Context: an optimization exercise on an open-source flow, tuned for small area. The choices shown serve that exercise and are no tape-out recipe. In this exercise RTL edits were held to simulation tests only and were not proved equivalent to the original. Not every run is shown, and edits may drop behaviour that the tests do not exercise.

==> flow/run.sh <==
#!/bin/bash
# synth_recipe.tcl (not shown) runs the flow's synth.tcl, then flattens the netlist and writes it again
# the make line also repeats each setting of config.mk as NAME=value (left out here)
make -C /OpenROAD-flow-scripts/flow DESIGN_CONFIG=/design/flow/config.mk WORK_HOME=/design/flow/orfs CLKGATE_MAP_FILE= SYNTH_SCRIPT=/design/flow/synth_recipe.tcl finish
==> flow/config.mk <==
export PLATFORM = sky130hd
export DESIGN_NAME = volume_meter
export DESIGN_NICKNAME = volume_meter
export VERILOG_FILES = /design/flow/design.v
export SDC_FILE = /design/flow/constraint.sdc
export NUM_CORES = 4
export LEC_CHECK = 0
export CAP_MARGIN = 20
export CORE_MARGIN = 2
export CORE_UTILIZATION = 40
export SLEW_MARGIN = 20
==> flow/constraint.sdc <==
create_clock -name core_clock -period 150.0 [get_ports {clk}]
set_input_delay 30.0000 -clock core_clock [delete_from_list [all_inputs] [get_ports {clk}]]
set_output_delay 30.0000 -clock core_clock [all_outputs]
set_load 0.01 [all_outputs]
==> flow/design.v <==
`timescale 1ns / 1ps
module averaging(
    input clk,
    input rst,
    input en,
    input take_average,
    input [9:0] waveform,
    output reg [9:0] averaged_waveform,
    output reg average_state
    );
    reg [31:0] counter;
    reg [31:0] intermediate;
    always @ (posedge clk) begin
        if (rst) begin
            intermediate <= 32'd0;
            counter <= 32'd0;
            averaged_waveform <= 10'd0;
            average_state <= 1'b0;
        end else if (en) begin
        intermediate <= (counter < 32'd4000 & take_average == 1) ? intermediate + waveform : intermediate;
        counter <= (counter < 32'd4000 & take_average == 1) ? (counter + 1) : counter;
        averaged_waveform <= (counter < 32'd4000 & take_average == 1) ? averaged_waveform : (intermediate / (counter+1));
        average_state <= (counter == 32'd4000 || take_average == 1) ? 1 : 0;
        end
    end
endmodule
`timescale 1ns / 1ps
module LED_calibrate(
    input clk,
    input rst,
    input en_20k,
    input en_5Hz,
    input sw4, 
    input btnC,
    input [9:0]wave,
    output reg [9:0]new_threshold,
    output reg [9:0]interval
    );
    localparam [9:0] max_value = 10'd1023;
    reg [9:0] base;
    reg [9:0] LEDs_needed;
    reg [9:0] difference;
    wire [9:0] average;
    wire average_state;
    wire [9:0] ratio = (LEDs_needed == 0) ? 10'd0 : (difference / LEDs_needed);
    averaging averaged(clk, rst, en_20k, sw4, wave, average, average_state);
    always @ (posedge clk) begin
        if (rst) begin
            base <= 10'd575;
            new_threshold <= 10'd575;
            difference <= 10'd0;
            LEDs_needed <= 10'd0;
            interval <= 10'd28;
        end else if (en_5Hz) begin
        base <= (sw4 == 1) ? ((wave < average) ? (wave + average) : wave) : (btnC == 0) ? base : 10'd575;
        new_threshold <= base;
        difference <= max_value - new_threshold;
        LEDs_needed <= (difference < 16) ? difference : 10'd16;
        interval <= (btnC == 1) ? ratio : (difference < 16 && sw4 == 1) ? 10'd1 : ((sw4 == 1) ? ratio : interval);
        end
    end
endmodule
`timescale 1ns / 1ps
module volume_indicator(
    input clk,
    input rst,
    input en_20k,
    input en_5Hz,
    input sw4,
    input btnC,
    input [9:0] wave,
    output reg [15:0] LED,
    output [9:0] base,
    output [9:0] interval
    );
    localparam [15:0] power = 16'b1111111111111111;
    LED_calibrate calibrate(clk, rst, en_20k, en_5Hz, sw4, btnC, wave, base, interval);
    always @ (posedge clk) begin
        if (rst) begin
            LED <= 16'd0;
        end else if (en_5Hz) begin
        LED <= (wave <= base) ? 0 :
                        (wave <= base + interval) ? power[1:0] :
                        (wave <= base + (interval * 2)) ? power[2:0] :
                        (wave <= base + (interval * 3)) ? power[3:0] :
                        (wave <= base + (interval * 4)) ? power[4:0] :
                        (wave <= base + (interval * 5)) ? power[5:0] :
                        (wave <= base + (interval * 6)) ? power[6:0] :
                        (wave <= base + (interval * 7)) ? power[7:0] :
                        (wave <= base + (interval * 8)) ? power[8:0] :
                        (wave <= base + (interval * 9)) ? power[9:0] :
                        (wave <= base + (interval * 10)) ? power[10:0] :
                        (wave <= base + (interval * 11)) ? power[11:0] :
                        (wave <= base + (interval * 12)) ? power[12:0] :
                        (wave <= base + (interval * 13)) ? power[13:0] :
                        (wave <= base + (interval * 14)) ? power[14:0] :
                        power;             
        end
    end
endmodule
`timescale 1ns / 1ps
module volume_meter(
    input clk,
    input rst,
    input en_20k,
    input en_5hz,
    input sw4,
    input btnC,
    input [9:0] wave,
    output [15:0] led,
    output [9:0] threshold,
    output [9:0] interval
    );
    volume_indicator vi(
        .clk(clk), .rst(rst), .en_20k(en_20k), .en_5Hz(en_5hz),
        .sw4(sw4), .btnC(btnC), .wave(wave),
        .LED(led), .base(threshold), .interval(interval)
    );
endmodule
Run 1, wiring by layer:
Only two layers are drawn.
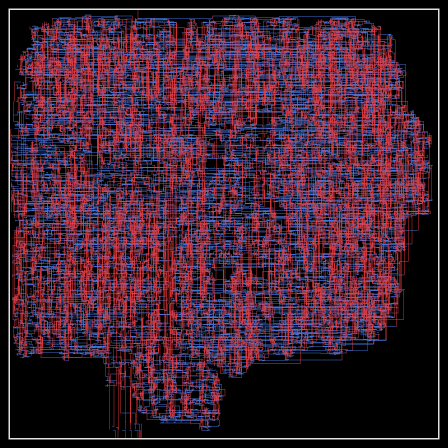
M2 -> red  # wire length 81.5 mm
M1 -> blue  # wire length 84.3 mm
Vias: 51100
drt wl/cell: 23.0 um
GRT Resource Usage Total: 30.0%
Total Routed Length: 190000 um

Run 1, finished layout with every layer on:
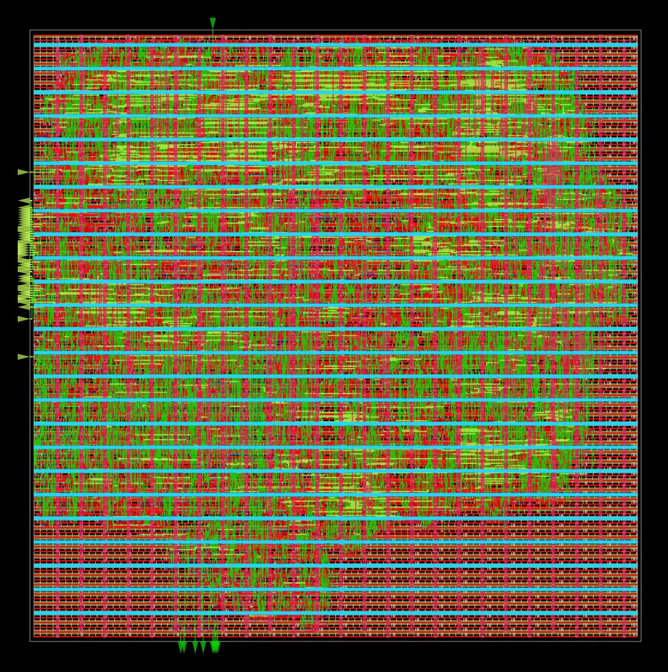
height of the die: 351 um
Top-Level Pins: 52

Run 1, the metal 3 layer:
The bar under the picture is 100 um long.
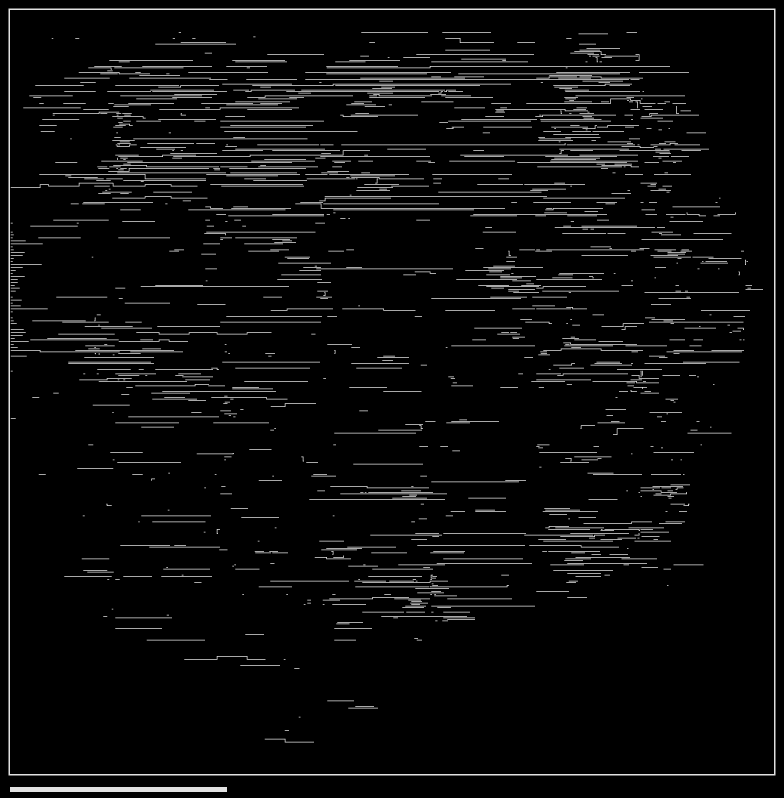
wire length on this layer = 15300 um
longest straight run = 149 um
nets with wire on the layer = 684
main direction = horizontal
met3 Usage GRT: 4.25%

==> metrics.cfg, run 1 <==
[finish]
layout.cells.non_filler = 8274
fillerInstances = 12400
multi_input_area_share_pct = 84.1
inverters = 387
diodes = 0
drive_above_1_share_pct = 5.69
multi_input_area_sq_um = 43300
largestRegisters = vi.calibrate.averaged.counter (32), vi.calibrate.averaged.intermediate (32), vi.LED (15)
seq_share_pct = 5.40
clk_share_pct = 1.22
mostFrequentLayoutCells = 918 x ha_1, 614 x nor2_1, 553 x a21oi_1
largestClassByArea = multi-input gates
nNonClkBuffers = 157
bufAreaShareNonClock_pct = 2.53
n_clock_buffer = 20
area_growth_pct = 6.77
nMultiInputCombCells = 5947
final_core_util_pct = 43.0

[flow_run]
drv_cap = 0

[setup_path]
startpoint_type = flop
r2r_start = vi.calibrate.averaged.counter[1]
path_class = reg -> reg
crit_required_ns = 150.32
worst_path_largest_cell_delay_ns = 0.94
cp-endpoint = vi.calibrate.averaged.averaged_waveform[0]
cp-startpoint = vi.calibrate.averaged.counter[1]
path_buf_inv = 21
rr_endpoint = vi.calibrate.averaged.averaged_waveform[0]
path_depth = 334
cp-end-kind = flop
cpMostUsedCell = a21oi_1
reg2reg_depth = 334

[cts]
cts_root_buf = clkbuf_16
cts_setup_buffers = 0
cts_buffer_depth = 2
numClockSinks = 139
cts_tree = done
postCtsHoldBufs = 0
htreeDepth = 4
clkSlewWorstSetupHoldPaths_ns = 0.06
clkLatencyLatePin_ns = 0.49
cts_made_buffers = 17

[yosys]
synth_top_cell_area_share_pct = 23.8
yosys.area_share.adder_pct = 25.6
synth_top_family_by_area = compound AO/OA/AOI/OAI gates
synth_cell_type_count = 109
synthFlopType = dfxtp_1
ys_warn_count = 3
synthTopCellsByArea = ha_1 24%, dfxtp_1 5.8%, a21oi_1 5.8%
synth-xor-area-share_pct = 9.58
yosysTopAreaCell = ha_1
synth-seq-cells = 139
synth.area.mux_share_pct = 3.05
avgSynthCellArea_sq_um = 7.21
synth_edf_count = 0
netlist_area_sq_um = 48300
synthArstFlopShare_pct = 0
synth_most_common_cell = ha_1
syn_inst = 6690
synth_compound_area_share_pct = 28.3
yosys.area_share.simple_pct = 22.8

[routing]
wl_met3_um = 15300
drc = 0
routed_via_density = 6.18
drtPass1Iterations = 6
highest-signal-layer = met4
met2_length_um = 81500
antenna_left = 0
first_iter_violations = 5069
wl_met1_um = 84300

[place]
routabilityCongestion = 1.01
io_buffers = 51
placedCellCount = 8242
dpl_cell_area_sq_um = 50900
pre_cts_ws_ns = 58.55
dpl.hpwl_um = 149000

[run_status]
status = no timing/DRC/antenna violations

[worst_hold_path]
holdPathEnd = vi.LED[5]
min_path_type = reg -> reg
holdPathStages = 2

[floorplanning]
num_rows = 127
nWellTaps = 1612
dieArea_sq_um = 123000
core_sq_um = 120000
die_w_um = 351

[timing]
worst_slew_pin_slew_ns = 1.12
rsz0062_at_grt = no
fmax_mhz = 10.6
setup_viol = 0
max-slew-margin-rel_pct = 24.6
fin_tns_setup_ns = 0
period_share_pct = 62.9
slew_violations = 0
hold_viol_final = 0
fin_worst_skew_ns = 0.0180

[grt]
grt_pass1_wl_um = 288000
antenna_found_initial = 0
grt_overflow_total = 0
grt_use_met1_pct = 41.1
use_met2_pct = 46.8

==> run 2: a larger rewrite; changed files in full <==
==> flow/design.v <==
`timescale 1ns / 1ps
module averaging(
    input clk,
    input rst,
    input en,
    input take_average,
    input [9:0] waveform,
    output [9:0] averaged_waveform
    );
    reg [11:0] cnt1;
    reg [21:0] sum;
    reg [9:0] avg_reg;
    reg [6:0] rem_hi;
    reg pending;
    wire done = &{cnt1[11:7], cnt1[5], cnt1[0]};
    wire acc = take_average & ~done;
    wire start = en & ~acc & ~pending;
    wire [16:0] num = pending ? {rem_hi, avg_reg[4:0], sum[4:0]} : sum[21:5];
    wire [4:0] q;
    wire [12:0] w5, w4, w3, w2, w1, w0;
    wire [12:0] dv = {1'b0, cnt1};
    wire [12:0] r4, r3, r2, r1, r0;
    vm_divstep #(13) s4(.t(num[16:4]), .d(dv), .q(q[4]), .r(r4));
    vm_divstep #(13) s3(.t({r4[11:0], num[3]}), .d(dv), .q(q[3]), .r(r3));
    vm_divstep #(13) s2(.t({r3[11:0], num[2]}), .d(dv), .q(q[2]), .r(r2));
    vm_divstep #(13) s1(.t({r2[11:0], num[1]}), .d(dv), .q(q[1]), .r(r1));
    vm_divstep #(13) s0(.t({r1[11:0], num[0]}), .d(dv), .q(q[0]), .r(r0));
    assign averaged_waveform = pending ? {avg_reg[9:5], q} : avg_reg;
    wire [21:0] sum_next;
    wire c10;
    vm_add #(10) add_lo(.a(sum[9:0]), .b(waveform), .ci(1'b0), .s(sum_next[9:0]), .co(c10));
    vm_inc #(12) add_hi(.a(sum[21:10]), .ci(c10), .s(sum_next[21:10]));
    wire [11:0] cnt1_next;
    vm_inc #(12) inc(.a(cnt1), .ci(1'b1), .s(cnt1_next));
    always @(posedge clk) begin
        rem_hi <= r0[11:5];
        if (rst) begin
            sum <= 22'd0;
            cnt1 <= 12'd1;
            avg_reg <= 10'd0;
            pending <= 1'b0;
        end else begin
            pending <= start;
            if (en & acc) begin
                sum <= sum_next;
                cnt1 <= cnt1_next;
            end
            if (start)
                avg_reg <= {q, r0[4:0]};
            else if (pending)
                avg_reg[4:0] <= q;
        end
    end
endmodule
`timescale 1ns / 1ps
module LED_calibrate(
    input clk,
    input rst,
    input en_20k,
    input en_5Hz,
    input sw4,
    input btnC,
    input [9:0] wave,
    output reg [9:0] new_threshold,
    output reg [9:0] interval
    );
    reg [9:0] base;
    reg [4:0] LEDs_needed;
    reg [9:0] difference;
    wire [9:0] average;
    averaging averaged(clk, rst, en_20k, sw4, wave, average);
    wire [9:0] q;
    wire [4:0] r9, r8, r7, r6, r5, r4, r3, r2, r1, r0;
    vm_divstep #(5) d9(.t({4'd0, difference[9]}), .d(LEDs_needed), .q(q[9]), .r(r9));
    vm_divstep #(5) d8(.t({r9[3:0], difference[8]}), .d(LEDs_needed), .q(q[8]), .r(r8));
    vm_divstep #(5) d7(.t({r8[3:0], difference[7]}), .d(LEDs_needed), .q(q[7]), .r(r7));
    vm_divstep #(5) d6(.t({r7[3:0], difference[6]}), .d(LEDs_needed), .q(q[6]), .r(r6));
    vm_divstep #(5) d5(.t({r6[3:0], difference[5]}), .d(LEDs_needed), .q(q[5]), .r(r5));
    vm_divstep #(5) d4(.t({r5[3:0], difference[4]}), .d(LEDs_needed), .q(q[4]), .r(r4));
    vm_divstep #(5) d3(.t({r4[3:0], difference[3]}), .d(LEDs_needed), .q(q[3]), .r(r3));
    vm_divstep #(5) d2(.t({r3[3:0], difference[2]}), .d(LEDs_needed), .q(q[2]), .r(r2));
    vm_divstep #(5) d1(.t({r2[3:0], difference[1]}), .d(LEDs_needed), .q(q[1]), .r(r1));
    vm_ge #(5) d0(.a({r1[3:0], difference[0]}), .b(LEDs_needed), .ge(q[0]));
    wire [9:0] ratio = q & {10{|LEDs_needed}};
    wire diff_small = (difference[9:4] == 6'd0);
    wire lt_n;
    vm_ge #(10) cmp(.a(wave), .b(average), .ge(lt_n));
    wire lt = ~lt_n;
    wire [9:0] base_sw;
    wire unused_co;
    vm_add #(10) add(.a(wave), .b(average & {10{lt}}), .ci(1'b0), .s(base_sw), .co(unused_co));
    always @(posedge clk) begin
        if (rst) begin
            base <= 10'd575;
            new_threshold <= 10'd575;
            difference <= 10'd0;
            LEDs_needed <= 5'd0;
            interval <= 10'd28;
        end else if (en_5Hz) begin
            if (sw4)
                base <= base_sw;
            else if (btnC)
                base <= 10'd575;
            new_threshold <= base;
            difference <= ~new_threshold;
            LEDs_needed <= diff_small ? {1'b0, difference[3:0]} : 5'd16;
            if (btnC)
                interval <= ratio;
            else if (sw4)
                interval <= diff_small ? 10'd1 : ratio;
        end
    end
endmodule
`timescale 1ns / 1ps
module volume_indicator(
    input clk,
    input rst,
    input en_20k,
    input en_5Hz,
    input sw4,
    input btnC,
    input [9:0] wave,
    output [15:0] LED,
    output [9:0] base,
    output [9:0] interval
    );
    reg [3:0] level;
    LED_calibrate calibrate(clk, rst, en_20k, en_5Hz, sw4, btnC, wave, base, interval);
    wire [9:0] e;
    wire above;
    wire [9:0] nb = ~base;
    vm_add #(10) ge_(.a(wave), .b(nb), .ci(1'b0), .s(e), .co(above));
    wire wrap;
    wire [9:0] unused_s;
    vm_add #(10) top(.a(base), .b(interval), .ci(1'b0), .s(unused_s), .co(wrap));
    wire [3:0] q;
    wire [6:0] r3;
    wire [7:0] r2;
    wire [8:0] r1;
    wire q3g, q2g, q1g;
    vm_sub #(7) q3s(.a(e[9:3]), .b(interval[6:0]), .d(r3), .ge(q3g));
    assign q[3] = q3g & (interval[9:7] == 3'd0);
    wire [6:0] m3 = q[3] ? r3 : e[9:3];
    vm_sub #(8) q2s(.a({m3, e[2]}), .b(interval[7:0]), .d(r2), .ge(q2g));
    assign q[2] = q2g & (interval[9:8] == 2'd0);
    wire [7:0] m2 = q[2] ? r2 : {m3, e[2]};
    vm_sub #(9) q1s(.a({m2, e[1]}), .b(interval[8:0]), .d(r1), .ge(q1g));
    assign q[1] = q1g & ~interval[9];
    wire [8:0] m1 = q[1] ? r1 : {m2, e[1]};
    vm_ge #(10) q0s(.a({m1, e[0]}), .b(interval), .ge(q[0]));
    wire [3:0] next_level = !above ? 4'd0 : wrap ? 4'd2 : (q == 4'd15) ? 4'd15 : q + 4'd1;
    always @(posedge clk) begin
        if (rst)
            level <= 4'd0;
        else if (en_5Hz)
            level <= next_level;
    end
    genvar i;
    generate
        for (i = 0; i < 16; i = i + 1) begin : bar
            assign LED[i] = (level >= ((i == 0) ? 1 : i));
        end
    endgenerate
endmodule
`timescale 1ns / 1ps
module volume_meter(
    input clk,
    input rst,
    input en_20k,
    input en_5hz,
    input sw4,
    input btnC,
    input [9:0] wave,
    output [15:0] led,
    output [9:0] threshold,
    output [9:0] interval
    );
    volume_indicator vi(
        .clk(clk), .rst(rst), .en_20k(en_20k), .en_5Hz(en_5hz),
        .sw4(sw4), .btnC(btnC), .wave(wave),
        .LED(led), .base(threshold), .interval(interval)
    );
endmodule
module vm_sub #(parameter W = 8) (
    input [W-1:0] a,
    input [W-1:0] b,
    output [W-1:0] d,
    output ge
    );
    wire [W:0] c;
    assign c[0] = 1'b1;
    genvar i;
    generate
        for (i = 0; i < W; i = i + 1) begin : bit_
            assign d[i] = a[i] ^ ~b[i] ^ c[i];
            assign c[i+1] = (a[i] & ~b[i]) | (c[i] & (a[i] | ~b[i]));
        end
    endgenerate
    assign ge = c[W];
endmodule
module vm_ge #(parameter W = 8) (
    input [W-1:0] a,
    input [W-1:0] b,
    output ge
    );
    wire [W:0] c;
    assign c[0] = 1'b1;
    genvar i;
    generate
        for (i = 0; i < W; i = i + 1) begin : bit_
            assign c[i+1] = (a[i] & ~b[i]) | (c[i] & (a[i] | ~b[i]));
        end
    endgenerate
    assign ge = c[W];
endmodule
module vm_add #(parameter W = 8) (
    input [W-1:0] a,
    input [W-1:0] b,
    input ci,
    output [W-1:0] s,
    output co
    );
    wire [W:0] c;
    assign c[0] = ci;
    genvar i;
    generate
        for (i = 0; i < W; i = i + 1) begin : bit_
            assign s[i] = a[i] ^ b[i] ^ c[i];
            assign c[i+1] = (a[i] & b[i]) | (c[i] & (a[i] | b[i]));
        end
    endgenerate
    assign co = c[W];
endmodule
module vm_inc #(parameter W = 8) (
    input [W-1:0] a,
    input ci,
    output [W-1:0] s
    );
    wire [W:0] c;
    assign c[0] = ci;
    genvar i;
    generate
        for (i = 0; i < W; i = i + 1) begin : bit_
            assign s[i] = a[i] ^ c[i];
            assign c[i+1] = a[i] & c[i];
        end
    endgenerate
endmodule
module vm_divstep #(parameter W = 8) (
    input [W-1:0] t,
    input [W-1:0] d,
    output q,
    output [W-1:0] r
    );
    wire [W-1:0] diff;
    vm_sub #(W) s(.a(t), .b(d), .d(diff), .ge(q));
    assign r = q ? diff : t;
endmodule
==> flow/config.mk <==
export PLATFORM = sky130hd
export DESIGN_NAME = volume_meter
export DESIGN_NICKNAME = volume_meter
export VERILOG_FILES = /design/flow/design.v
export SDC_FILE = /design/flow/constraint.sdc
export NUM_CORES = 4
export LEC_CHECK = 0
export ABC_AREA = 1
export CAP_MARGIN = 20
export CORE_MARGIN = 2
export CORE_UTILIZATION = 40
export SLEW_MARGIN = 20
Run 2, placed cells, one colour a class:
The bar under the picture is 50 um long.
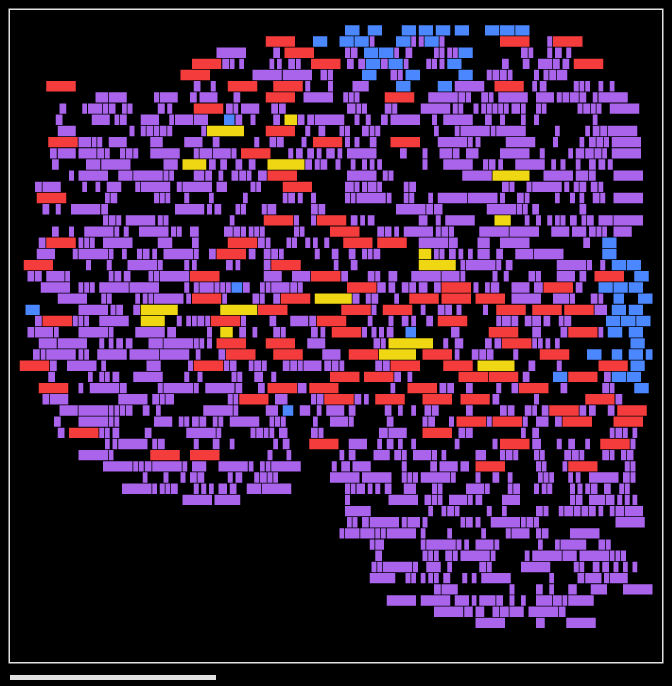
remaining logic cells -> purple  # cells 1101
registers -> red  # cells 101
clock drivers and dummy loads -> yellow  # cells 16
remaining buffers and delay cells -> blue  # cells 57

Run 2, signal wires on met1:
The bar under the picture is 50 um long. Supply wires on this layer in grey.
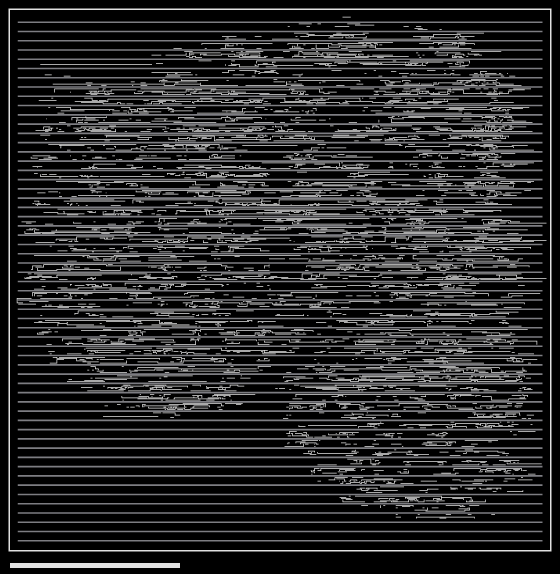
longest straight run = 43.7 um
nets with wire on the layer = 1368
wire length on this layer = 11300 um
share of all routed wire = 47%
main direction = horizontal

==> run 2 against run 1 <==
Compared with the run above:
- design area fell by 79%
- still clean
- critical endpoint is now vi.level[3]
- largest cell class unchanged
- critical path depth fell by 279
- count of clock-buffer cells in the layout fell by 11
- die area fell by 80%
==> metrics.cfg, run 2 <==
[routing]
drtPass1Iterations = 5
drc = 0
antenna_left = 0
first_iter_violations = 522
wl_met3_um = 1080
routed_via_density = 5.02
highest-signal-layer = met4
wl_met1_um = 11300
met2_length_um = 11300

[floorplanning]
num_rows = 56
core_sq_um = 23500
ios = 52
dieArea_sq_um = 25200
start_util_pct = 40.7
nWellTaps = 319

[cts]
cts_tree = done
clkSlewWorstSetupHoldPaths_ns = 0.08
cts_setup_buffers = 0
cts_root_buf = clkbuf_16
postCtsHoldBufs = 0
cts_made_buffers = 9
clkLatencyLatePin_ns = 0.36
cts_buffer_depth = 2
htreeDepth = 3
ctsResizeCount = 0
numClockSinks = 101

[setup_path]
cp_top_family = adder cells
reg2reg_depth = 121
rr_endpoint = vi.calibrate.base[9]
r2r_start = vi.calibrate.averaged.pending
crit_required_ns = 150.22
cp-end-kind = flop
path_buf_inv = 8
path_class = in -> reg
cp-startpoint = wave[0]
worst_path_largest_cell_delay_ns = 0.50
cp.arrival_ns = 44.29
r2r_slack_ns = 118.96
path_depth = 55
crit_fanout = 14
startpoint_type = input pin
cpMostUsedCell = fa_1
cp-endpoint = vi.level[3]
crit_path_top_delay_cell = clkdlybuf4s50_1

[grt]
grt_use_met3_pct = 3.02
grt_overflow_total = 0
grt_use_met1_pct = 27.5
antenna_found_initial = 0
use_met2_pct = 34.5
grt_max_degree = 55
grt-busiest-layer = met2
grt_pass1_wl_um = 40000
grt_pass1_vias = 7883

[finish]
final_core_util_pct = 45.5
bufAreaShareNonClock_pct = 5.16
diodes = 0
drive_above_1_share_pct = 6.59
multi_input_area_share_pct = 61.8
mostFrequentLayoutCells = 306 x nand2_1, 194 x inv_1, 123 x o21ai_0
largestRegisters = vi.calibrate.averaged.sum (22), vi.calibrate.averaged.cnt1 (12)
clk_share_pct = 3.05
area_growth_pct = 11.6
regMostFlops = vi.calibrate.averaged.sum
largestClassByArea = multi-input gates
seq_cells = 101
nMultiInputCombCells = 894
largest_reg_flops = 22
register_area_sq_um = 2020
fillerInstances = 2388
final_common_cell = nand2_1
nNetsFinal = 1457
n_clock_buffer = 9
nNonClkBuffers = 57
multi_input_area_sq_um = 6600
seq_share_pct = 18.9
inverters = 207

[yosys]
synth_cell_type_count = 42
synthFlopType = dfxtp_1
synth_top_cell_area_share_pct = 25.5
synthTopCellsByCount = 306 x nand2_1, 194 x inv_1, 123 x o21ai_0, 122 x fa_1, 101 x dfxtp_1
synth_edf_count = 0
synthArstFlopShare_pct = 0
synth_top_family_by_area = adder cells
yosys.area_share.simple_pct = 20.6
netlist_area_sq_um = 9560
syn_inst = 1241
synth-seq-cells = 101
synthTopCellsByArea = fa_1 26%, dfxtp_1 21%, nand2_1 12%
synth_compound_area_share_pct = 14.8
synth_fp_nets = 1428
ys_warn_count = 3
yosysTopAreaCell = fa_1
synth.area.mux_share_pct = 1.05
synth_most_common_cell = nand2_1
ys_seq_area_share_pct = 21.1
synth-xor-area-share_pct = 0.366
yosys.area_share.adder_pct = 32.1
avgSynthCellArea_sq_um = 7.71

[timing]
period_share_pct = 29.4
worst_slew_pin_slew_ns = 0.739
fin_worst_skew_ns = 0.00788
rsz0062_at_grt = no
setup_viol = 0
slew_violations = 0
worst_slack_ns = 105.93
fin_tns_setup_ns = 0
min_period_ns = 44.07
max-slew-margin-rel_pct = 50.7
hold_viol_final = 0
hold_ws_ns = 0.466
fmax_mhz = 22.7

[place]
io_buffers = 51
dpl.hpwl_um = 18900
pre_cts_ws_ns = 105.65
dpl_cell_area_sq_um = 10300
placedCellCount = 1578
routabilityCongestion = 0.859

[run_status]
status = no timing/DRC/antenna violations

[worst_hold_path]
holdPathEnd = vi.calibrate.averaged.avg_reg[5]
holdPathStages = 2
hp-start = vi.calibrate.averaged.avg_reg[5]
min_path_type = reg -> reg

[flow_run]
drv_cap = 0

Run 2, finished layout with every layer on:
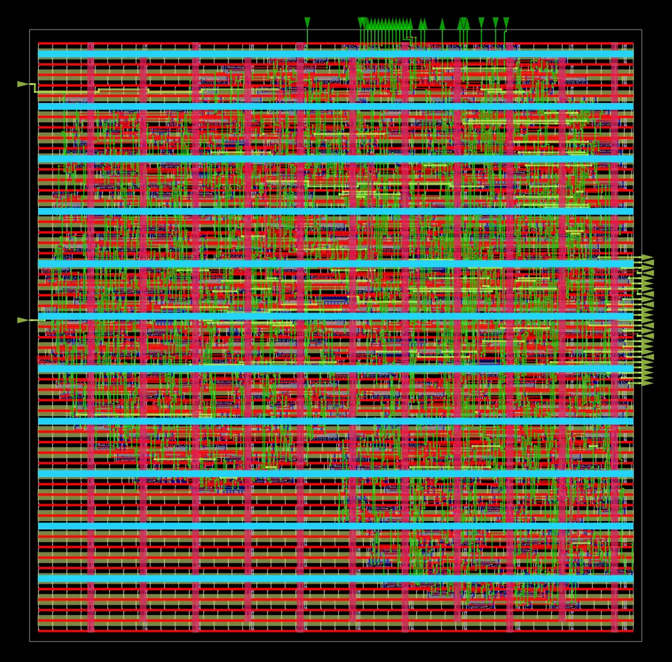
die width: 159 um
Non-Filler Instances: 1594
Total Routed Length: 24000 um
height of the die: 159 um
Post-Layout Inst Area: 10700 sq um

Run 2, wiring by layer:
Only two layers are drawn.
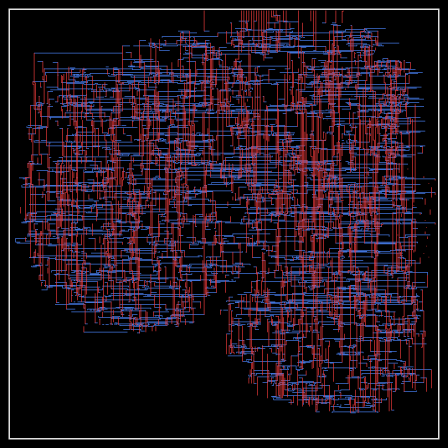
drt wl/cell: 15.1 um
GRT Resource Usage Total: 20.3%
Vias: 8003

==> run 3, diff against run 2 <==
--- a/flow/config.mk
+++ b/flow/config.mk
@@ -10,3 +10,4 @@
 export CORE_MARGIN = 2
 export CORE_UTILIZATION = 40
+export CTS_BUF_LIST = sky130_fd_sc_hd__clkbuf_8
 export SLEW_MARGIN = 20
Run 3, signal wires on met1:
The bar under the picture is 50 um long. Supply wires on this layer in grey.
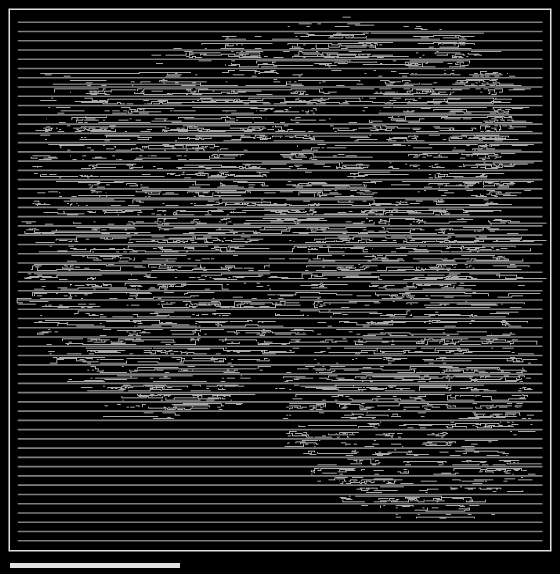
met1 Use GR: 27.4%
Vias: 7997

Run 3, placed cells, one colour a class:
The bar under the picture is 50 um long.
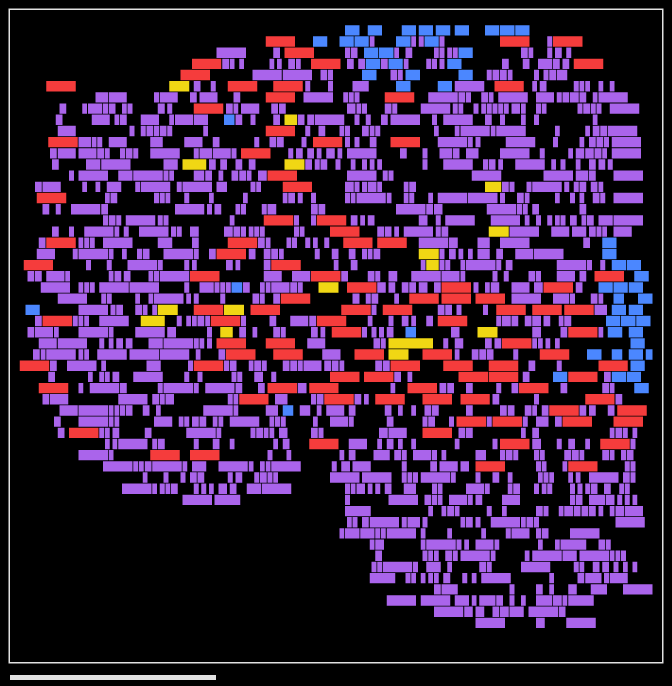
remaining buffers and delay cells -> blue  # cells 57
remaining logic cells -> purple  # cells 1101
clock drivers and dummy loads -> yellow  # cells 16
registers -> red  # cells 101
sequential share of cell area: 19.1%
Core Util, Final: 45.0%
Post-Layout Inst Area: 10600 sq um
Core ar.: 23500 sq um

==> run 3 against run 2 <==
Compared with the run above:
- first-iteration DRC count is 5.7% higher
- utilization is 0.43 points lower
- synthesized area stayed put
- sequential cell count stayed put
- worst setup slack better by 0.033 ns
- synthesized cell count stayed put
- register-to-register slack hardly changed
- critical path depth stayed put
- critical path type unchanged
- highest routed layer unchanged
==> metrics.cfg, run 3 <==
[run_status]
status = no timing/DRC/antenna violations

[place]
placedCellCount = 1578
io_buffers = 51
pre_cts_ws_ns = 105.65
dpl.hpwl_um = 18900
dpl_cell_area_sq_um = 10300

[cts]
cts_buffer_depth = 2
ctsResizeCount = 0
postCtsHoldBufs = 0
clkLatencyLatePin_ns = 0.39
cts_made_buffers = 9
cts_root_buf = clkbuf_8
cts_setup_buffers = 0
cts_tree = done
clkSlewWorstSetupHoldPaths_ns = 0.11
htreeDepth = 3

[setup_path]
startpoint_type = input pin
crit_required_ns = 150.26
cp-startpoint = wave[0]
cp.arrival_ns = 44.30
r2r_slack_ns = 118.95
r2r_start = vi.calibrate.averaged.pending
cp-end-kind = flop
reg2reg_depth = 121
crit_fanout = 14
cpMostUsedCell = fa_1
path_depth = 55
worst_path_largest_cell_delay_ns = 0.51
cp-endpoint = vi.level[3]
rr_endpoint = vi.calibrate.base[9]
path_class = in -> reg
cp_top_family = adder cells

[yosys]
yosys.area_share.simple_pct = 20.6
ys_seq_area_share_pct = 21.1
synth_compound_area_share_pct = 14.8
synth-xor-area-share_pct = 0.366
synthArstFlopShare_pct = 0
synthTopCellsByArea = fa_1 26%, dfxtp_1 21%, nand2_1 12%
synth_top_family_by_area = adder cells
avgSynthCellArea_sq_um = 7.71
synthTopCellsByCount = 306 x nand2_1, 194 x inv_1, 123 x o21ai_0, 122 x fa_1, 101 x dfxtp_1
yosys.area_share.adder_pct = 32.1
ys_warn_count = 3
synth_most_common_cell = nand2_1
synthFlopType = dfxtp_1
synth_edf_count = 0

[timing]
rsz0062_at_grt = no
hold_ws_ns = 0.472
fmax_mhz = 22.7
period_share_pct = 29.4
min_period_ns = 44.03
fin_tns_setup_ns = 0
fin_worst_skew_ns = 0.0113
setup_viol = 0
slew_violations = 0
worst_slew_pin_slew_ns = 0.733
worst_slack_ns = 105.97

[finish]
fillerInstances = 2404
largestRegisters = vi.calibrate.averaged.sum (22), vi.calibrate.averaged.cnt1 (12)
final_common_cell = nand2_1
register_area_sq_um = 2020
bufAreaShareNonClock_pct = 5.21
nNonClkBuffers = 57
clk_share_pct = 2.12
regMostFlops = vi.calibrate.averaged.sum
layout.cells.non_filler = 1594
drive_above_1_share_pct = 6.59
seq_cells = 101
multi_input_area_share_pct = 62.4
largest_reg_flops = 22
area_growth_pct = 10.5
multi_input_area_sq_um = 6600
inverters = 207
nMultiInputCombCells = 894
nNetsFinal = 1457

[routing]
wire_per_inst_um = 15.0
drc = 0
wl_met3_um = 1010
routed_via_density = 5.02
first_iter_violations = 552
antenna_left = 0
highest-signal-layer = met4
met2_length_um = 11200
wl_met1_um = 11400
drtPass1Iterations = 5

[floorplanning]
die_w_um = 159
ios = 52
die_h_um = 159
start_util_pct = 40.7

[grt]
grt_pass1_wl_um = 39900
grt_max_degree = 55
grt_pass1_vias = 7866
antenna_found_initial = 0
use_met2_pct = 34.3
grt_overflow_total = 0
grtUsageTotal_pct = 20.2
grt-busiest-layer = met2

[worst_hold_path]
holdPathEnd = vi.calibrate.averaged.avg_reg[5]
hp-start = vi.calibrate.averaged.avg_reg[5]
min_path_type = reg -> reg

[flow_run]
drv_cap = 0

Run 3, the metal 3 layer:
The bar under the picture is 50 um long.
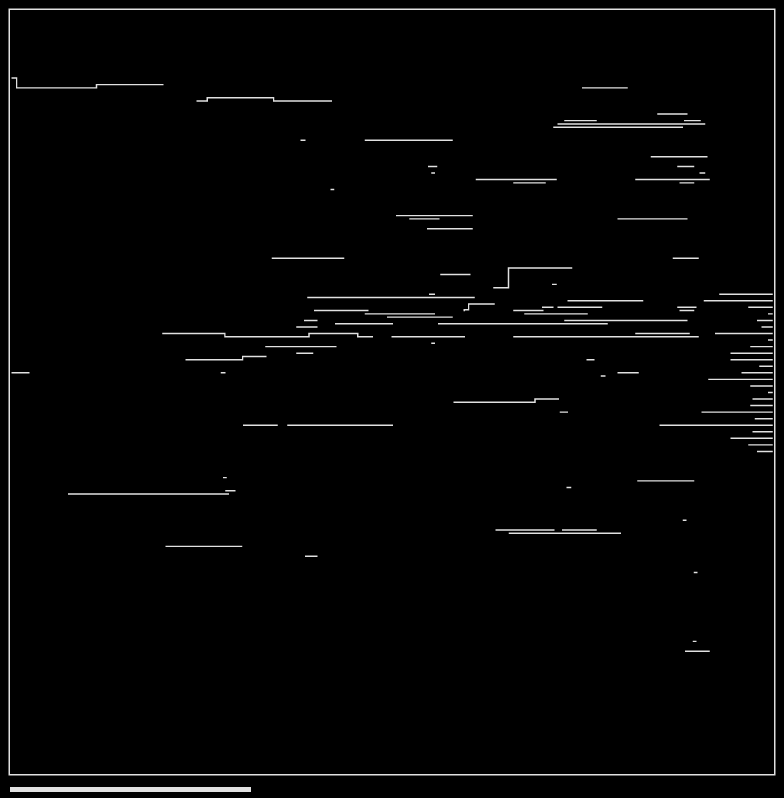
met3 Usage GRT: 2.75%
Total Routed Length: 23900 um

Run 3, finished layout with every layer on:
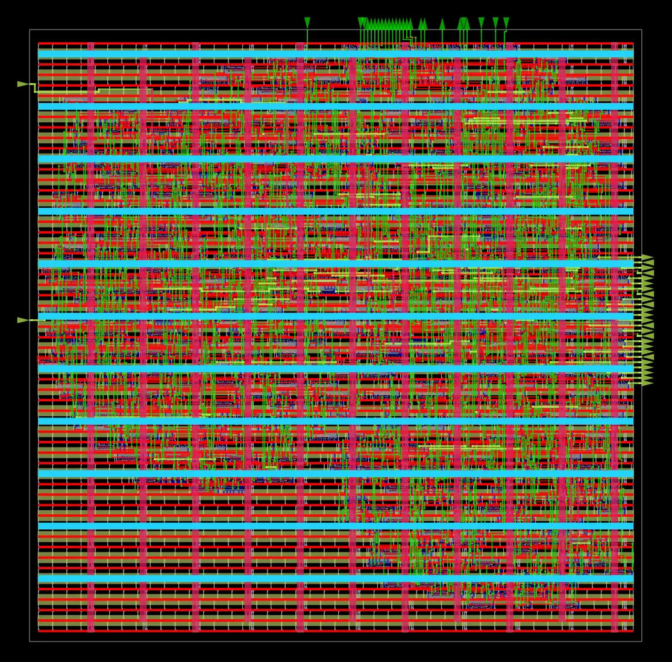
area of the die: 25200 sq um
Rows: 56

==> run 4, diff against run 3 <==
--- a/flow/config.mk
+++ b/flow/config.mk
@@ -6,8 +6,6 @@
 export NUM_CORES = 4
 export LEC_CHECK = 0
-export ABC_AREA = 1
 export CAP_MARGIN = 20
 export CORE_MARGIN = 2
 export CORE_UTILIZATION = 40
-export CTS_BUF_LIST = sky130_fd_sc_hd__clkbuf_8
 export SLEW_MARGIN = 20
Run 4, finished layout with every layer on:
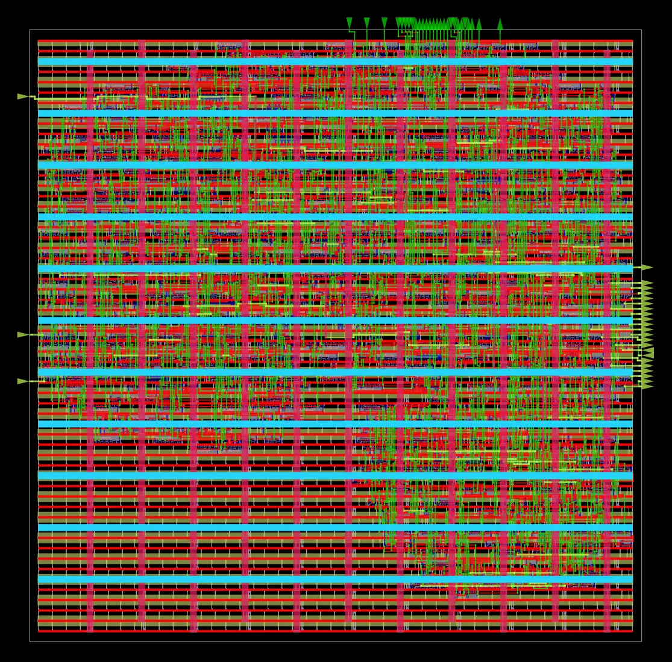
Rows: 57
height of the die: 161 um
Total Routed Length: 23900 um
die width: 161 um
Post-Layout Inst Area: 10900 sq um

Run 4, the metal 3 layer:
The bar under the picture is 50 um long.
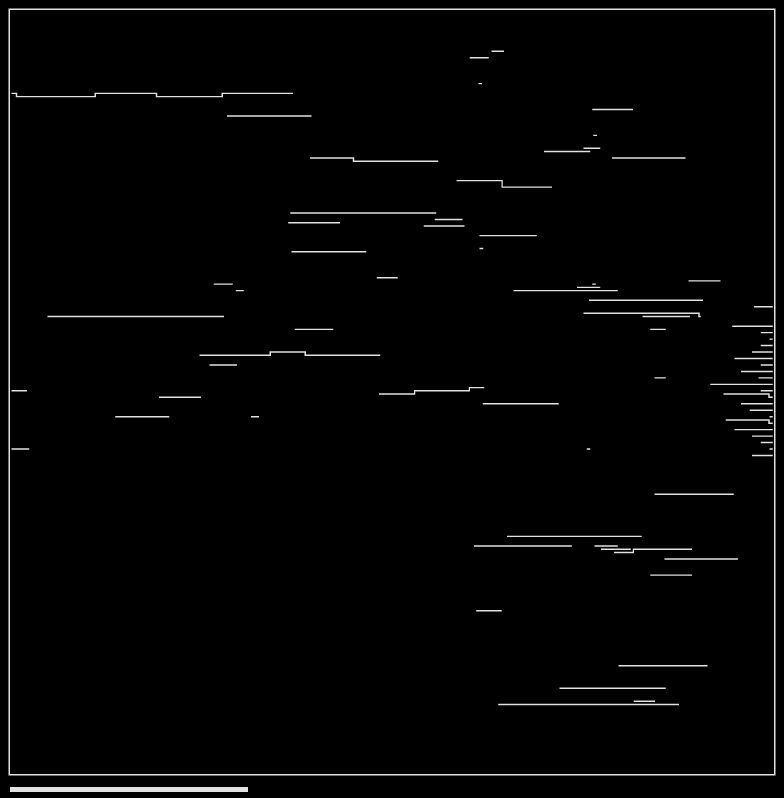
Vias: 7599
met3 Usage GRT: 3.25%

==> run 4 against run 3 <==
Compared with the run above:
- still clean on timing, DRC and antenna
- critical path type unchanged
- synthesized cell count decreased by 14%
- hold slack improved by 0.0044 ns
- design area increased by 3.3%
- synthesized area increased by 2.7%
==> metrics.cfg, run 4 <==
[yosys]
synthArstFlopShare_pct = 0
synth_top_cell_area_share_pct = 24.9
netlist_area_sq_um = 9820
synth_top_family_by_area = adder cells
yosysTopAreaCell = fa_1
ys_warn_count = 3
synth-seq-cells = 101
synth.area.mux_share_pct = 11.3
synth_compound_area_share_pct = 14.0
yosys.area_share.simple_pct = 14.1
avgSynthCellArea_sq_um = 9.16
ys_seq_area_share_pct = 20.6
synth_fp_nets = 1259
syn_inst = 1072
synth_cell_type_count = 77
synth_edf_count = 0
synthTopCellsByArea = fa_1 25%, dfxtp_1 21%, ha_1 6.2%
synthTopCellsByCount = 122 x fa_1, 122 x nand2_1, 109 x inv_1, 101 x dfxtp_1, 90 x nor2_1
yosys.area_share.adder_pct = 33.1
synth-xor-area-share_pct = 0.624
synthFlopType = dfxtp_1

[finish]
diodes = 0
largest_reg_flops = 22
register_area_sq_um = 2020
multi_input_area_share_pct = 65.8
nNetsFinal = 1284
final_core_util_pct = 45.2
nMultiInputCombCells = 811
largestRegisters = vi.calibrate.averaged.sum (22), vi.calibrate.averaged.cnt1 (12)
regMostFlops = vi.calibrate.averaged.sum
layout.cells.non_filler = 1426
clk_share_pct = 2.83
mostFrequentLayoutCells = 122 x nand2_1, 122 x fa_1, 109 x inv_1
largestClassByArea = multi-input gates
area_growth_pct = 11.3
fillerInstances = 2356
multi_input_area_sq_um = 7190
seq_cells = 101
n_clock_buffer = 9
inverters = 113
bufAreaShareNonClock_pct = 5.27
drive_above_1_share_pct = 9.07
seq_share_pct = 18.5
nNonClkBuffers = 61

[run_status]
status = no timing/DRC/antenna violations

[routing]
drc = 0
first_iter_violations = 417
wl_met1_um = 11100
highest-signal-layer = met4
antenna_left = 0
met2_length_um = 11600
wl_met3_um = 822
routed_via_density = 5.33
drtPass1Iterations = 5

[worst_hold_path]
holdPathStages = 2
hp-start = vi.calibrate.averaged.sum[20]
min_path_type = reg -> reg
holdPathEnd = vi.calibrate.averaged.sum[20]

[setup_path]
cpMostUsedCell = fa_1
cp-endpoint = vi.level[3]
path_class = in -> reg
path_depth = 53
cp-startpoint = wave[0]
crit_required_ns = 150.23
r2r_slack_ns = 118.16
cp.arrival_ns = 46.88
path_buf_inv = 7
r2r_start = vi.calibrate.averaged.pending
cp-end-kind = flop
worst_path_largest_cell_delay_ns = 0.75
crit_path_top_delay_cell = nor4b_1
crit_fanout = 12
rr_endpoint = vi.calibrate.base[9]
reg2reg_depth = 108
startpoint_type = input pin
cp_top_family = adder cells

[cts]
cts_buffer_depth = 2
numClockSinks = 101
cts_root_buf = clkbuf_16
cts_tree = done
htreeDepth = 3
postCtsHoldBufs = 0
cts_made_buffers = 9
cts_setup_buffers = 0
clkSlewWorstSetupHoldPaths_ns = 0.08
clkLatencyLatePin_ns = 0.37
ctsResizeCount = 0

[grt]
antenna_found_initial = 0
use_met2_pct = 33.4
grt_use_met1_pct = 25.9
grt_max_degree = 80
grt_pass1_vias = 7759
grt_pass1_wl_um = 40400
grt-busiest-layer = met2
grt_overflow_total = 0

[timing]
fin_tns_setup_ns = 0
fmax_mhz = 21.4
setup_viol = 0
worst_slack_ns = 103.34
fin_worst_skew_ns = 0.0128
worst_slew_pin_slew_ns = 0.909
min_period_ns = 46.66
hold_viol_final = 0
max-slew-margin-rel_pct = 38.6
hold_ws_ns = 0.476
rsz0062_at_grt = no
slew_violations = 0
period_share_pct = 31.1

[floorplanning]
start_util_pct = 40.6
ios = 52
nWellTaps = 324
core_sq_um = 24200
dieArea_sq_um = 25800

[place]
dpl.hpwl_um = 18300
pre_cts_ws_ns = 103.04
routabilityCongestion = 0.802
placedCellCount = 1410
dpl_cell_area_sq_um = 10600
io_buffers = 51

[flow_run]
drv_cap = 0

Run 4, wiring by layer:
Only two layers are drawn.
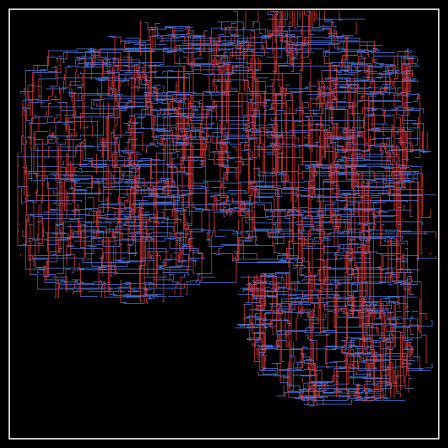
M1 -> blue  # wire length 11100 um
M2 -> red  # wire length 11600 um
GRT Resource Usage Total: 19.4%
drt wl/cell: 16.7 um

Run 4, signal wires on met1:
The bar under the picture is 50 um long. Supply wires on this layer in grey.
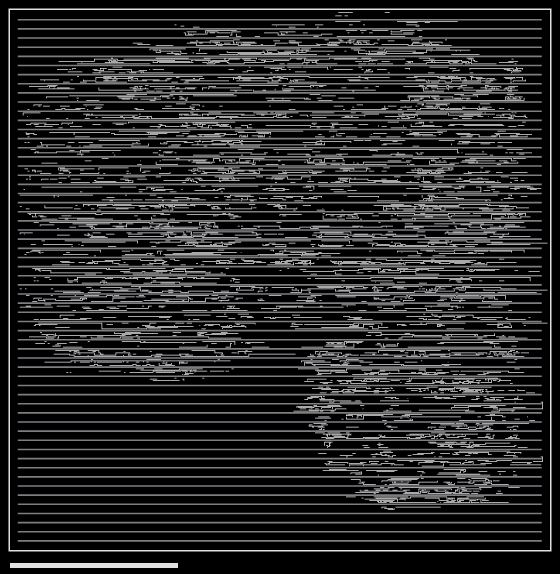
main direction = horizontal
nets with wire on the layer = 1203
wire length on this layer = 11100 um
longest straight run = 47.4 um

==> run 5, diff against run 4 <==
==> flow/flow/run.sh (new file) <==
#!/bin/bash
# Standard layout, except that the combinational logic of the standard
# synthesis netlist is re-mapped with an area-oriented ABC script before
# floorplanning, and ports are buffered with the smallest buffer.
# Flip-flops (instances, names, cell types) are kept as synthesis made them.
set -euo pipefail
W=$PWD
R=$W/orfs/results/$FLOW_PLATFORM/volume_meter/base
bash standard.sh synth > $W/synth.log 2>&1
cp $R/1_2_yosys.v $W/standard_1_2_yosys.v
REMAP_LIB=$FLOW_HOME/platforms/$FLOW_PLATFORM/lib/sky130_fd_sc_hd__tt_025C_1v80.lib \
REMAP_IN=$W/standard_1_2_yosys.v REMAP_OUT=$W/remap_1_2_yosys.v \
REMAP_SCRIPT=$W/flow/remap.abc REMAP_TOP=$FLOW_TOP \
  yosys -c $W/flow/remap.tcl > $W/remap.log 2>&1
cp $W/remap_1_2_yosys.v $R/1_2_yosys.v
rm -f $R/1_synth.odb $R/1_synth.sdc
bash standard.sh "BUFFER_PORTS_ARGS=-buffer_cell sky130_fd_sc_hd__buf_1" finish > $W/layout.log 2>&1
==> flow/flow/remap.abc (new file) <==
strash; ifraig; dc2; dch -f; amap -m; topo
==> flow/flow/remap.tcl (new file) <==
# Re-map the combinational logic of the standard synthesis netlist with an
# area-oriented ABC script. Flip-flops stay as they are (same instances,
# names and cell types).
set lib $::env(REMAP_LIB)
set in $::env(REMAP_IN)
set out $::env(REMAP_OUT)
set script $::env(REMAP_SCRIPT)
yosys read_liberty -ignore_miss_func $lib
yosys read_verilog $in
yosys hierarchy -top $::env(REMAP_TOP)
# keep sequential and tie cells as black boxes
yosys blackbox sky130_fd_sc_hd__df* sky130_fd_sc_hd__edf* sky130_fd_sc_hd__sdf* sky130_fd_sc_hd__dl* sky130_fd_sc_hd__conb_1
yosys flatten
yosys opt_clean -purge
yosys abc -liberty $lib -script $script -dont_use *probe* -dont_use *lpflow* -dont_use *clkdly* -dont_use *dlygate* -dont_use *dlymetal* -dont_use *clkbuf* -dont_use *clkinv*
yosys opt_clean -purge
yosys hilomap -singleton -hicell sky130_fd_sc_hd__conb_1 HI -locell sky130_fd_sc_hd__conb_1 LO
yosys insbuf -buf sky130_fd_sc_hd__buf_1 A X
yosys splitnets
yosys opt_clean -purge
yosys tee -o $out.stat stat -liberty $lib
yosys write_verilog -noattr -nohex -nodec -noexpr $out
==> flow/standard.sh (new file) <==
#!/bin/bash
# synth_recipe.tcl (not shown) runs the flow's synth.tcl, then flattens the netlist and writes it again
# the make line also repeats each setting of config.mk as NAME=value (left out here)
make -C /OpenROAD-flow-scripts/flow DESIGN_CONFIG=/design/flow/config.mk WORK_HOME=/design/flow/orfs CLKGATE_MAP_FILE= SYNTH_SCRIPT=/design/flow/synth_recipe.tcl "${@:-finish}"
--- a/flow/config.mk
+++ b/flow/config.mk
@@ -6,6 +6,8 @@
 export NUM_CORES = 4
 export LEC_CHECK = 0
+export ABC_AREA = 1
 export CAP_MARGIN = 20
 export CORE_MARGIN = 2
 export CORE_UTILIZATION = 40
+export CTS_BUF_LIST = sky130_fd_sc_hd__clkbuf_8
 export SLEW_MARGIN = 20
removed: flow/run.sh
Run 5, finished layout with every layer on:
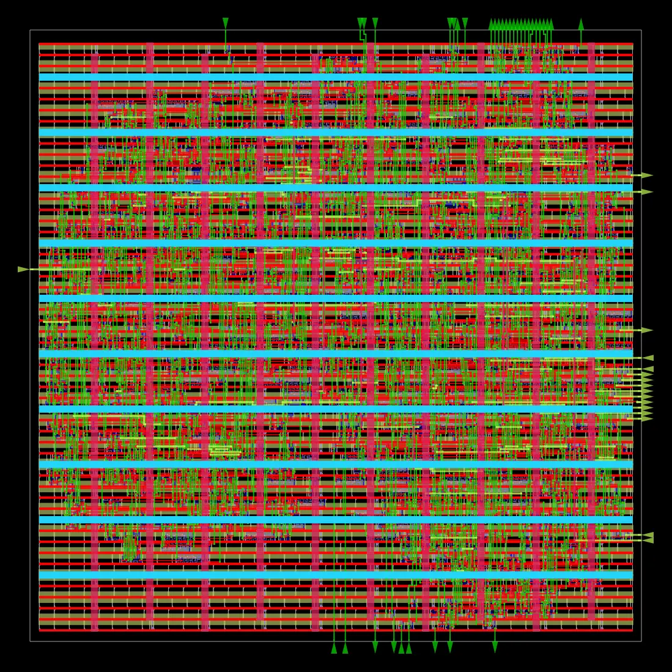
Rows: 53
die width: 150 um
Total Routed Length: 26700 um

Run 5, signal wires on met1:
The bar under the picture is 50 um long. Supply wires on this layer in grey.
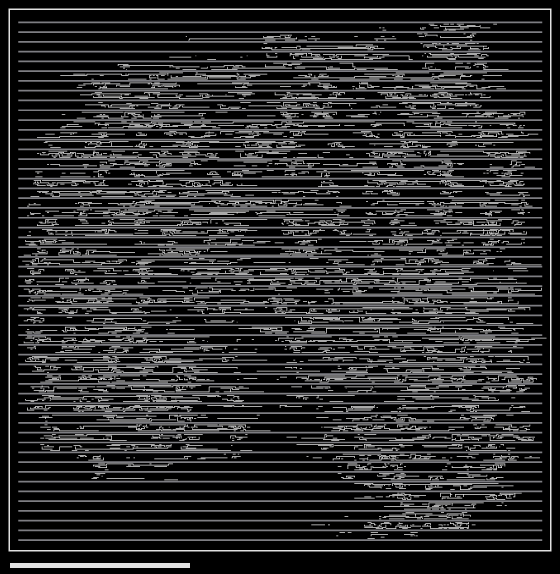
longest straight run = 40.0 um
wire length on this layer = 12100 um
share of all routed wire = 46%
nets with wire on the layer = 1449
main direction = horizontal
Vias: 10000
met1 Use GR: 29.1%

==> run 5 against run 4 <==
Compared with the run above:
- still clean on timing, DRC and antenna
- count of clock-buffer cells in the layout unchanged
- hold slack got worse by 0.011 ns
- sequential cell count did not move
- synthesized cell count increased by 35%
- clock skew shrank 0.0016 ns
- sequential share of layout area rose by 3.3 points
- utilization is 1.1 points lower
- first-iteration DRC count up 33%
- wire length rose by 12%
- highest routed layer unchanged
==> metrics.cfg, run 5 <==
[finish]
largest_reg_flops = 22
fillerInstances = 2293
nNetsFinal = 1518
regMostFlops = vi.calibrate.averaged.sum
largestClassByArea = multi-input gates
layout.cells.non_filler = 1782
register_area_sq_um = 2020
mostFrequentLayoutCells = 370 x nor2_1, 175 x a21oi_1, 158 x inv_1
seq_cells = 101
n_clock_buffer = 9
area_growth_pct = 8.32
bufAreaShareNonClock_pct = 2.97
final_area_sq_um = 9270
nMultiInputCombCells = 1170
seq_share_pct = 21.8
drive_above_1_share_pct = 1.92
clk_share_pct = 1.86
multi_input_area_sq_um = 5870
nNonClkBuffers = 62
multi_input_area_share_pct = 63.3
largestRegisters = vi.calibrate.averaged.sum (22), vi.calibrate.averaged.cnt1 (12)
inverters = 158
final_common_cell = nor2_1
final_core_util_pct = 44.1

[routing]
drc = 0
drtPass1Iterations = 5
first_iter_violations = 553
met2_length_um = 13100
wl_met3_um = 1030
antenna_left = 0
routed_via_density = 5.64
wl_met1_um = 12100
highest-signal-layer = met4

[yosys]
syn_inst = 1451
avgSynthCellArea_sq_um = 5.90
ys_warn_count = 3
netlist_area_sq_um = 8560

[setup_path]
path_depth = 70
cpMostUsedCell = nor2_1
path_buf_inv = 8
cp-endpoint = vi.level[0]
r2r_slack_ns = 120.80
worst_path_largest_cell_delay_ns = 0.78
rr_endpoint = vi.calibrate.base[9]
path_class = in -> reg
crit_fanout = 11
crit_path_top_delay_cell = a221oi_1
r2r_start = vi.calibrate.averaged.pending
cp-startpoint = wave[1]
cp_top_family = compound AO/OA/AOI/OAI gates
cp.arrival_ns = 41.12
reg2reg_depth = 167
cp-end-kind = flop
startpoint_type = input pin
crit_required_ns = 150.26

[timing]
hold_viol_final = 0
fin_worst_skew_ns = 0.0113
slew_violations = 0
worst_slack_ns = 109.14
rsz0062_at_grt = no
hold_ws_ns = 0.465
fin_tns_setup_ns = 0
period_share_pct = 27.2
max-slew-margin-rel_pct = 40.4
setup_viol = 0
min_period_ns = 40.86
fmax_mhz = 24.5
worst_slew_pin_slew_ns = 0.894

[cts]
cts_made_buffers = 9
cts_tree = done
numClockSinks = 101
ctsResizeCount = 0
clkSlewWorstSetupHoldPaths_ns = 0.10
htreeDepth = 3
cts_buffer_depth = 2
cts_setup_buffers = 0
cts_root_buf = clkbuf_8
clkLatencyLatePin_ns = 0.39
postCtsHoldBufs = 0

[floorplanning]
ios = 52
core_sq_um = 21000
start_util_pct = 40.7
nWellTaps = 275
dieArea_sq_um = 22600

[grt]
use_met2_pct = 42.7
grt_use_met3_pct = 3.45
grt_overflow_total = 0
grt_pass1_wl_um = 42800
grt_max_degree = 42
grt_pass1_vias = 8726
grt-busiest-layer = met2
antenna_found_initial = 0

[worst_hold_path]
holdPathEnd = vi.calibrate.averaged.sum[21]
hp-start = vi.calibrate.averaged.sum[21]
min_path_type = reg -> reg
holdPathStages = 1

[place]
placedCellCount = 1766
dpl.hpwl_um = 20100
routabilityCongestion = 0.874
pre_cts_ws_ns = 108.90
io_buffers = 51
dpl_cell_area_sq_um = 9100

[flow_run]
drv_cap = 0

[run_status]
status = no timing/DRC/antenna violations

Run 5, wiring by layer:
Only two layers are drawn.
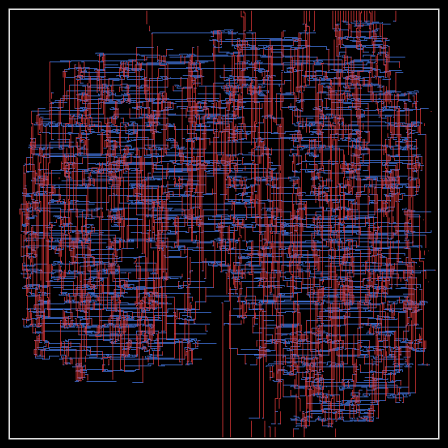
M2 -> red  # wire length 13100 um
M1 -> blue  # wire length 12100 um
GRT Resource Usage Total: 23.4%
drt wl/cell: 15.0 um

Run 5, placed cells, one colour a class:
The bar under the picture is 50 um long.
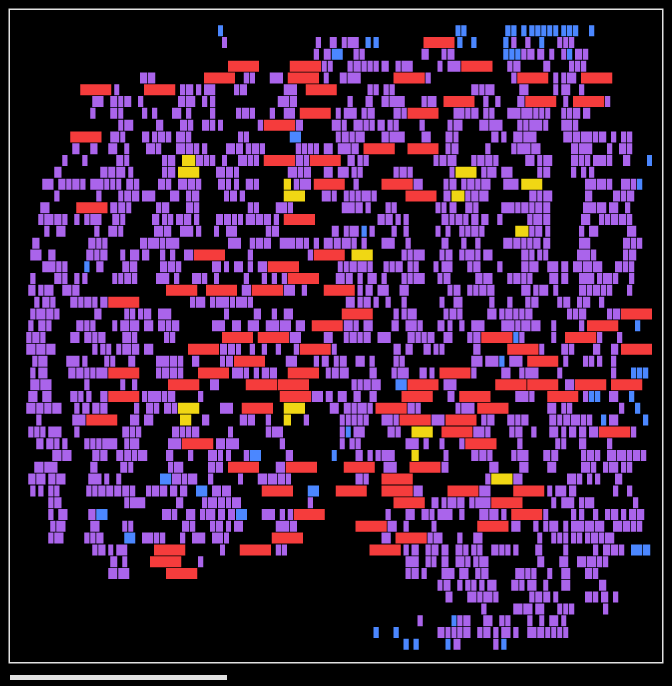
remaining buffers and delay cells -> blue  # cells 62
registers -> red  # cells 101
clock drivers and dummy loads -> yellow  # cells 16
remaining logic cells -> purple  # cells 1328

==> run 6, diff against run 5 <==
--- a/flow/flow/run.sh
+++ b/flow/flow/run.sh
@@ -2,5 +2,6 @@
 # Standard layout, except that the combinational logic of the standard
 # synthesis netlist is re-mapped with an area-oriented ABC script before
-# floorplanning, and ports are buffered with the smallest buffer.
+# floorplanning (flow/remap.tcl, flow/remap.abc), and the make variables in
+# flow/extra_args (one per line) are added to the layout steps.
 # Flip-flops (instances, names, cell types) are kept as synthesis made them.
 set -euo pipefail
@@ -15,3 +16,7 @@
 cp $W/remap_1_2_yosys.v $R/1_2_yosys.v
 rm -f $R/1_synth.odb $R/1_synth.sdc
-bash standard.sh "BUFFER_PORTS_ARGS=-buffer_cell sky130_fd_sc_hd__buf_1" finish > $W/layout.log 2>&1
+extra=()
+if [[ -f $W/flow/extra_args ]]; then
+  while IFS= read -r line; do [[ -n $line ]] && extra+=("$line"); done < $W/flow/extra_args
+fi
+bash standard.sh "${extra[@]}" finish > $W/layout.log 2>&1
==> flow/flow/extra_args (new file) <==
BUFFER_PORTS_ARGS=-buffer_cell sky130_fd_sc_hd__buf_1
CTS_ARGS=-sink_clustering_enable -repair_clock_nets -buf_list sky130_fd_sc_hd__clkbuf_8 -dont_use_dummy_load -sink_clustering_size 34 -sink_clustering_max_diameter 300
--- a/flow/flow/remap.tcl
+++ b/flow/flow/remap.tcl
@@ -12,4 +12,5 @@
 yosys blackbox sky130_fd_sc_hd__df* sky130_fd_sc_hd__edf* sky130_fd_sc_hd__sdf* sky130_fd_sc_hd__dl* sky130_fd_sc_hd__conb_1
 yosys flatten
+yosys rename -hide w:_*_.*
 yosys opt_clean -purge
 yosys abc -liberty $lib -script $script -dont_use *probe* -dont_use *lpflow* -dont_use *clkdly* -dont_use *dlygate* -dont_use *dlymetal* -dont_use *clkbuf* -dont_use *clkinv*
--- a/flow/config.mk
+++ b/flow/config.mk
@@ -11,3 +11,4 @@
 export CORE_UTILIZATION = 40
 export CTS_BUF_LIST = sky130_fd_sc_hd__clkbuf_8
+export GPL_TIMING_DRIVEN = 0
 export SLEW_MARGIN = 20
Run 6, placed cells, one colour a class:
The bar under the picture is 50 um long.
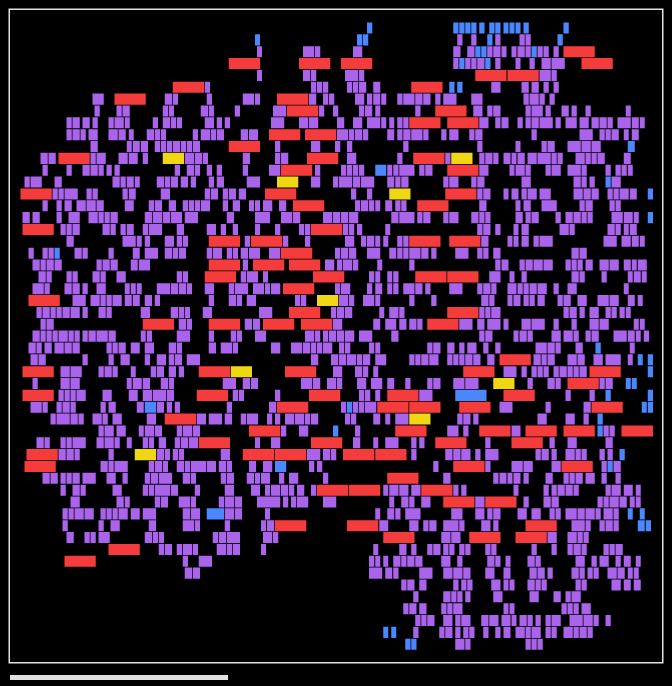
clock-net drivers -> yellow  # cells 9
registers -> red  # cells 101
remaining logic cells -> purple  # cells 1328
remaining buffers and delay cells -> blue  # cells 59

Run 6, finished layout with every layer on:
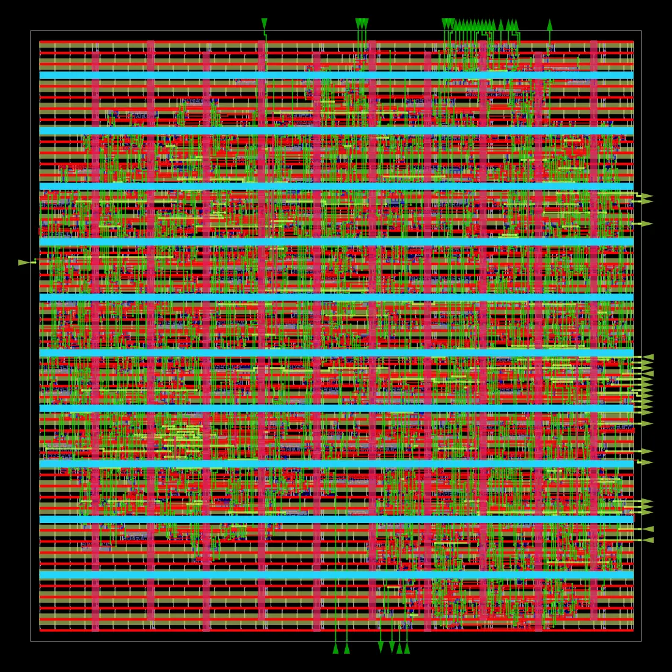
Total Routed Length: 26000 um
Post-Layout Inst Area: 9220 sq um
area of the die: 22400 sq um
Core Util, Final: 44.0%

==> run 6 against run 5 <==
Compared with the run above:
- cell count fell by 0.56%
- largest cell class unchanged
- non-clock buffer count decreased by 3
- critical path type unchanged
- hold slack got worse by 0.0046 ns
- global-route usage is 0.093 points lower
- synthesized area shrank 0.88%
- design area shrank 0.58%
- highest routed layer unchanged
- first-iteration DRC count fell by 7.8%
==> metrics.cfg, run 6 <==
[yosys]
syn_inst = 1431
netlist_area_sq_um = 8490
synth_fp_nets = 1447
ys_warn_count = 3

[cts]
ctsResizeCount = 0
htreeDepth = 3
cts_made_buffers = 9
cts_buffer_depth = 2
cts_root_buf = clkbuf_8
postCtsHoldBufs = 0
cts_tree = done
numClockSinks = 101
clkSlewWorstSetupHoldPaths_ns = 0.12
cts_setup_buffers = 0
clkLatencyLatePin_ns = 0.41

[setup_path]
r2r_slack_ns = 119.30
cp_top_family = compound AO/OA/AOI/OAI gates
path_class = in -> reg
path_depth = 69
path_buf_inv = 8
cp-endpoint = vi.level[0]
cp-startpoint = wave[1]
rr_endpoint = vi.calibrate.base[9]
crit_path_top_delay_cell = o221ai_1
r2r_start = vi.calibrate.averaged.pending
worst_path_largest_cell_delay_ns = 0.68
cp-end-kind = flop
startpoint_type = input pin
reg2reg_depth = 160

[finish]
multi_input_area_sq_um = 5880
area_growth_pct = 8.64
seq_cells = 101
seq_share_pct = 21.9
diodes = 0
bufAreaShareNonClock_pct = 2.81
layout.cells.non_filler = 1772
nNetsFinal = 1515
regMostFlops = vi.calibrate.averaged.sum
mostFrequentLayoutCells = 370 x nor2_1, 175 x a21oi_1, 158 x inv_1
clk_share_pct = 1.34
drive_above_1_share_pct = 1.27
multi_input_area_share_pct = 63.8
fillerInstances = 2283
register_area_sq_um = 2020
largestRegisters = vi.calibrate.averaged.sum (22), vi.calibrate.averaged.cnt1 (12)
largestClassByArea = multi-input gates

[place]
routabilityCongestion = 0.869
dpl_cell_area_sq_um = 9080
io_buffers = 51
placedCellCount = 1761
dpl.hpwl_um = 19700

[routing]
highest-signal-layer = met4
wl_met1_um = 12100
drc = 0
antenna_left = 0
routed_via_density = 5.60
wl_met3_um = 1140
first_iter_violations = 510

[floorplanning]
die_w_um = 150
core_sq_um = 21000
num_rows = 53
ios = 52
start_util_pct = 40.5
nWellTaps = 275
die_h_um = 150

[worst_hold_path]
hp-start = vi.calibrate.base[3]
holdPathStages = 1
holdPathEnd = vi.calibrate.new_threshold[3]
min_path_type = reg -> reg

[grt]
grt_max_degree = 34
grt_overflow_total = 0
antenna_found_initial = 0
use_met2_pct = 40.0
grt_use_met3_pct = 3.75
grt-busiest-layer = met2
grt_pass1_wl_um = 42500

[timing]
fmax_mhz = 24.5
fin_worst_skew_ns = 0.0317
min_period_ns = 40.80
worst_slack_ns = 109.20
period_share_pct = 27.2
max-slew-margin-rel_pct = 30.2
rsz0062_at_grt = no
hold_ws_ns = 0.460
slew_violations = 0
setup_viol = 0
worst_slew_pin_slew_ns = 1.05

[flow_run]
drv_cap = 0

[run_status]
status = no timing/DRC/antenna violations

Run 6, signal wires on met1:
The bar under the picture is 50 um long. Supply wires on this layer in grey.
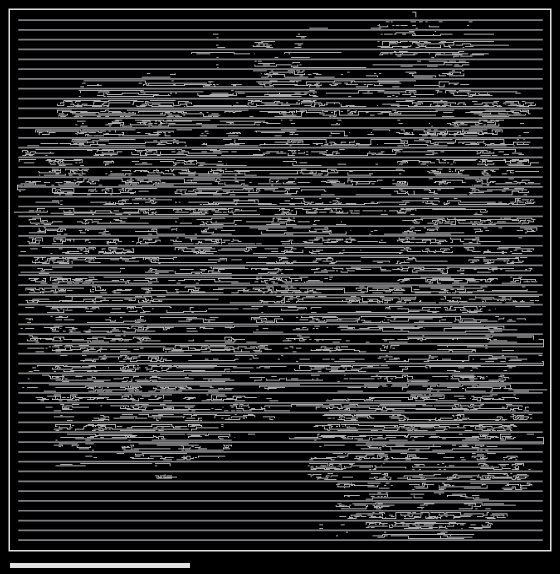
main direction = horizontal
wire length on this layer = 12100 um
longest straight run = 69.5 um
nets with wire on the layer = 1438
met1 Use GR: 30.5%
Vias: 9924

Run 6, wiring by layer:
Only two layers are drawn.
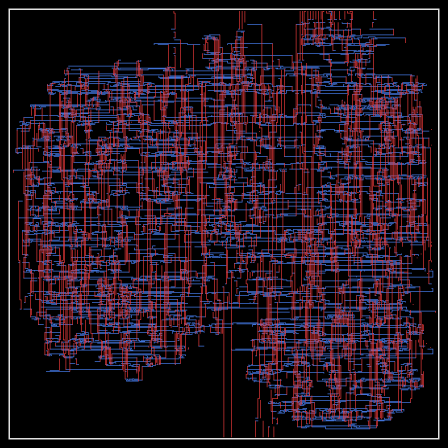
GRT Resource Usage Total: 23.3%
drt wl/cell: 14.7 um

==> run 7, diff against run 6 <==
==> flow/flow/extra_args (replaced) <==
BUFFER_PORTS_ARGS=-buffer_cell sky130_fd_sc_hd__buf_1
CTS_ARGS=-sink_clustering_enable -repair_clock_nets -buf_list sky130_fd_sc_hd__clkbuf_16 -dont_use_dummy_load -sink_clustering_size 51 -sink_clustering_max_diameter 300
Run 7, signal wires on met1:
The bar under the picture is 50 um long. Supply wires on this layer in grey.
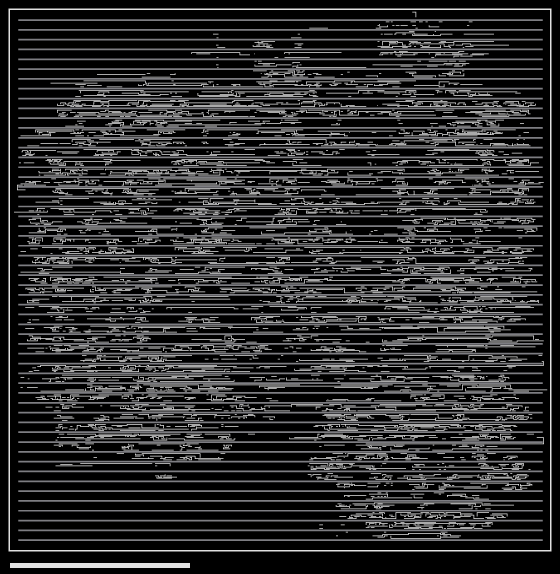
share of all routed wire = 47%
longest straight run = 49.2 um
main direction = horizontal
wire length on this layer = 12200 um
nets with wire on the layer = 1437

Run 7, finished layout with every layer on:
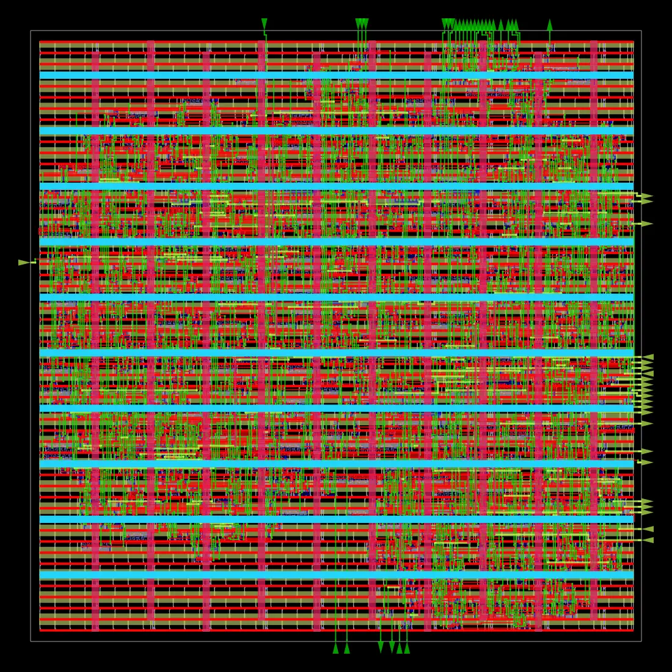
height of the die: 150 um
Core Util, Final: 44.5%
Non-Filler Instances: 1772
Total Routed Length: 26100 um

==> run 7 against run 6 <==
Compared with the run above:
- largest cell class unchanged
- clock skew down 0.011 ns
- sequential cell count unchanged
- sequential share of layout area down 0.24 points
- synthesized area unchanged
- design area up 1.1%
- cell count unchanged
- wire length up 0.17%
- die area unchanged
- critical path depth unchanged
- count of clock-buffer cells in the layout unchanged
==> metrics.cfg, run 7 <==
[finish]
nMultiInputCombCells = 1170
fillerInstances = 2269
area_growth_pct = 9.83
clk_share_pct = 2.42
multi_input_area_sq_um = 5880
drive_above_1_share_pct = 1.27
n_clock_buffer = 9
largestRegisters = vi.calibrate.averaged.sum (22), vi.calibrate.averaged.cnt1 (12)
seq_cells = 101
nNetsFinal = 1515
final_area_sq_um = 9320
multi_input_area_share_pct = 63.1
register_area_sq_um = 2020
regMostFlops = vi.calibrate.averaged.sum
final_common_cell = nor2_1
largest_reg_flops = 22
bufAreaShareNonClock_pct = 2.78
inverters = 158
largestClassByArea = multi-input gates
seq_share_pct = 21.7
diodes = 0
nNonClkBuffers = 59
mostFrequentLayoutCells = 370 x nor2_1, 175 x a21oi_1, 158 x inv_1

[setup_path]
cp_top_family = compound AO/OA/AOI/OAI gates
cp-endpoint = vi.level[0]
path_buf_inv = 8
worst_path_largest_cell_delay_ns = 0.67
r2r_slack_ns = 119.31
crit_path_top_delay_cell = o221ai_1
rr_endpoint = vi.calibrate.base[9]
cp.arrival_ns = 40.99
r2r_start = vi.calibrate.averaged.pending
cpMostUsedCell = nor2_1
cp-startpoint = wave[1]
crit_required_ns = 150.19
reg2reg_depth = 160
path_depth = 69
path_class = in -> reg
crit_fanout = 11
cp-end-kind = flop
startpoint_type = input pin

[floorplanning]
die_w_um = 150
start_util_pct = 40.5
nWellTaps = 275
dieArea_sq_um = 22400
num_rows = 53
core_sq_um = 21000
ios = 52

[run_status]
status = no timing/DRC/antenna violations

[flow_run]
drv_cap = 0

[timing]
period_share_pct = 27.2
fin_worst_skew_ns = 0.0206
worst_slack_ns = 109.20
worst_slew_pin_slew_ns = 1.02
max-slew-margin-rel_pct = 31.6
hold_viol_final = 0
min_period_ns = 40.80
hold_ws_ns = 0.461
fmax_mhz = 24.5
slew_violations = 0
fin_tns_setup_ns = 0
setup_viol = 0
rsz0062_at_grt = no

[yosys]
syn_inst = 1431
synth_fp_nets = 1447
netlist_area_sq_um = 8490
avgSynthCellArea_sq_um = 5.93
ys_warn_count = 3

[worst_hold_path]
min_path_type = reg -> reg
holdPathEnd = vi.calibrate.averaged.sum[21]
hp-start = vi.calibrate.averaged.sum[21]
holdPathStages = 1

[cts]
cts_tree = done
numClockSinks = 101
cts_made_buffers = 9
htreeDepth = 3
clkLatencyLatePin_ns = 0.36
ctsResizeCount = 0
cts_buffer_depth = 2
cts_root_buf = clkbuf_16
cts_setup_buffers = 0
clkSlewWorstSetupHoldPaths_ns = 0.07
postCtsHoldBufs = 0

[place]
placedCellCount = 1761
io_buffers = 51
routabilityCongestion = 0.869
dpl_cell_area_sq_um = 9080
pre_cts_ws_ns = 108.27
dpl.hpwl_um = 19700

[routing]
met2_length_um = 12400
drc = 0
wl_met1_um = 12200
wl_met3_um = 1050
first_iter_violations = 522
routed_via_density = 5.61
highest-signal-layer = met4
wire_per_inst_um = 14.7
drtPass1Iterations = 5
antenna_left = 0

[grt]
use_met2_pct = 40.1
grt_pass1_wl_um = 42500
antenna_found_initial = 0
grt_max_degree = 34
grt_use_met1_pct = 30.5
grt_pass1_vias = 8662
grt-busiest-layer = met2
grt_overflow_total = 0
grtUsageTotal_pct = 23.2

Run 7, placed cells, one colour a class:
The bar under the picture is 50 um long.
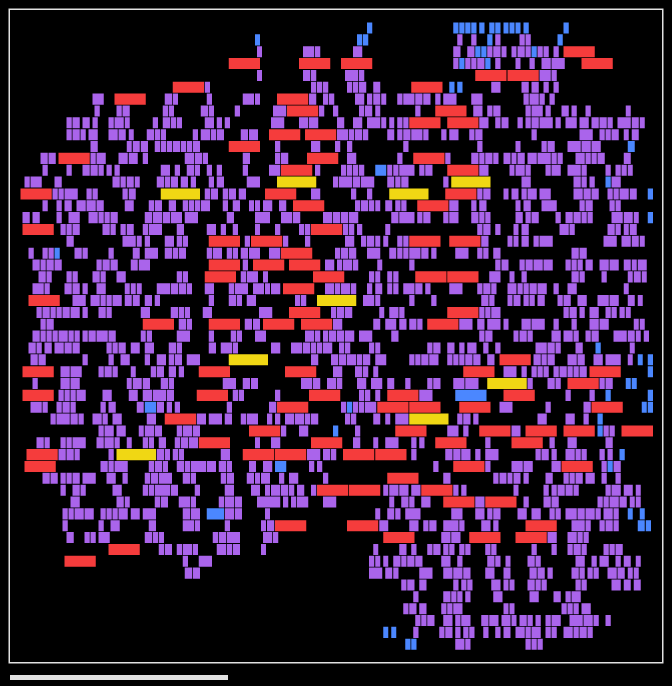
remaining logic cells -> purple  # cells 1328
registers -> red  # cells 101
clock-net drivers -> yellow  # cells 9
remaining buffers and delay cells -> blue  # cells 59

Run 7, the metal 3 layer:
The bar under the picture is 50 um long.
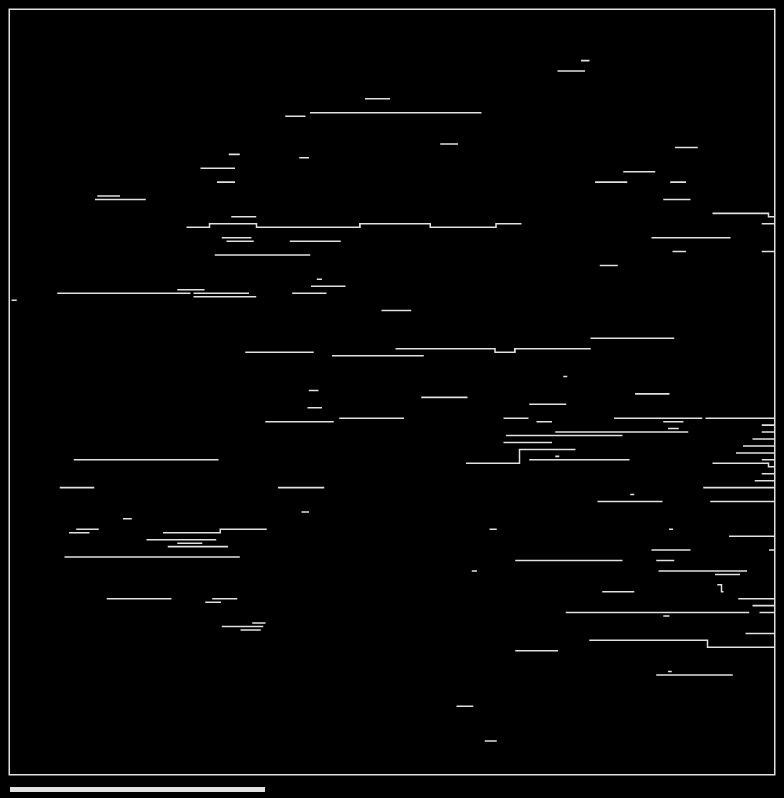
longest straight run = 35.7 um
main direction = horizontal
wire length on this layer = 1050 um
nets with wire on the layer = 97
share of all routed wire = 4.0%
Vias: 9940
met3 Usage GRT: 3.48%

==> run 8, diff against run 7 <==
==> flow/flow/extra_args (replaced) <==
BUFFER_PORTS_ARGS=-buffer_cell sky130_fd_sc_hd__buf_1
CTS_ARGS=-sink_clustering_enable -repair_clock_nets -root_buf sky130_fd_sc_hd__clkbuf_16 -buf_list sky130_fd_sc_hd__clkbuf_4 -dont_use_dummy_load
Run 8, wiring by layer:
Only two layers are drawn.
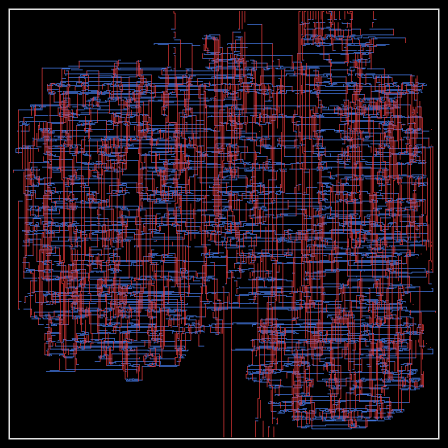
M1 -> blue  # wire length 12200 um
M2 -> red  # wire length 12400 um

==> run 8 against run 7 <==
Compared with the run above:
- still clean on timing, DRC and antenna
- worst setup slack did not move
- critical path depth unchanged
- first-iteration DRC count is the same
- hold slack unchanged
- via count unchanged
- global-route usage unchanged
- design area stayed put
- cell count unchanged
- sequential share of layout area did not move
- critical path type unchanged
==> metrics.cfg, run 8 <==
[finish]
final_common_cell = nor2_1
multi_input_area_share_pct = 63.1
multi_input_area_sq_um = 5880
register_area_sq_um = 2020
area_growth_pct = 9.83
inverters = 158
fillerInstances = 2269
nMultiInputCombCells = 1170
nNetsFinal = 1515
regMostFlops = vi.calibrate.averaged.sum
mostFrequentLayoutCells = 370 x nor2_1, 175 x a21oi_1, 158 x inv_1
final_core_util_pct = 44.5
largest_reg_flops = 22
seq_share_pct = 21.7
final_area_sq_um = 9320
nNonClkBuffers = 59
layout.cells.non_filler = 1772
clk_share_pct = 2.42
bufAreaShareNonClock_pct = 2.78
largestClassByArea = multi-input gates
largestRegisters = vi.calibrate.averaged.sum (22), vi.calibrate.averaged.cnt1 (12)

[cts]
cts_root_buf = clkbuf_16
cts_made_buffers = 9
ctsResizeCount = 0
postCtsHoldBufs = 0
cts_setup_buffers = 0
htreeDepth = 3
clkSlewWorstSetupHoldPaths_ns = 0.07
cts_buffer_depth = 2
clkLatencyLatePin_ns = 0.36
numClockSinks = 101
cts_tree = done

[run_status]
status = no timing/DRC/antenna violations

[setup_path]
crit_fanout = 11
cp.arrival_ns = 40.99
crit_path_top_delay_cell = o221ai_1
cp-endpoint = vi.level[0]
r2r_start = vi.calibrate.averaged.pending
rr_endpoint = vi.calibrate.base[9]
cp-startpoint = wave[1]
reg2reg_depth = 160
r2r_slack_ns = 119.31
cp_top_family = compound AO/OA/AOI/OAI gates
path_buf_inv = 8
path_class = in -> reg

[grt]
grt-busiest-layer = met2
grt_pass1_vias = 8662
grt_pass1_wl_um = 42500
grt_max_degree = 34
antenna_found_initial = 0
grt_overflow_total = 0

[yosys]
syn_inst = 1431
synth_fp_nets = 1447
netlist_area_sq_um = 8490
ys_warn_count = 3
avgSynthCellArea_sq_um = 5.93

[timing]
fin_tns_setup_ns = 0
rsz0062_at_grt = no
slew_violations = 0
setup_viol = 0
min_period_ns = 40.80
period_share_pct = 27.2
fmax_mhz = 24.5
worst_slack_ns = 109.20
fin_worst_skew_ns = 0.0206

[place]
io_buffers = 51
dpl_cell_area_sq_um = 9080
dpl.hpwl_um = 19700

[floorplanning]
ios = 52
nWellTaps = 275
core_sq_um = 21000
die_w_um = 150
die_h_um = 150
dieArea_sq_um = 22400
num_rows = 53

[worst_hold_path]
holdPathEnd = vi.calibrate.averaged.sum[21]
holdPathStages = 1
min_path_type = reg -> reg

[routing]
wl_met3_um = 1050
antenna_left = 0
met2_length_um = 12400
wire_per_inst_um = 14.7
drtPass1Iterations = 5
routed_via_density = 5.61
first_iter_violations = 522
num_vias = 9940
highest-signal-layer = met4
drc = 0

==> run 9, diff against run 8 <==
==> flow/flow/extra_args (replaced) <==
BUFFER_PORTS_ARGS=-buffer_cell sky130_fd_sc_hd__buf_1
CTS_ARGS=-sink_clustering_enable -repair_clock_nets -buf_list sky130_fd_sc_hd__clkbuf_8 -dont_use_dummy_load
Run 9, the metal 3 layer:
The bar under the picture is 50 um long.
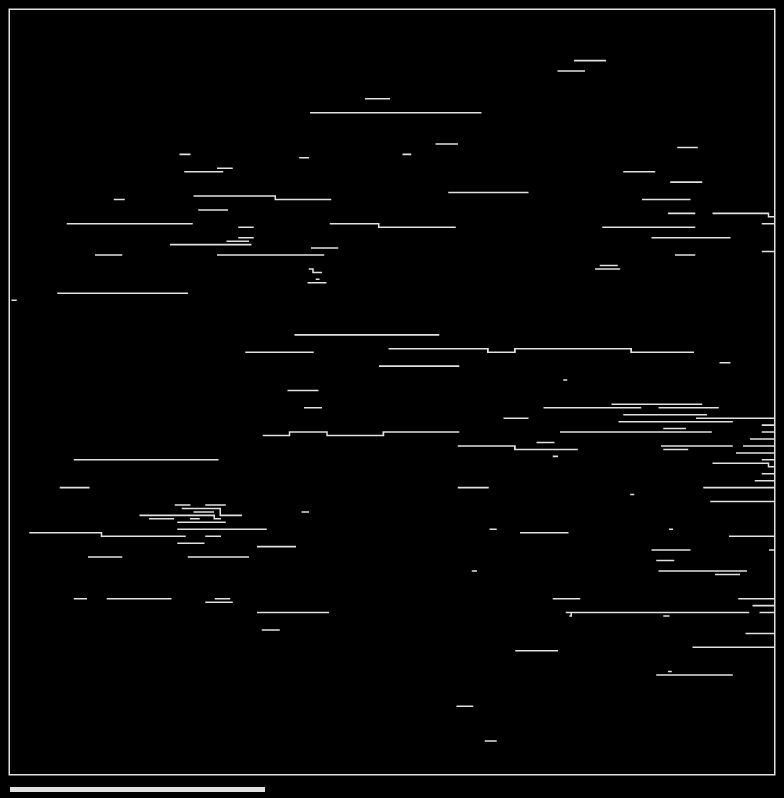
wire length on this layer = 1140 um
share of all routed wire = 4.4%
longest straight run = 35.7 um
nets with wire on the layer = 95
main direction = horizontal
Vias: 9924
met3 Usage GRT: 3.75%
Total Routed Length: 26000 um

==> run 9 against run 8 <==
Compared with the run above:
- die area unchanged
- hold slack got worse by 0.00099 ns
- fmax about the same
- wire length decreased by 0.16%
- design area decreased by 1.1%
- clock skew increased by 0.011 ns
==> metrics.cfg, run 9 <==
[worst_hold_path]
hp-start = vi.calibrate.base[3]
holdPathStages = 1

[cts]
cts_tree = done
clkSlewWorstSetupHoldPaths_ns = 0.12
cts_buffer_depth = 2
ctsResizeCount = 0
cts_made_buffers = 9

[finish]
register_area_sq_um = 2020
final_common_cell = nor2_1
layout.cells.non_filler = 1772
multi_input_area_sq_um = 5880
diodes = 0
nNonClkBuffers = 59
regMostFlops = vi.calibrate.averaged.sum
n_clock_buffer = 9
nNetsFinal = 1515
largestRegisters = vi.calibrate.averaged.sum (22), vi.calibrate.averaged.cnt1 (12)
fillerInstances = 2283
inverters = 158
largestClassByArea = multi-input gates
largest_reg_flops = 22
clk_share_pct = 1.34

[floorplanning]
die_w_um = 150
nWellTaps = 275
dieArea_sq_um = 22400
start_util_pct = 40.5
ios = 52
core_sq_um = 21000

[setup_path]
path_class = in -> reg
cp_top_family = compound AO/OA/AOI/OAI gates
path_buf_inv = 8
startpoint_type = input pin
cp-endpoint = vi.level[0]
cpMostUsedCell = nor2_1
reg2reg_depth = 160
crit_required_ns = 150.23
worst_path_largest_cell_delay_ns = 0.68
path_depth = 69
cp-end-kind = flop
r2r_slack_ns = 119.30
crit_path_top_delay_cell = o221ai_1

[routing]
wire_per_inst_um = 14.7
met2_length_um = 12300
drtPass1Iterations = 5
routed_via_density = 5.60
first_iter_violations = 510
wl_met3_um = 1140
wl_met1_um = 12100
drc = 0

[timing]
hold_viol_final = 0
period_share_pct = 27.2
fmax_mhz = 24.5
max-slew-margin-rel_pct = 30.2
min_period_ns = 40.80
rsz0062_at_grt = no
worst_slew_pin_slew_ns = 1.05
fin_tns_setup_ns = 0
setup_viol = 0

[grt]
grt_max_degree = 34
antenna_found_initial = 0
grtUsageTotal_pct = 23.3
grt_pass1_vias = 8646
grt-busiest-layer = met2

[flow_run]
drv_cap = 0

[yosys]
ys_warn_count = 3
netlist_area_sq_um = 8490
avgSynthCellArea_sq_um = 5.93
syn_inst = 1431
synth_fp_nets = 1447

[place]
routabilityCongestion = 0.869
pre_cts_ws_ns = 108.27
io_buffers = 51
dpl.hpwl_um = 19700

[run_status]
status = no timing/DRC/antenna violations

==> run 10, diff against run 9 <==
==> flow/flow/extra_args (replaced) <==
BUFFER_PORTS_ARGS=-buffer_cell sky130_fd_sc_hd__buf_1
CTS_ARGS=-sink_clustering_enable -repair_clock_nets -buf_list sky130_fd_sc_hd__clkbuf_8 -dont_use_dummy_load -sink_buffer_max_cap_derate 1.0 -sink_clustering_size 50 -sink_clustering_max_diameter 400
==> run 10 against run 9 <==
Compared with the run above:
- still clean
- worst setup slack stayed put
- fmax stayed put
- design area unchanged
- count of clock-buffer cells in the layout is the same
- global-route usage did not move
- critical path type unchanged
- largest cell class unchanged
==> metrics.cfg, run 10 <==
[timing]
fin_worst_skew_ns = 0.0317
hold_viol_final = 0
setup_viol = 0
max-slew-margin-rel_pct = 30.2
period_share_pct = 27.2
fin_tns_setup_ns = 0
hold_ws_ns = 0.460
min_period_ns = 40.80
worst_slew_pin_slew_ns = 1.05
worst_slack_ns = 109.20

[cts]
postCtsHoldBufs = 0
cts_root_buf = clkbuf_8
clkSlewWorstSetupHoldPaths_ns = 0.12
cts_setup_buffers = 0
cts_tree = done
htreeDepth = 3
numClockSinks = 101
ctsResizeCount = 0
cts_made_buffers = 9

[floorplanning]
num_rows = 53
ios = 52
die_h_um = 150
die_w_um = 150
dieArea_sq_um = 22400
core_sq_um = 21000
nWellTaps = 275
start_util_pct = 40.5

[finish]
seq_cells = 101
multi_input_area_sq_um = 5880
register_area_sq_um = 2020
seq_share_pct = 21.9
fillerInstances = 2283
nMultiInputCombCells = 1170
n_clock_buffer = 9
bufAreaShareNonClock_pct = 2.81
mostFrequentLayoutCells = 370 x nor2_1, 175 x a21oi_1, 158 x inv_1
nNetsFinal = 1515
final_area_sq_um = 9220
drive_above_1_share_pct = 1.27
multi_input_area_share_pct = 63.8
largestRegisters = vi.calibrate.averaged.sum (22), vi.calibrate.averaged.cnt1 (12)
largest_reg_flops = 22
final_common_cell = nor2_1
layout.cells.non_filler = 1772
nNonClkBuffers = 59
clk_share_pct = 1.34
diodes = 0
area_growth_pct = 8.64
regMostFlops = vi.calibrate.averaged.sum

[routing]
drc = 0
wl_met1_um = 12100
first_iter_violations = 510
routed_via_density = 5.60
wl_met3_um = 1140
highest-signal-layer = met4
num_vias = 9924
wire_per_inst_um = 14.7
drtPass1Iterations = 5
wl_um = 26000
met2_length_um = 12300
antenna_left = 0

[grt]
grt_overflow_total = 0
grt_max_degree = 34
grt-busiest-layer = met2
grtUsageTotal_pct = 23.3
grt_use_met3_pct = 3.75
use_met2_pct = 40.0
grt_use_met1_pct = 30.5
grt_pass1_vias = 8646
grt_pass1_wl_um = 42500

[setup_path]
worst_path_largest_cell_delay_ns = 0.68
cp-endpoint = vi.level[0]
reg2reg_depth = 160
startpoint_type = input pin
cp-end-kind = flop
cp-startpoint = wave[1]
crit_path_top_delay_cell = o221ai_1
cp.arrival_ns = 41.02
cpMostUsedCell = nor2_1
rr_endpoint = vi.calibrate.base[9]
path_buf_inv = 8
path_depth = 69
path_class = in -> reg
cp_top_family = compound AO/OA/AOI/OAI gates
crit_fanout = 11
r2r_slack_ns = 119.30
crit_required_ns = 150.23

[place]
dpl.hpwl_um = 19700
pre_cts_ws_ns = 108.27
routabilityCongestion = 0.869
placedCellCount = 1761
dpl_cell_area_sq_um = 9080
io_buffers = 51

[worst_hold_path]
min_path_type = reg -> reg
holdPathStages = 1
hp-start = vi.calibrate.base[3]
holdPathEnd = vi.calibrate.new_threshold[3]

[yosys]
ys_warn_count = 3
syn_inst = 1431
netlist_area_sq_um = 8490

[flow_run]
drv_cap = 0

[run_status]
status = no timing/DRC/antenna violations

==> run 11, diff against run 10 <==
==> flow/flow/extra_args (replaced) <==
BUFFER_PORTS_ARGS=-buffer_cell sky130_fd_sc_hd__buf_1
CTS_ARGS=-repair_clock_nets -buf_list sky130_fd_sc_hd__clkbuf_8 -dont_use_dummy_load
==> flow/flow/remap.abc (replaced) <==
strash; ifraig; balance -l; resub -K 6 -l; rewrite -l; resub -K 6 -N 2 -l; refactor -l; resub -K 8 -l; balance -l; resub -K 8 -N 2 -l; rewrite -l; resub -K 10 -l; rewrite -z -l; resub -K 10 -N 2 -l; balance -l; resub -K 12 -l; refactor -z -l; resub -K 12 -N 2 -l; rewrite -z -l; balance -l; balance -l; resub -K 6 -l; rewrite -l; resub -K 6 -N 2 -l; refactor -l; resub -K 8 -l; balance -l; resub -K 8 -N 2 -l; rewrite -l; resub -K 10 -l; rewrite -z -l; resub -K 10 -N 2 -l; balance -l; resub -K 12 -l; refactor -z -l; resub -K 12 -N 2 -l; rewrite -z -l; balance -l; balance -l; resub -K 6 -l; rewrite -l; resub -K 6 -N 2 -l; refactor -l; resub -K 8 -l; balance -l; resub -K 8 -N 2 -l; rewrite -l; resub -K 10 -l; rewrite -z -l; resub -K 10 -N 2 -l; balance -l; resub -K 12 -l; refactor -z -l; resub -K 12 -N 2 -l; rewrite -z -l; balance -l; balance -l; resub -K 6 -l; rewrite -l; resub -K 6 -N 2 -l; refactor -l; resub -K 8 -l; balance -l; resub -K 8 -N 2 -l; rewrite -l; resub -K 10 -l; rewrite -z -l; resub -K 10 -N 2 -l; balance -l; resub -K 12 -l; refactor -z -l; resub -K 12 -N 2 -l; rewrite -z -l; balance -l; dch; amap -m -F 2 -A 4; topo
Run 11, signal wires on met1:
The bar under the picture is 50 um long. Supply wires on this layer in grey.
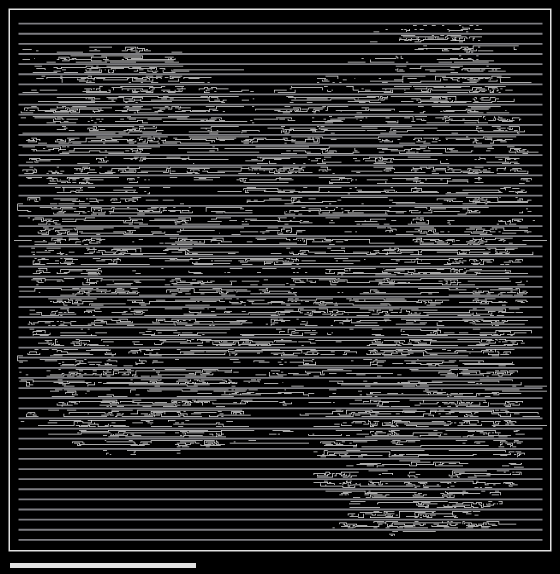
wire length on this layer = 11200 um
main direction = horizontal

Run 11, placed cells, one colour a class:
The bar under the picture is 50 um long.
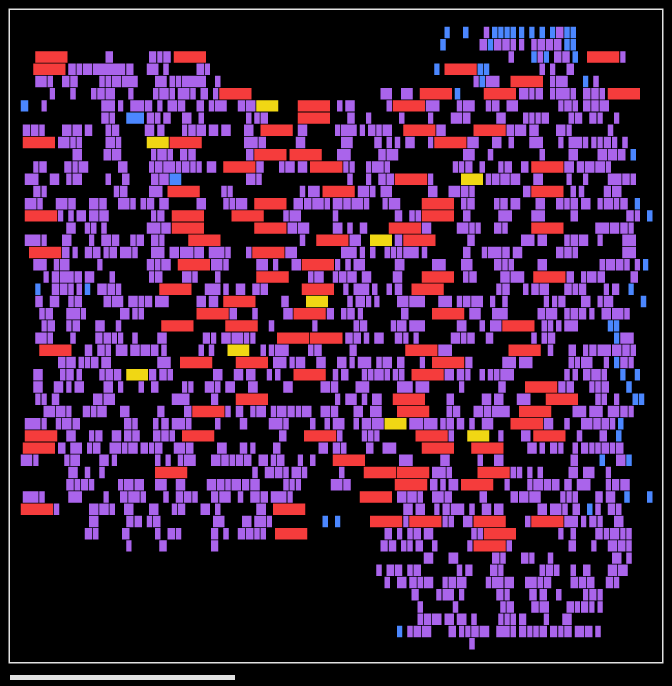
Rows: 51
Post-Layout Inst Area: 8660 sq um
Core Util, Final: 44.4%
sequential share of cell area: 23.3%
Core ar.: 19500 sq um

==> run 11 against run 10 <==
Compared with the run above:
- hold slack worse by 0.015 ns
- first-iteration DRC count shrank 0.59%
- non-clock buffer count is 4 lower
- still clean
- clock skew decreased by 0.0032 ns
- die area fell by 6.0%
- sequential cell count did not move
- critical path depth down 2
- design area down 6.1%
- global-route usage rose by 0.11 points
- via count is 7.2% lower
==> metrics.cfg, run 11 <==
[finish]
n_clock_buffer = 9
multi_input_area_share_pct = 62.5
diodes = 0
seq_cells = 101
register_area_sq_um = 2020
multi_input_area_sq_um = 5410
fillerInstances = 2140
regMostFlops = vi.calibrate.averaged.sum
clk_share_pct = 1.43
area_growth_pct = 8.75
mostFrequentLayoutCells = 178 x o22ai_1, 175 x o21ai_0, 167 x nor2_1
nNonClkBuffers = 55
nMultiInputCombCells = 1003
largestRegisters = vi.calibrate.averaged.sum (22), vi.calibrate.averaged.cnt1 (12)
bufAreaShareNonClock_pct = 2.53
layout.cells.non_filler = 1581

[floorplanning]
die_w_um = 145
nWellTaps = 265
dieArea_sq_um = 21100
start_util_pct = 40.8

[cts]
htreeDepth = 3
cts_buffer_depth = 2
cts_made_buffers = 9
clkSlewWorstSetupHoldPaths_ns = 0.11
clkLatencyLatePin_ns = 0.40
cts_tree = done
cts_setup_buffers = 0
cts_root_buf = clkbuf_8
numClockSinks = 101
postCtsHoldBufs = 0

[timing]
fin_worst_skew_ns = 0.0285
period_share_pct = 28.3
fin_tns_setup_ns = 0
min_period_ns = 42.43
fmax_mhz = 23.6
worst_slew_pin_slew_ns = 1.02
rsz0062_at_grt = no

[place]
dpl_cell_area_sq_um = 8530
dpl.hpwl_um = 18800
routabilityCongestion = 0.826
pre_cts_ws_ns = 107.43
io_buffers = 51

[yosys]
syn_inst = 1254
avgSynthCellArea_sq_um = 6.35
netlist_area_sq_um = 7960
synth_fp_nets = 1270

[setup_path]
cpMostUsedCell = nor2_1
crit_required_ns = 150.27
cp-end-kind = flop
path_buf_inv = 4
r2r_start = vi.calibrate.averaged.pending
path_depth = 67
rr_endpoint = vi.calibrate.base[9]
startpoint_type = input pin
crit_path_top_delay_cell = a21oi_1
worst_path_largest_cell_delay_ns = 0.50
cp-startpoint = wave[0]
cp.arrival_ns = 42.70
cp_top_family = compound AO/OA/AOI/OAI gates

[routing]
drc = 0
antenna_left = 0
wl_met1_um = 11200
first_iter_violations = 507
routed_via_density = 5.82
wl_met3_um = 1100
highest-signal-layer = met4
met2_length_um = 11800

[worst_hold_path]
holdPathEnd = vi.calibrate.new_threshold[6]
hp-start = vi.calibrate.base[6]
min_path_type = reg -> reg

[run_status]
status = no timing/DRC/antenna violations

[grt]
grt_max_degree = 29
grt_use_met1_pct = 29.5
grt_pass1_wl_um = 41000
antenna_found_initial = 1

Run 11, the metal 3 layer:
The bar under the picture is 50 um long.
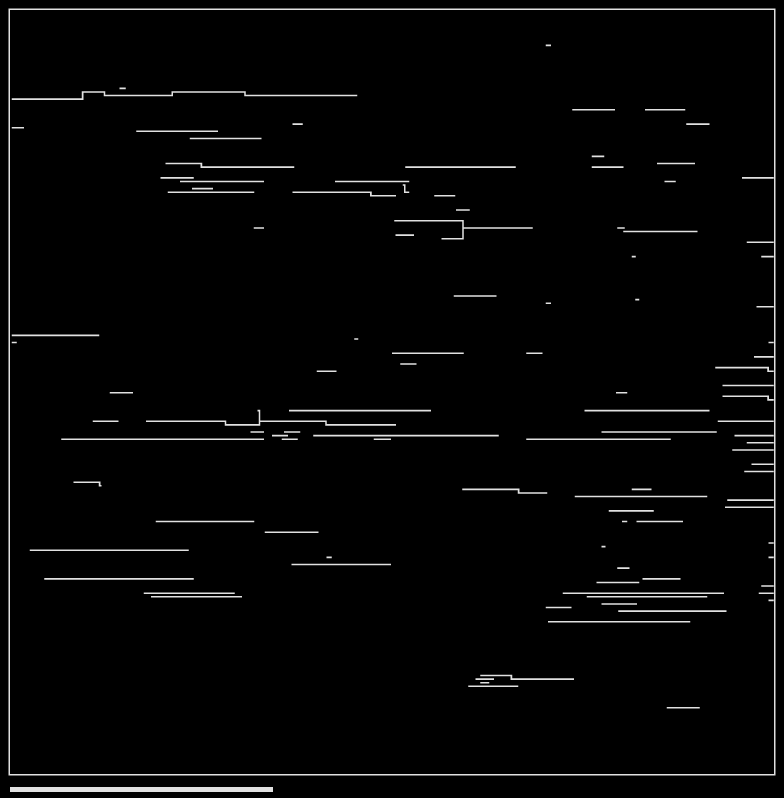
nets with wire on the layer = 81
wire length on this layer = 1100 um
main direction = horizontal
longest straight run = 38.2 um
share of all routed wire = 4.5%
Total Routed Length: 24700 um
Vias: 9208
met3 Usage GRT: 3.43%

Run 11, wiring by layer:
Only two layers are drawn.
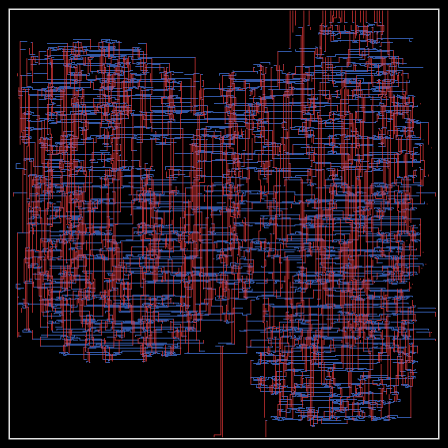
GRT Resource Usage Total: 23.4%
drt wl/cell: 15.6 um

==> run 12, diff against run 11 <==
==> flow/flow/extra_args (replaced) <==
BUFFER_PORTS_ARGS=-buffer_cell sky130_fd_sc_hd__buf_1
CTS_ARGS=-sink_clustering_enable -repair_clock_nets -buf_list sky130_fd_sc_hd__clkbuf_8 -dont_use_dummy_load
Run 12, finished layout with every layer on:
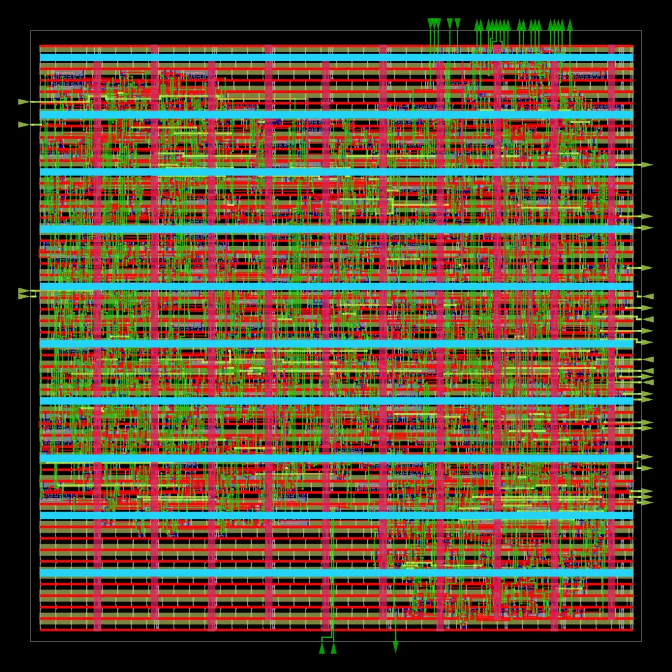
Non-Filler Instances: 1581
area of the die: 21100 sq um
height of the die: 145 um
die width: 145 um

==> run 12 against run 11 <==
Compared with the run above:
- still clean
- via count unchanged
- cell count unchanged
- sequential share of layout area is the same
- synthesized cell count did not move
- fmax stayed put
- synthesized area did not move
- design area stayed put
- largest cell class unchanged
==> metrics.cfg, run 12 <==
[grt]
grt_overflow_total = 0
grt_pass1_wl_um = 41000
antenna_found_initial = 1
use_met2_pct = 41.8
grtUsageTotal_pct = 23.4
grt_use_met3_pct = 3.43
grt-busiest-layer = met2
grt_max_degree = 29
grt_use_met1_pct = 29.5
grt_pass1_vias = 8361

[routing]
met2_length_um = 11800
drtPass1Iterations = 5
num_vias = 9208
antenna_left = 0
highest-signal-layer = met4
first_iter_violations = 507
wl_met3_um = 1100
routed_via_density = 5.82
wl_met1_um = 11200
wire_per_inst_um = 15.6
drc = 0
wl_um = 24700

[setup_path]
r2r_start = vi.calibrate.averaged.pending
cpMostUsedCell = nor2_1
crit_fanout = 12
cp-endpoint = vi.level[1]
r2r_slack_ns = 122.87
rr_endpoint = vi.calibrate.base[9]
cp-end-kind = flop
crit_required_ns = 150.27
cp_top_family = compound AO/OA/AOI/OAI gates
worst_path_largest_cell_delay_ns = 0.50
reg2reg_depth = 143
path_depth = 67
startpoint_type = input pin
path_class = in -> reg
path_buf_inv = 4
cp.arrival_ns = 42.70
cp-startpoint = wave[0]
crit_path_top_delay_cell = a21oi_1

[yosys]
synth_fp_nets = 1270
avgSynthCellArea_sq_um = 6.35
syn_inst = 1254
netlist_area_sq_um = 7960
ys_warn_count = 3

[floorplanning]
core_sq_um = 19500
num_rows = 51
start_util_pct = 40.8
ios = 52
nWellTaps = 265

[finish]
area_growth_pct = 8.75
largest_reg_flops = 22
seq_cells = 101
nNetsFinal = 1334
nNonClkBuffers = 55
regMostFlops = vi.calibrate.averaged.sum
multi_input_area_share_pct = 62.5
mostFrequentLayoutCells = 178 x o22ai_1, 175 x o21ai_0, 167 x nor2_1
final_core_util_pct = 44.4
drive_above_1_share_pct = 1.29
bufAreaShareNonClock_pct = 2.53
register_area_sq_um = 2020
nMultiInputCombCells = 1003
n_clock_buffer = 9
largestRegisters = vi.calibrate.averaged.sum (22), vi.calibrate.averaged.cnt1 (12)
fillerInstances = 2140
diodes = 0
multi_input_area_sq_um = 5410
final_common_cell = o22ai_1
inverters = 148
final_area_sq_um = 8660
seq_share_pct = 23.3
largestClassByArea = multi-input gates
clk_share_pct = 1.43

[timing]
hold_viol_final = 0
period_share_pct = 28.3
setup_viol = 0
hold_ws_ns = 0.445
rsz0062_at_grt = no
fmax_mhz = 23.6
worst_slew_pin_slew_ns = 1.02
slew_violations = 0
max-slew-margin-rel_pct = 32.0
fin_tns_setup_ns = 0
worst_slack_ns = 107.57
fin_worst_skew_ns = 0.0285
min_period_ns = 42.43

[cts]
clkLatencyLatePin_ns = 0.40
cts_made_buffers = 9
cts_buffer_depth = 2
clkSlewWorstSetupHoldPaths_ns = 0.11
ctsResizeCount = 0
numClockSinks = 101
cts_tree = done
postCtsHoldBufs = 0
cts_setup_buffers = 0
htreeDepth = 3
cts_root_buf = clkbuf_8

[place]
io_buffers = 51
dpl.hpwl_um = 18800
pre_cts_ws_ns = 107.43
dpl_cell_area_sq_um = 8530
routabilityCongestion = 0.826
placedCellCount = 1572

[worst_hold_path]
holdPathEnd = vi.calibrate.new_threshold[6]
min_path_type = reg -> reg
holdPathStages = 2
hp-start = vi.calibrate.base[6]

[run_status]
status = no timing/DRC/antenna violations

[flow_run]
drv_cap = 0

==> run 13, diff against run 12 <==
--- a/flow/design.v
+++ b/flow/design.v
@@ -29,8 +29,9 @@
     wire [21:0] sum_next;
     wire c10;
-    vm_add #(10) add_lo(.a(sum[9:0]), .b(waveform), .ci(1'b0), .s(sum_next[9:0]), .co(c10));
+    wire take = en & acc;
+    vm_add #(10) add_lo(.a(sum[9:0]), .b(waveform & {10{take}}), .ci(1'b0), .s(sum_next[9:0]), .co(c10));
     vm_inc #(12) add_hi(.a(sum[21:10]), .ci(c10), .s(sum_next[21:10]));
     wire [11:0] cnt1_next;
-    vm_inc #(12) inc(.a(cnt1), .ci(1'b1), .s(cnt1_next));
+    vm_inc #(12) inc(.a(cnt1), .ci(take), .s(cnt1_next));
     always @(posedge clk) begin
         rem_hi <= r0[11:5];
@@ -42,8 +43,6 @@
         end else begin
             pending <= start;
-            if (en & acc) begin
-                sum <= sum_next;
-                cnt1 <= cnt1_next;
-            end
+            sum <= sum_next;
+            cnt1 <= cnt1_next;
             if (start)
                 avg_reg <= {q, r0[4:0]};
==> flow/flow/remap.abc (replaced) <==
strash; ifraig; balance -l; resub -K 6 -l; rewrite -l; resub -K 6 -N 2 -l; refactor -l; resub -K 8 -l; balance -l; resub -K 8 -N 2 -l; rewrite -l; resub -K 10 -l; rewrite -z -l; resub -K 10 -N 2 -l; balance -l; resub -K 12 -l; refactor -z -l; resub -K 12 -N 2 -l; rewrite -z -l; balance -l; balance -l; resub -K 6 -l; rewrite -l; resub -K 6 -N 2 -l; refactor -l; resub -K 8 -l; balance -l; resub -K 8 -N 2 -l; rewrite -l; resub -K 10 -l; rewrite -z -l; resub -K 10 -N 2 -l; balance -l; resub -K 12 -l; refactor -z -l; resub -K 12 -N 2 -l; rewrite -z -l; balance -l; balance -l; resub -K 6 -l; rewrite -l; resub -K 6 -N 2 -l; refactor -l; resub -K 8 -l; balance -l; resub -K 8 -N 2 -l; rewrite -l; resub -K 10 -l; rewrite -z -l; resub -K 10 -N 2 -l; balance -l; resub -K 12 -l; refactor -z -l; resub -K 12 -N 2 -l; rewrite -z -l; balance -l; balance -l; resub -K 6 -l; rewrite -l; resub -K 6 -N 2 -l; refactor -l; resub -K 8 -l; balance -l; resub -K 8 -N 2 -l; rewrite -l; resub -K 10 -l; rewrite -z -l; resub -K 10 -N 2 -l; balance -l; resub -K 12 -l; refactor -z -l; resub -K 12 -N 2 -l; rewrite -z -l; balance -l; &get -n; &deepsyn -T 60; &put; balance -l; resub -K 6 -l; rewrite -l; resub -K 6 -N 2 -l; refactor -l; resub -K 8 -l; balance -l; resub -K 8 -N 2 -l; rewrite -l; resub -K 10 -l; rewrite -z -l; resub -K 10 -N 2 -l; balance -l; resub -K 12 -l; refactor -z -l; resub -K 12 -N 2 -l; rewrite -z -l; balance -l; &get -n; &deepsyn -T 60; &put; balance -l; resub -K 6 -l; rewrite -l; resub -K 6 -N 2 -l; refactor -l; resub -K 8 -l; balance -l; resub -K 8 -N 2 -l; rewrite -l; resub -K 10 -l; rewrite -z -l; resub -K 10 -N 2 -l; balance -l; resub -K 12 -l; refactor -z -l; resub -K 12 -N 2 -l; rewrite -z -l; balance -l; dch; amap -m -F 2 -A 4; topo
--- a/flow/config.mk
+++ b/flow/config.mk
@@ -7,8 +7,8 @@
 export LEC_CHECK = 0
 export ABC_AREA = 1
-export CAP_MARGIN = 20
+export CAP_MARGIN = 0
 export CORE_MARGIN = 2
 export CORE_UTILIZATION = 40
 export CTS_BUF_LIST = sky130_fd_sc_hd__clkbuf_8
 export GPL_TIMING_DRIVEN = 0
-export SLEW_MARGIN = 20
+export SLEW_MARGIN = 0
Run 13, signal wires on met1:
The bar under the picture is 50 um long. Supply wires on this layer in grey.
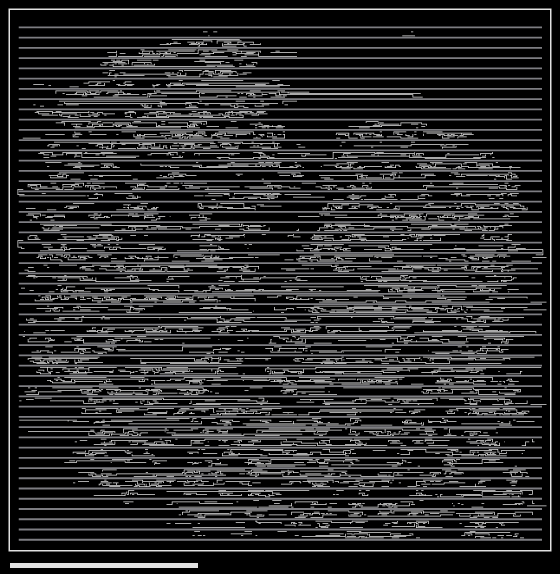
share of all routed wire = 50%
longest straight run = 59.8 um
wire length on this layer = 11100 um
nets with wire on the layer = 1259
met1 Use GR: 29.6%
Total Routed Length: 22300 um
Vias: 8700

Run 13, wiring by layer:
Only two layers are drawn.
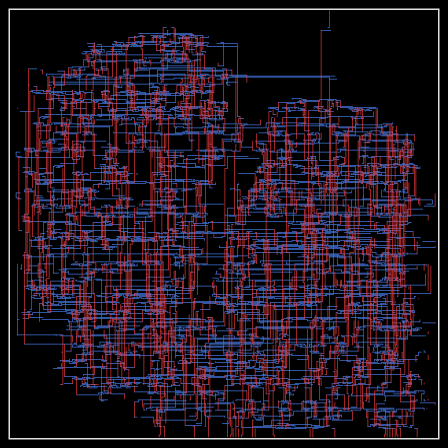
M2 -> red  # wire length 10100 um
M1 -> blue  # wire length 11100 um

==> run 13 against run 12 <==
Compared with the run above:
- utilization grew 0.41 points
- global-route usage shrank 1.5 points
- worst setup slack gained 0.44 ns
- critical path depth grew 11
- cell count shrank 1.3%
- register-to-register slack lost 2.4 ns
- count of clock-buffer cells in the layout is the same
- sequential share of layout area grew 0.56 points
- wire length shrank 9.8%
- die area shrank 2.4%
- highest routed layer unchanged
==> metrics.cfg, run 13 <==
[floorplanning]
num_rows = 50
die_w_um = 143
core_sq_um = 18900
start_util_pct = 41.1
ios = 52
dieArea_sq_um = 20500
nWellTaps = 260

[yosys]
syn_inst = 1237
avgSynthCellArea_sq_um = 6.28
synth_fp_nets = 1253
netlist_area_sq_um = 7770
ys_warn_count = 3

[finish]
final_core_util_pct = 44.8
largestClassByArea = multi-input gates
regMostFlops = vi.calibrate.averaged.sum
clk_share_pct = 1.46
area_growth_pct = 8.89
nNetsFinal = 1318
largest_reg_flops = 22
multi_input_area_share_pct = 63.2
final_common_cell = nor2_1
nMultiInputCombCells = 1026
register_area_sq_um = 2020
bufAreaShareNonClock_pct = 2.77
multi_input_area_sq_um = 5350
seq_share_pct = 23.9
nNonClkBuffers = 56
final_area_sq_um = 8460
seq_cells = 101
inverters = 108
diodes = 0
n_clock_buffer = 9
fillerInstances = 2002
largestRegisters = vi.calibrate.averaged.sum (22), vi.calibrate.averaged.cnt1 (12)
drive_above_1_share_pct = 1.23

[cts]
clkLatencyLatePin_ns = 0.39
cts_made_buffers = 9
cts_tree = done
numClockSinks = 101
cts_buffer_depth = 2
htreeDepth = 3
cts_setup_buffers = 0
cts_root_buf = clkbuf_8

[routing]
drc = 0
first_iter_violations = 503
drtPass1Iterations = 5
wl_met3_um = 765
wl_met1_um = 11100
wire_per_inst_um = 14.3
highest-signal-layer = met4
antenna_left = 0
routed_via_density = 5.58

[timing]
fmax_mhz = 23.8
worst_slack_ns = 108.01
period_share_pct = 28.0
hold_ws_ns = 0.453
fin_tns_setup_ns = 0
fin_worst_skew_ns = 0.0351
setup_viol = 0
rsz0062_at_grt = no
min_period_ns = 41.99
slew_violations = 0
max-slew-margin-rel_pct = 28.7

[setup_path]
worst_path_largest_cell_delay_ns = 0.49
path_depth = 78
cpMostUsedCell = nor2_1
r2r_start = vi.calibrate.averaged.pending
startpoint_type = input pin
path_buf_inv = 8
path_class = in -> reg
cp.arrival_ns = 42.24
crit_path_top_delay_cell = nor2_1
r2r_slack_ns = 120.47
crit_fanout = 8
rr_endpoint = vi.calibrate.base[9]
cp-end-kind = flop
cp-startpoint = wave[1]
reg2reg_depth = 159
cp-endpoint = vi.level[1]

[place]
dpl_cell_area_sq_um = 8330
routabilityCongestion = 0.837
placedCellCount = 1551
io_buffers = 51
pre_cts_ws_ns = 107.66
dpl.hpwl_um = 17300

[grt]
use_met2_pct = 37.2
antenna_found_initial = 0
grtUsageTotal_pct = 22.0
grt-busiest-layer = met2
grt_max_degree = 43
grt_overflow_total = 0
grt_pass1_wl_um = 36700

[worst_hold_path]
hp-start = vi.calibrate.averaged.sum[21]
holdPathEnd = vi.calibrate.averaged.sum[21]
min_path_type = reg -> reg
holdPathStages = 1

[run_status]
status = no timing/DRC/antenna violations

Run 13, finished layout with every layer on:
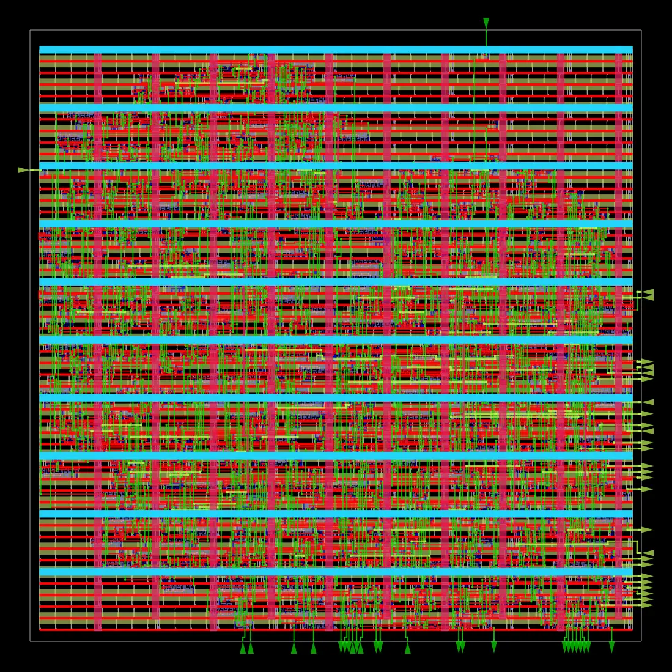
Non-Filler Instances: 1560
height of the die: 143 um

Run 13, the metal 3 layer:
The bar under the picture is 50 um long.
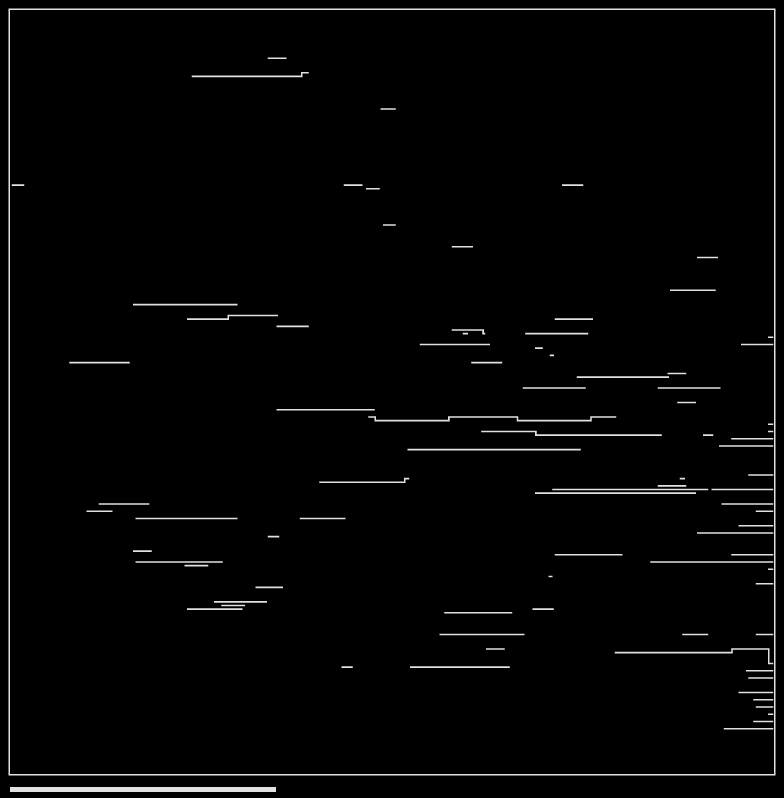
met3 Usage GRT: 3.30%


==> gallery <==
Placed cells, one colour a class.
(a)
The bar under the picture is 50 um long.
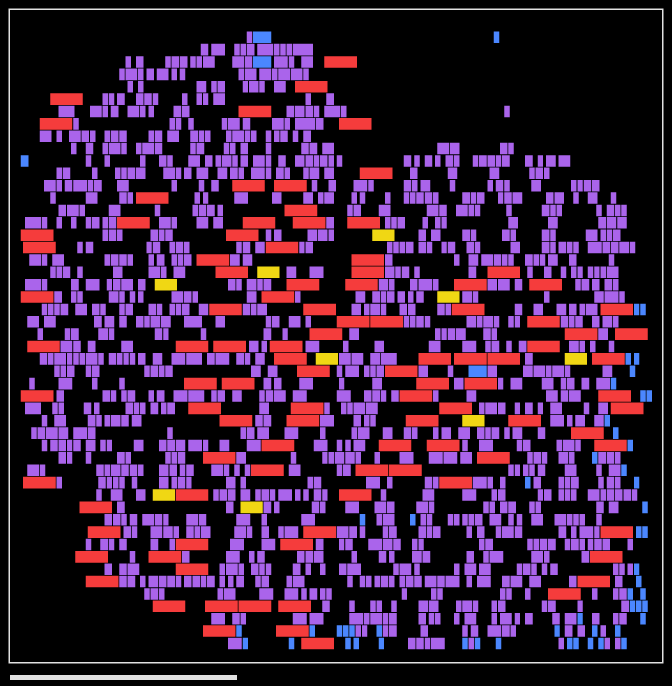
(b)
The bar under the picture is 50 um long.
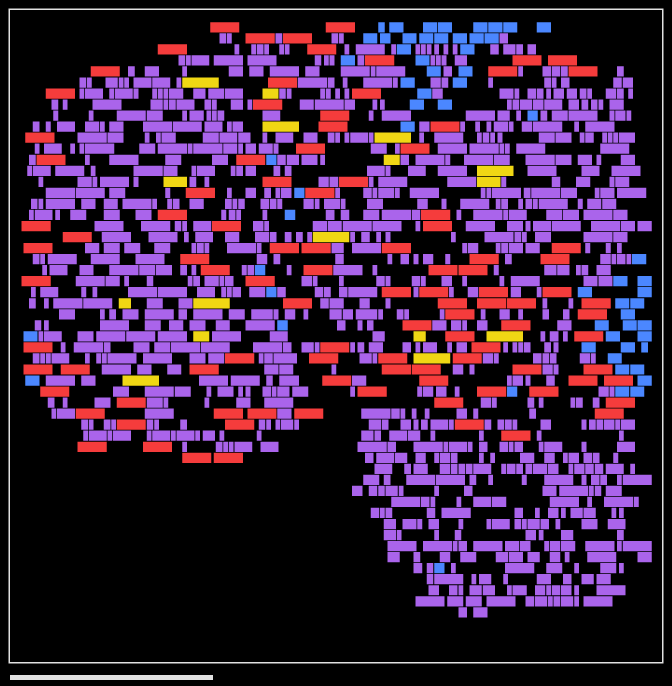
(c)
The bar under the picture is 100 um long.
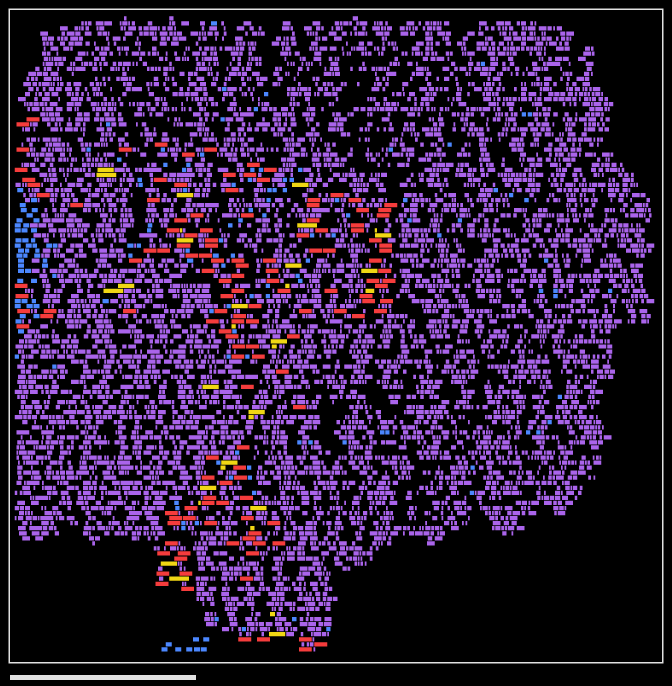
Of these, largest die: (c)
Of these, most cells: (c)
(a): run 13
(c): run 1
(b): run 4

-- re-timing with driven ports --
In the flow no input, the clock included, has a driving cell. The finished layouts below were timed again as built, in two steps.
Step 1 sets driving cells, clkbuf_16 on the clock port and buf_2 on the other inputs (assumed; they add their load-dependent delay and slew).
Step 2 adds t to the input delays and takes it off the output delays; t is the mean of the earliest and latest rising clock arrival at the registers after step 1. Input paths then give back, and output paths get back, about the clock's delay inside the block.
a / b / c = ideal / step 1 / step 2; a / b = the first two.
| run | shift t [ns] | setup WS [ns] | cell pins on the clock port's net |
|---|---|---|---|
| run 1 | 0.548 | 55.583 / 55.583 / 55.583 | 1 |
| run 2 | 0.400 | 105.933 / 105.948 / 105.548 | 1 |
| run 3 | 0.426 | 105.966 / 105.976 / 105.550 | 1 |
| run 4 | 0.407 | 103.342 / 103.349 / 102.942 | 1 |
| run 5 | 0.432 | 109.142 / 109.147 / 108.715 | 1 |
| run 6 | 0.436 | 109.203 / 109.206 / 108.770 | 1 |
| run 7 | 0.402 | 109.198 / 109.206 / 108.804 | 1 |
| run 8 | 0.402 | 109.198 / 109.206 / 108.804 | 1 |
| run 9 | 0.436 | 109.203 / 109.206 / 108.770 | 1 |
| run 10 | 0.436 | 109.203 / 109.206 / 108.770 | 1 |
| run 11 | 0.427 | 107.570 / 107.566 / 107.138 | 1 |
| run 12 | 0.427 | 107.570 / 107.566 / 107.138 | 1 |
| run 13 | 0.415 | 108.007 / 108.027 / 107.612 | 1 |
After both steps every run listed still meets setup and hold.
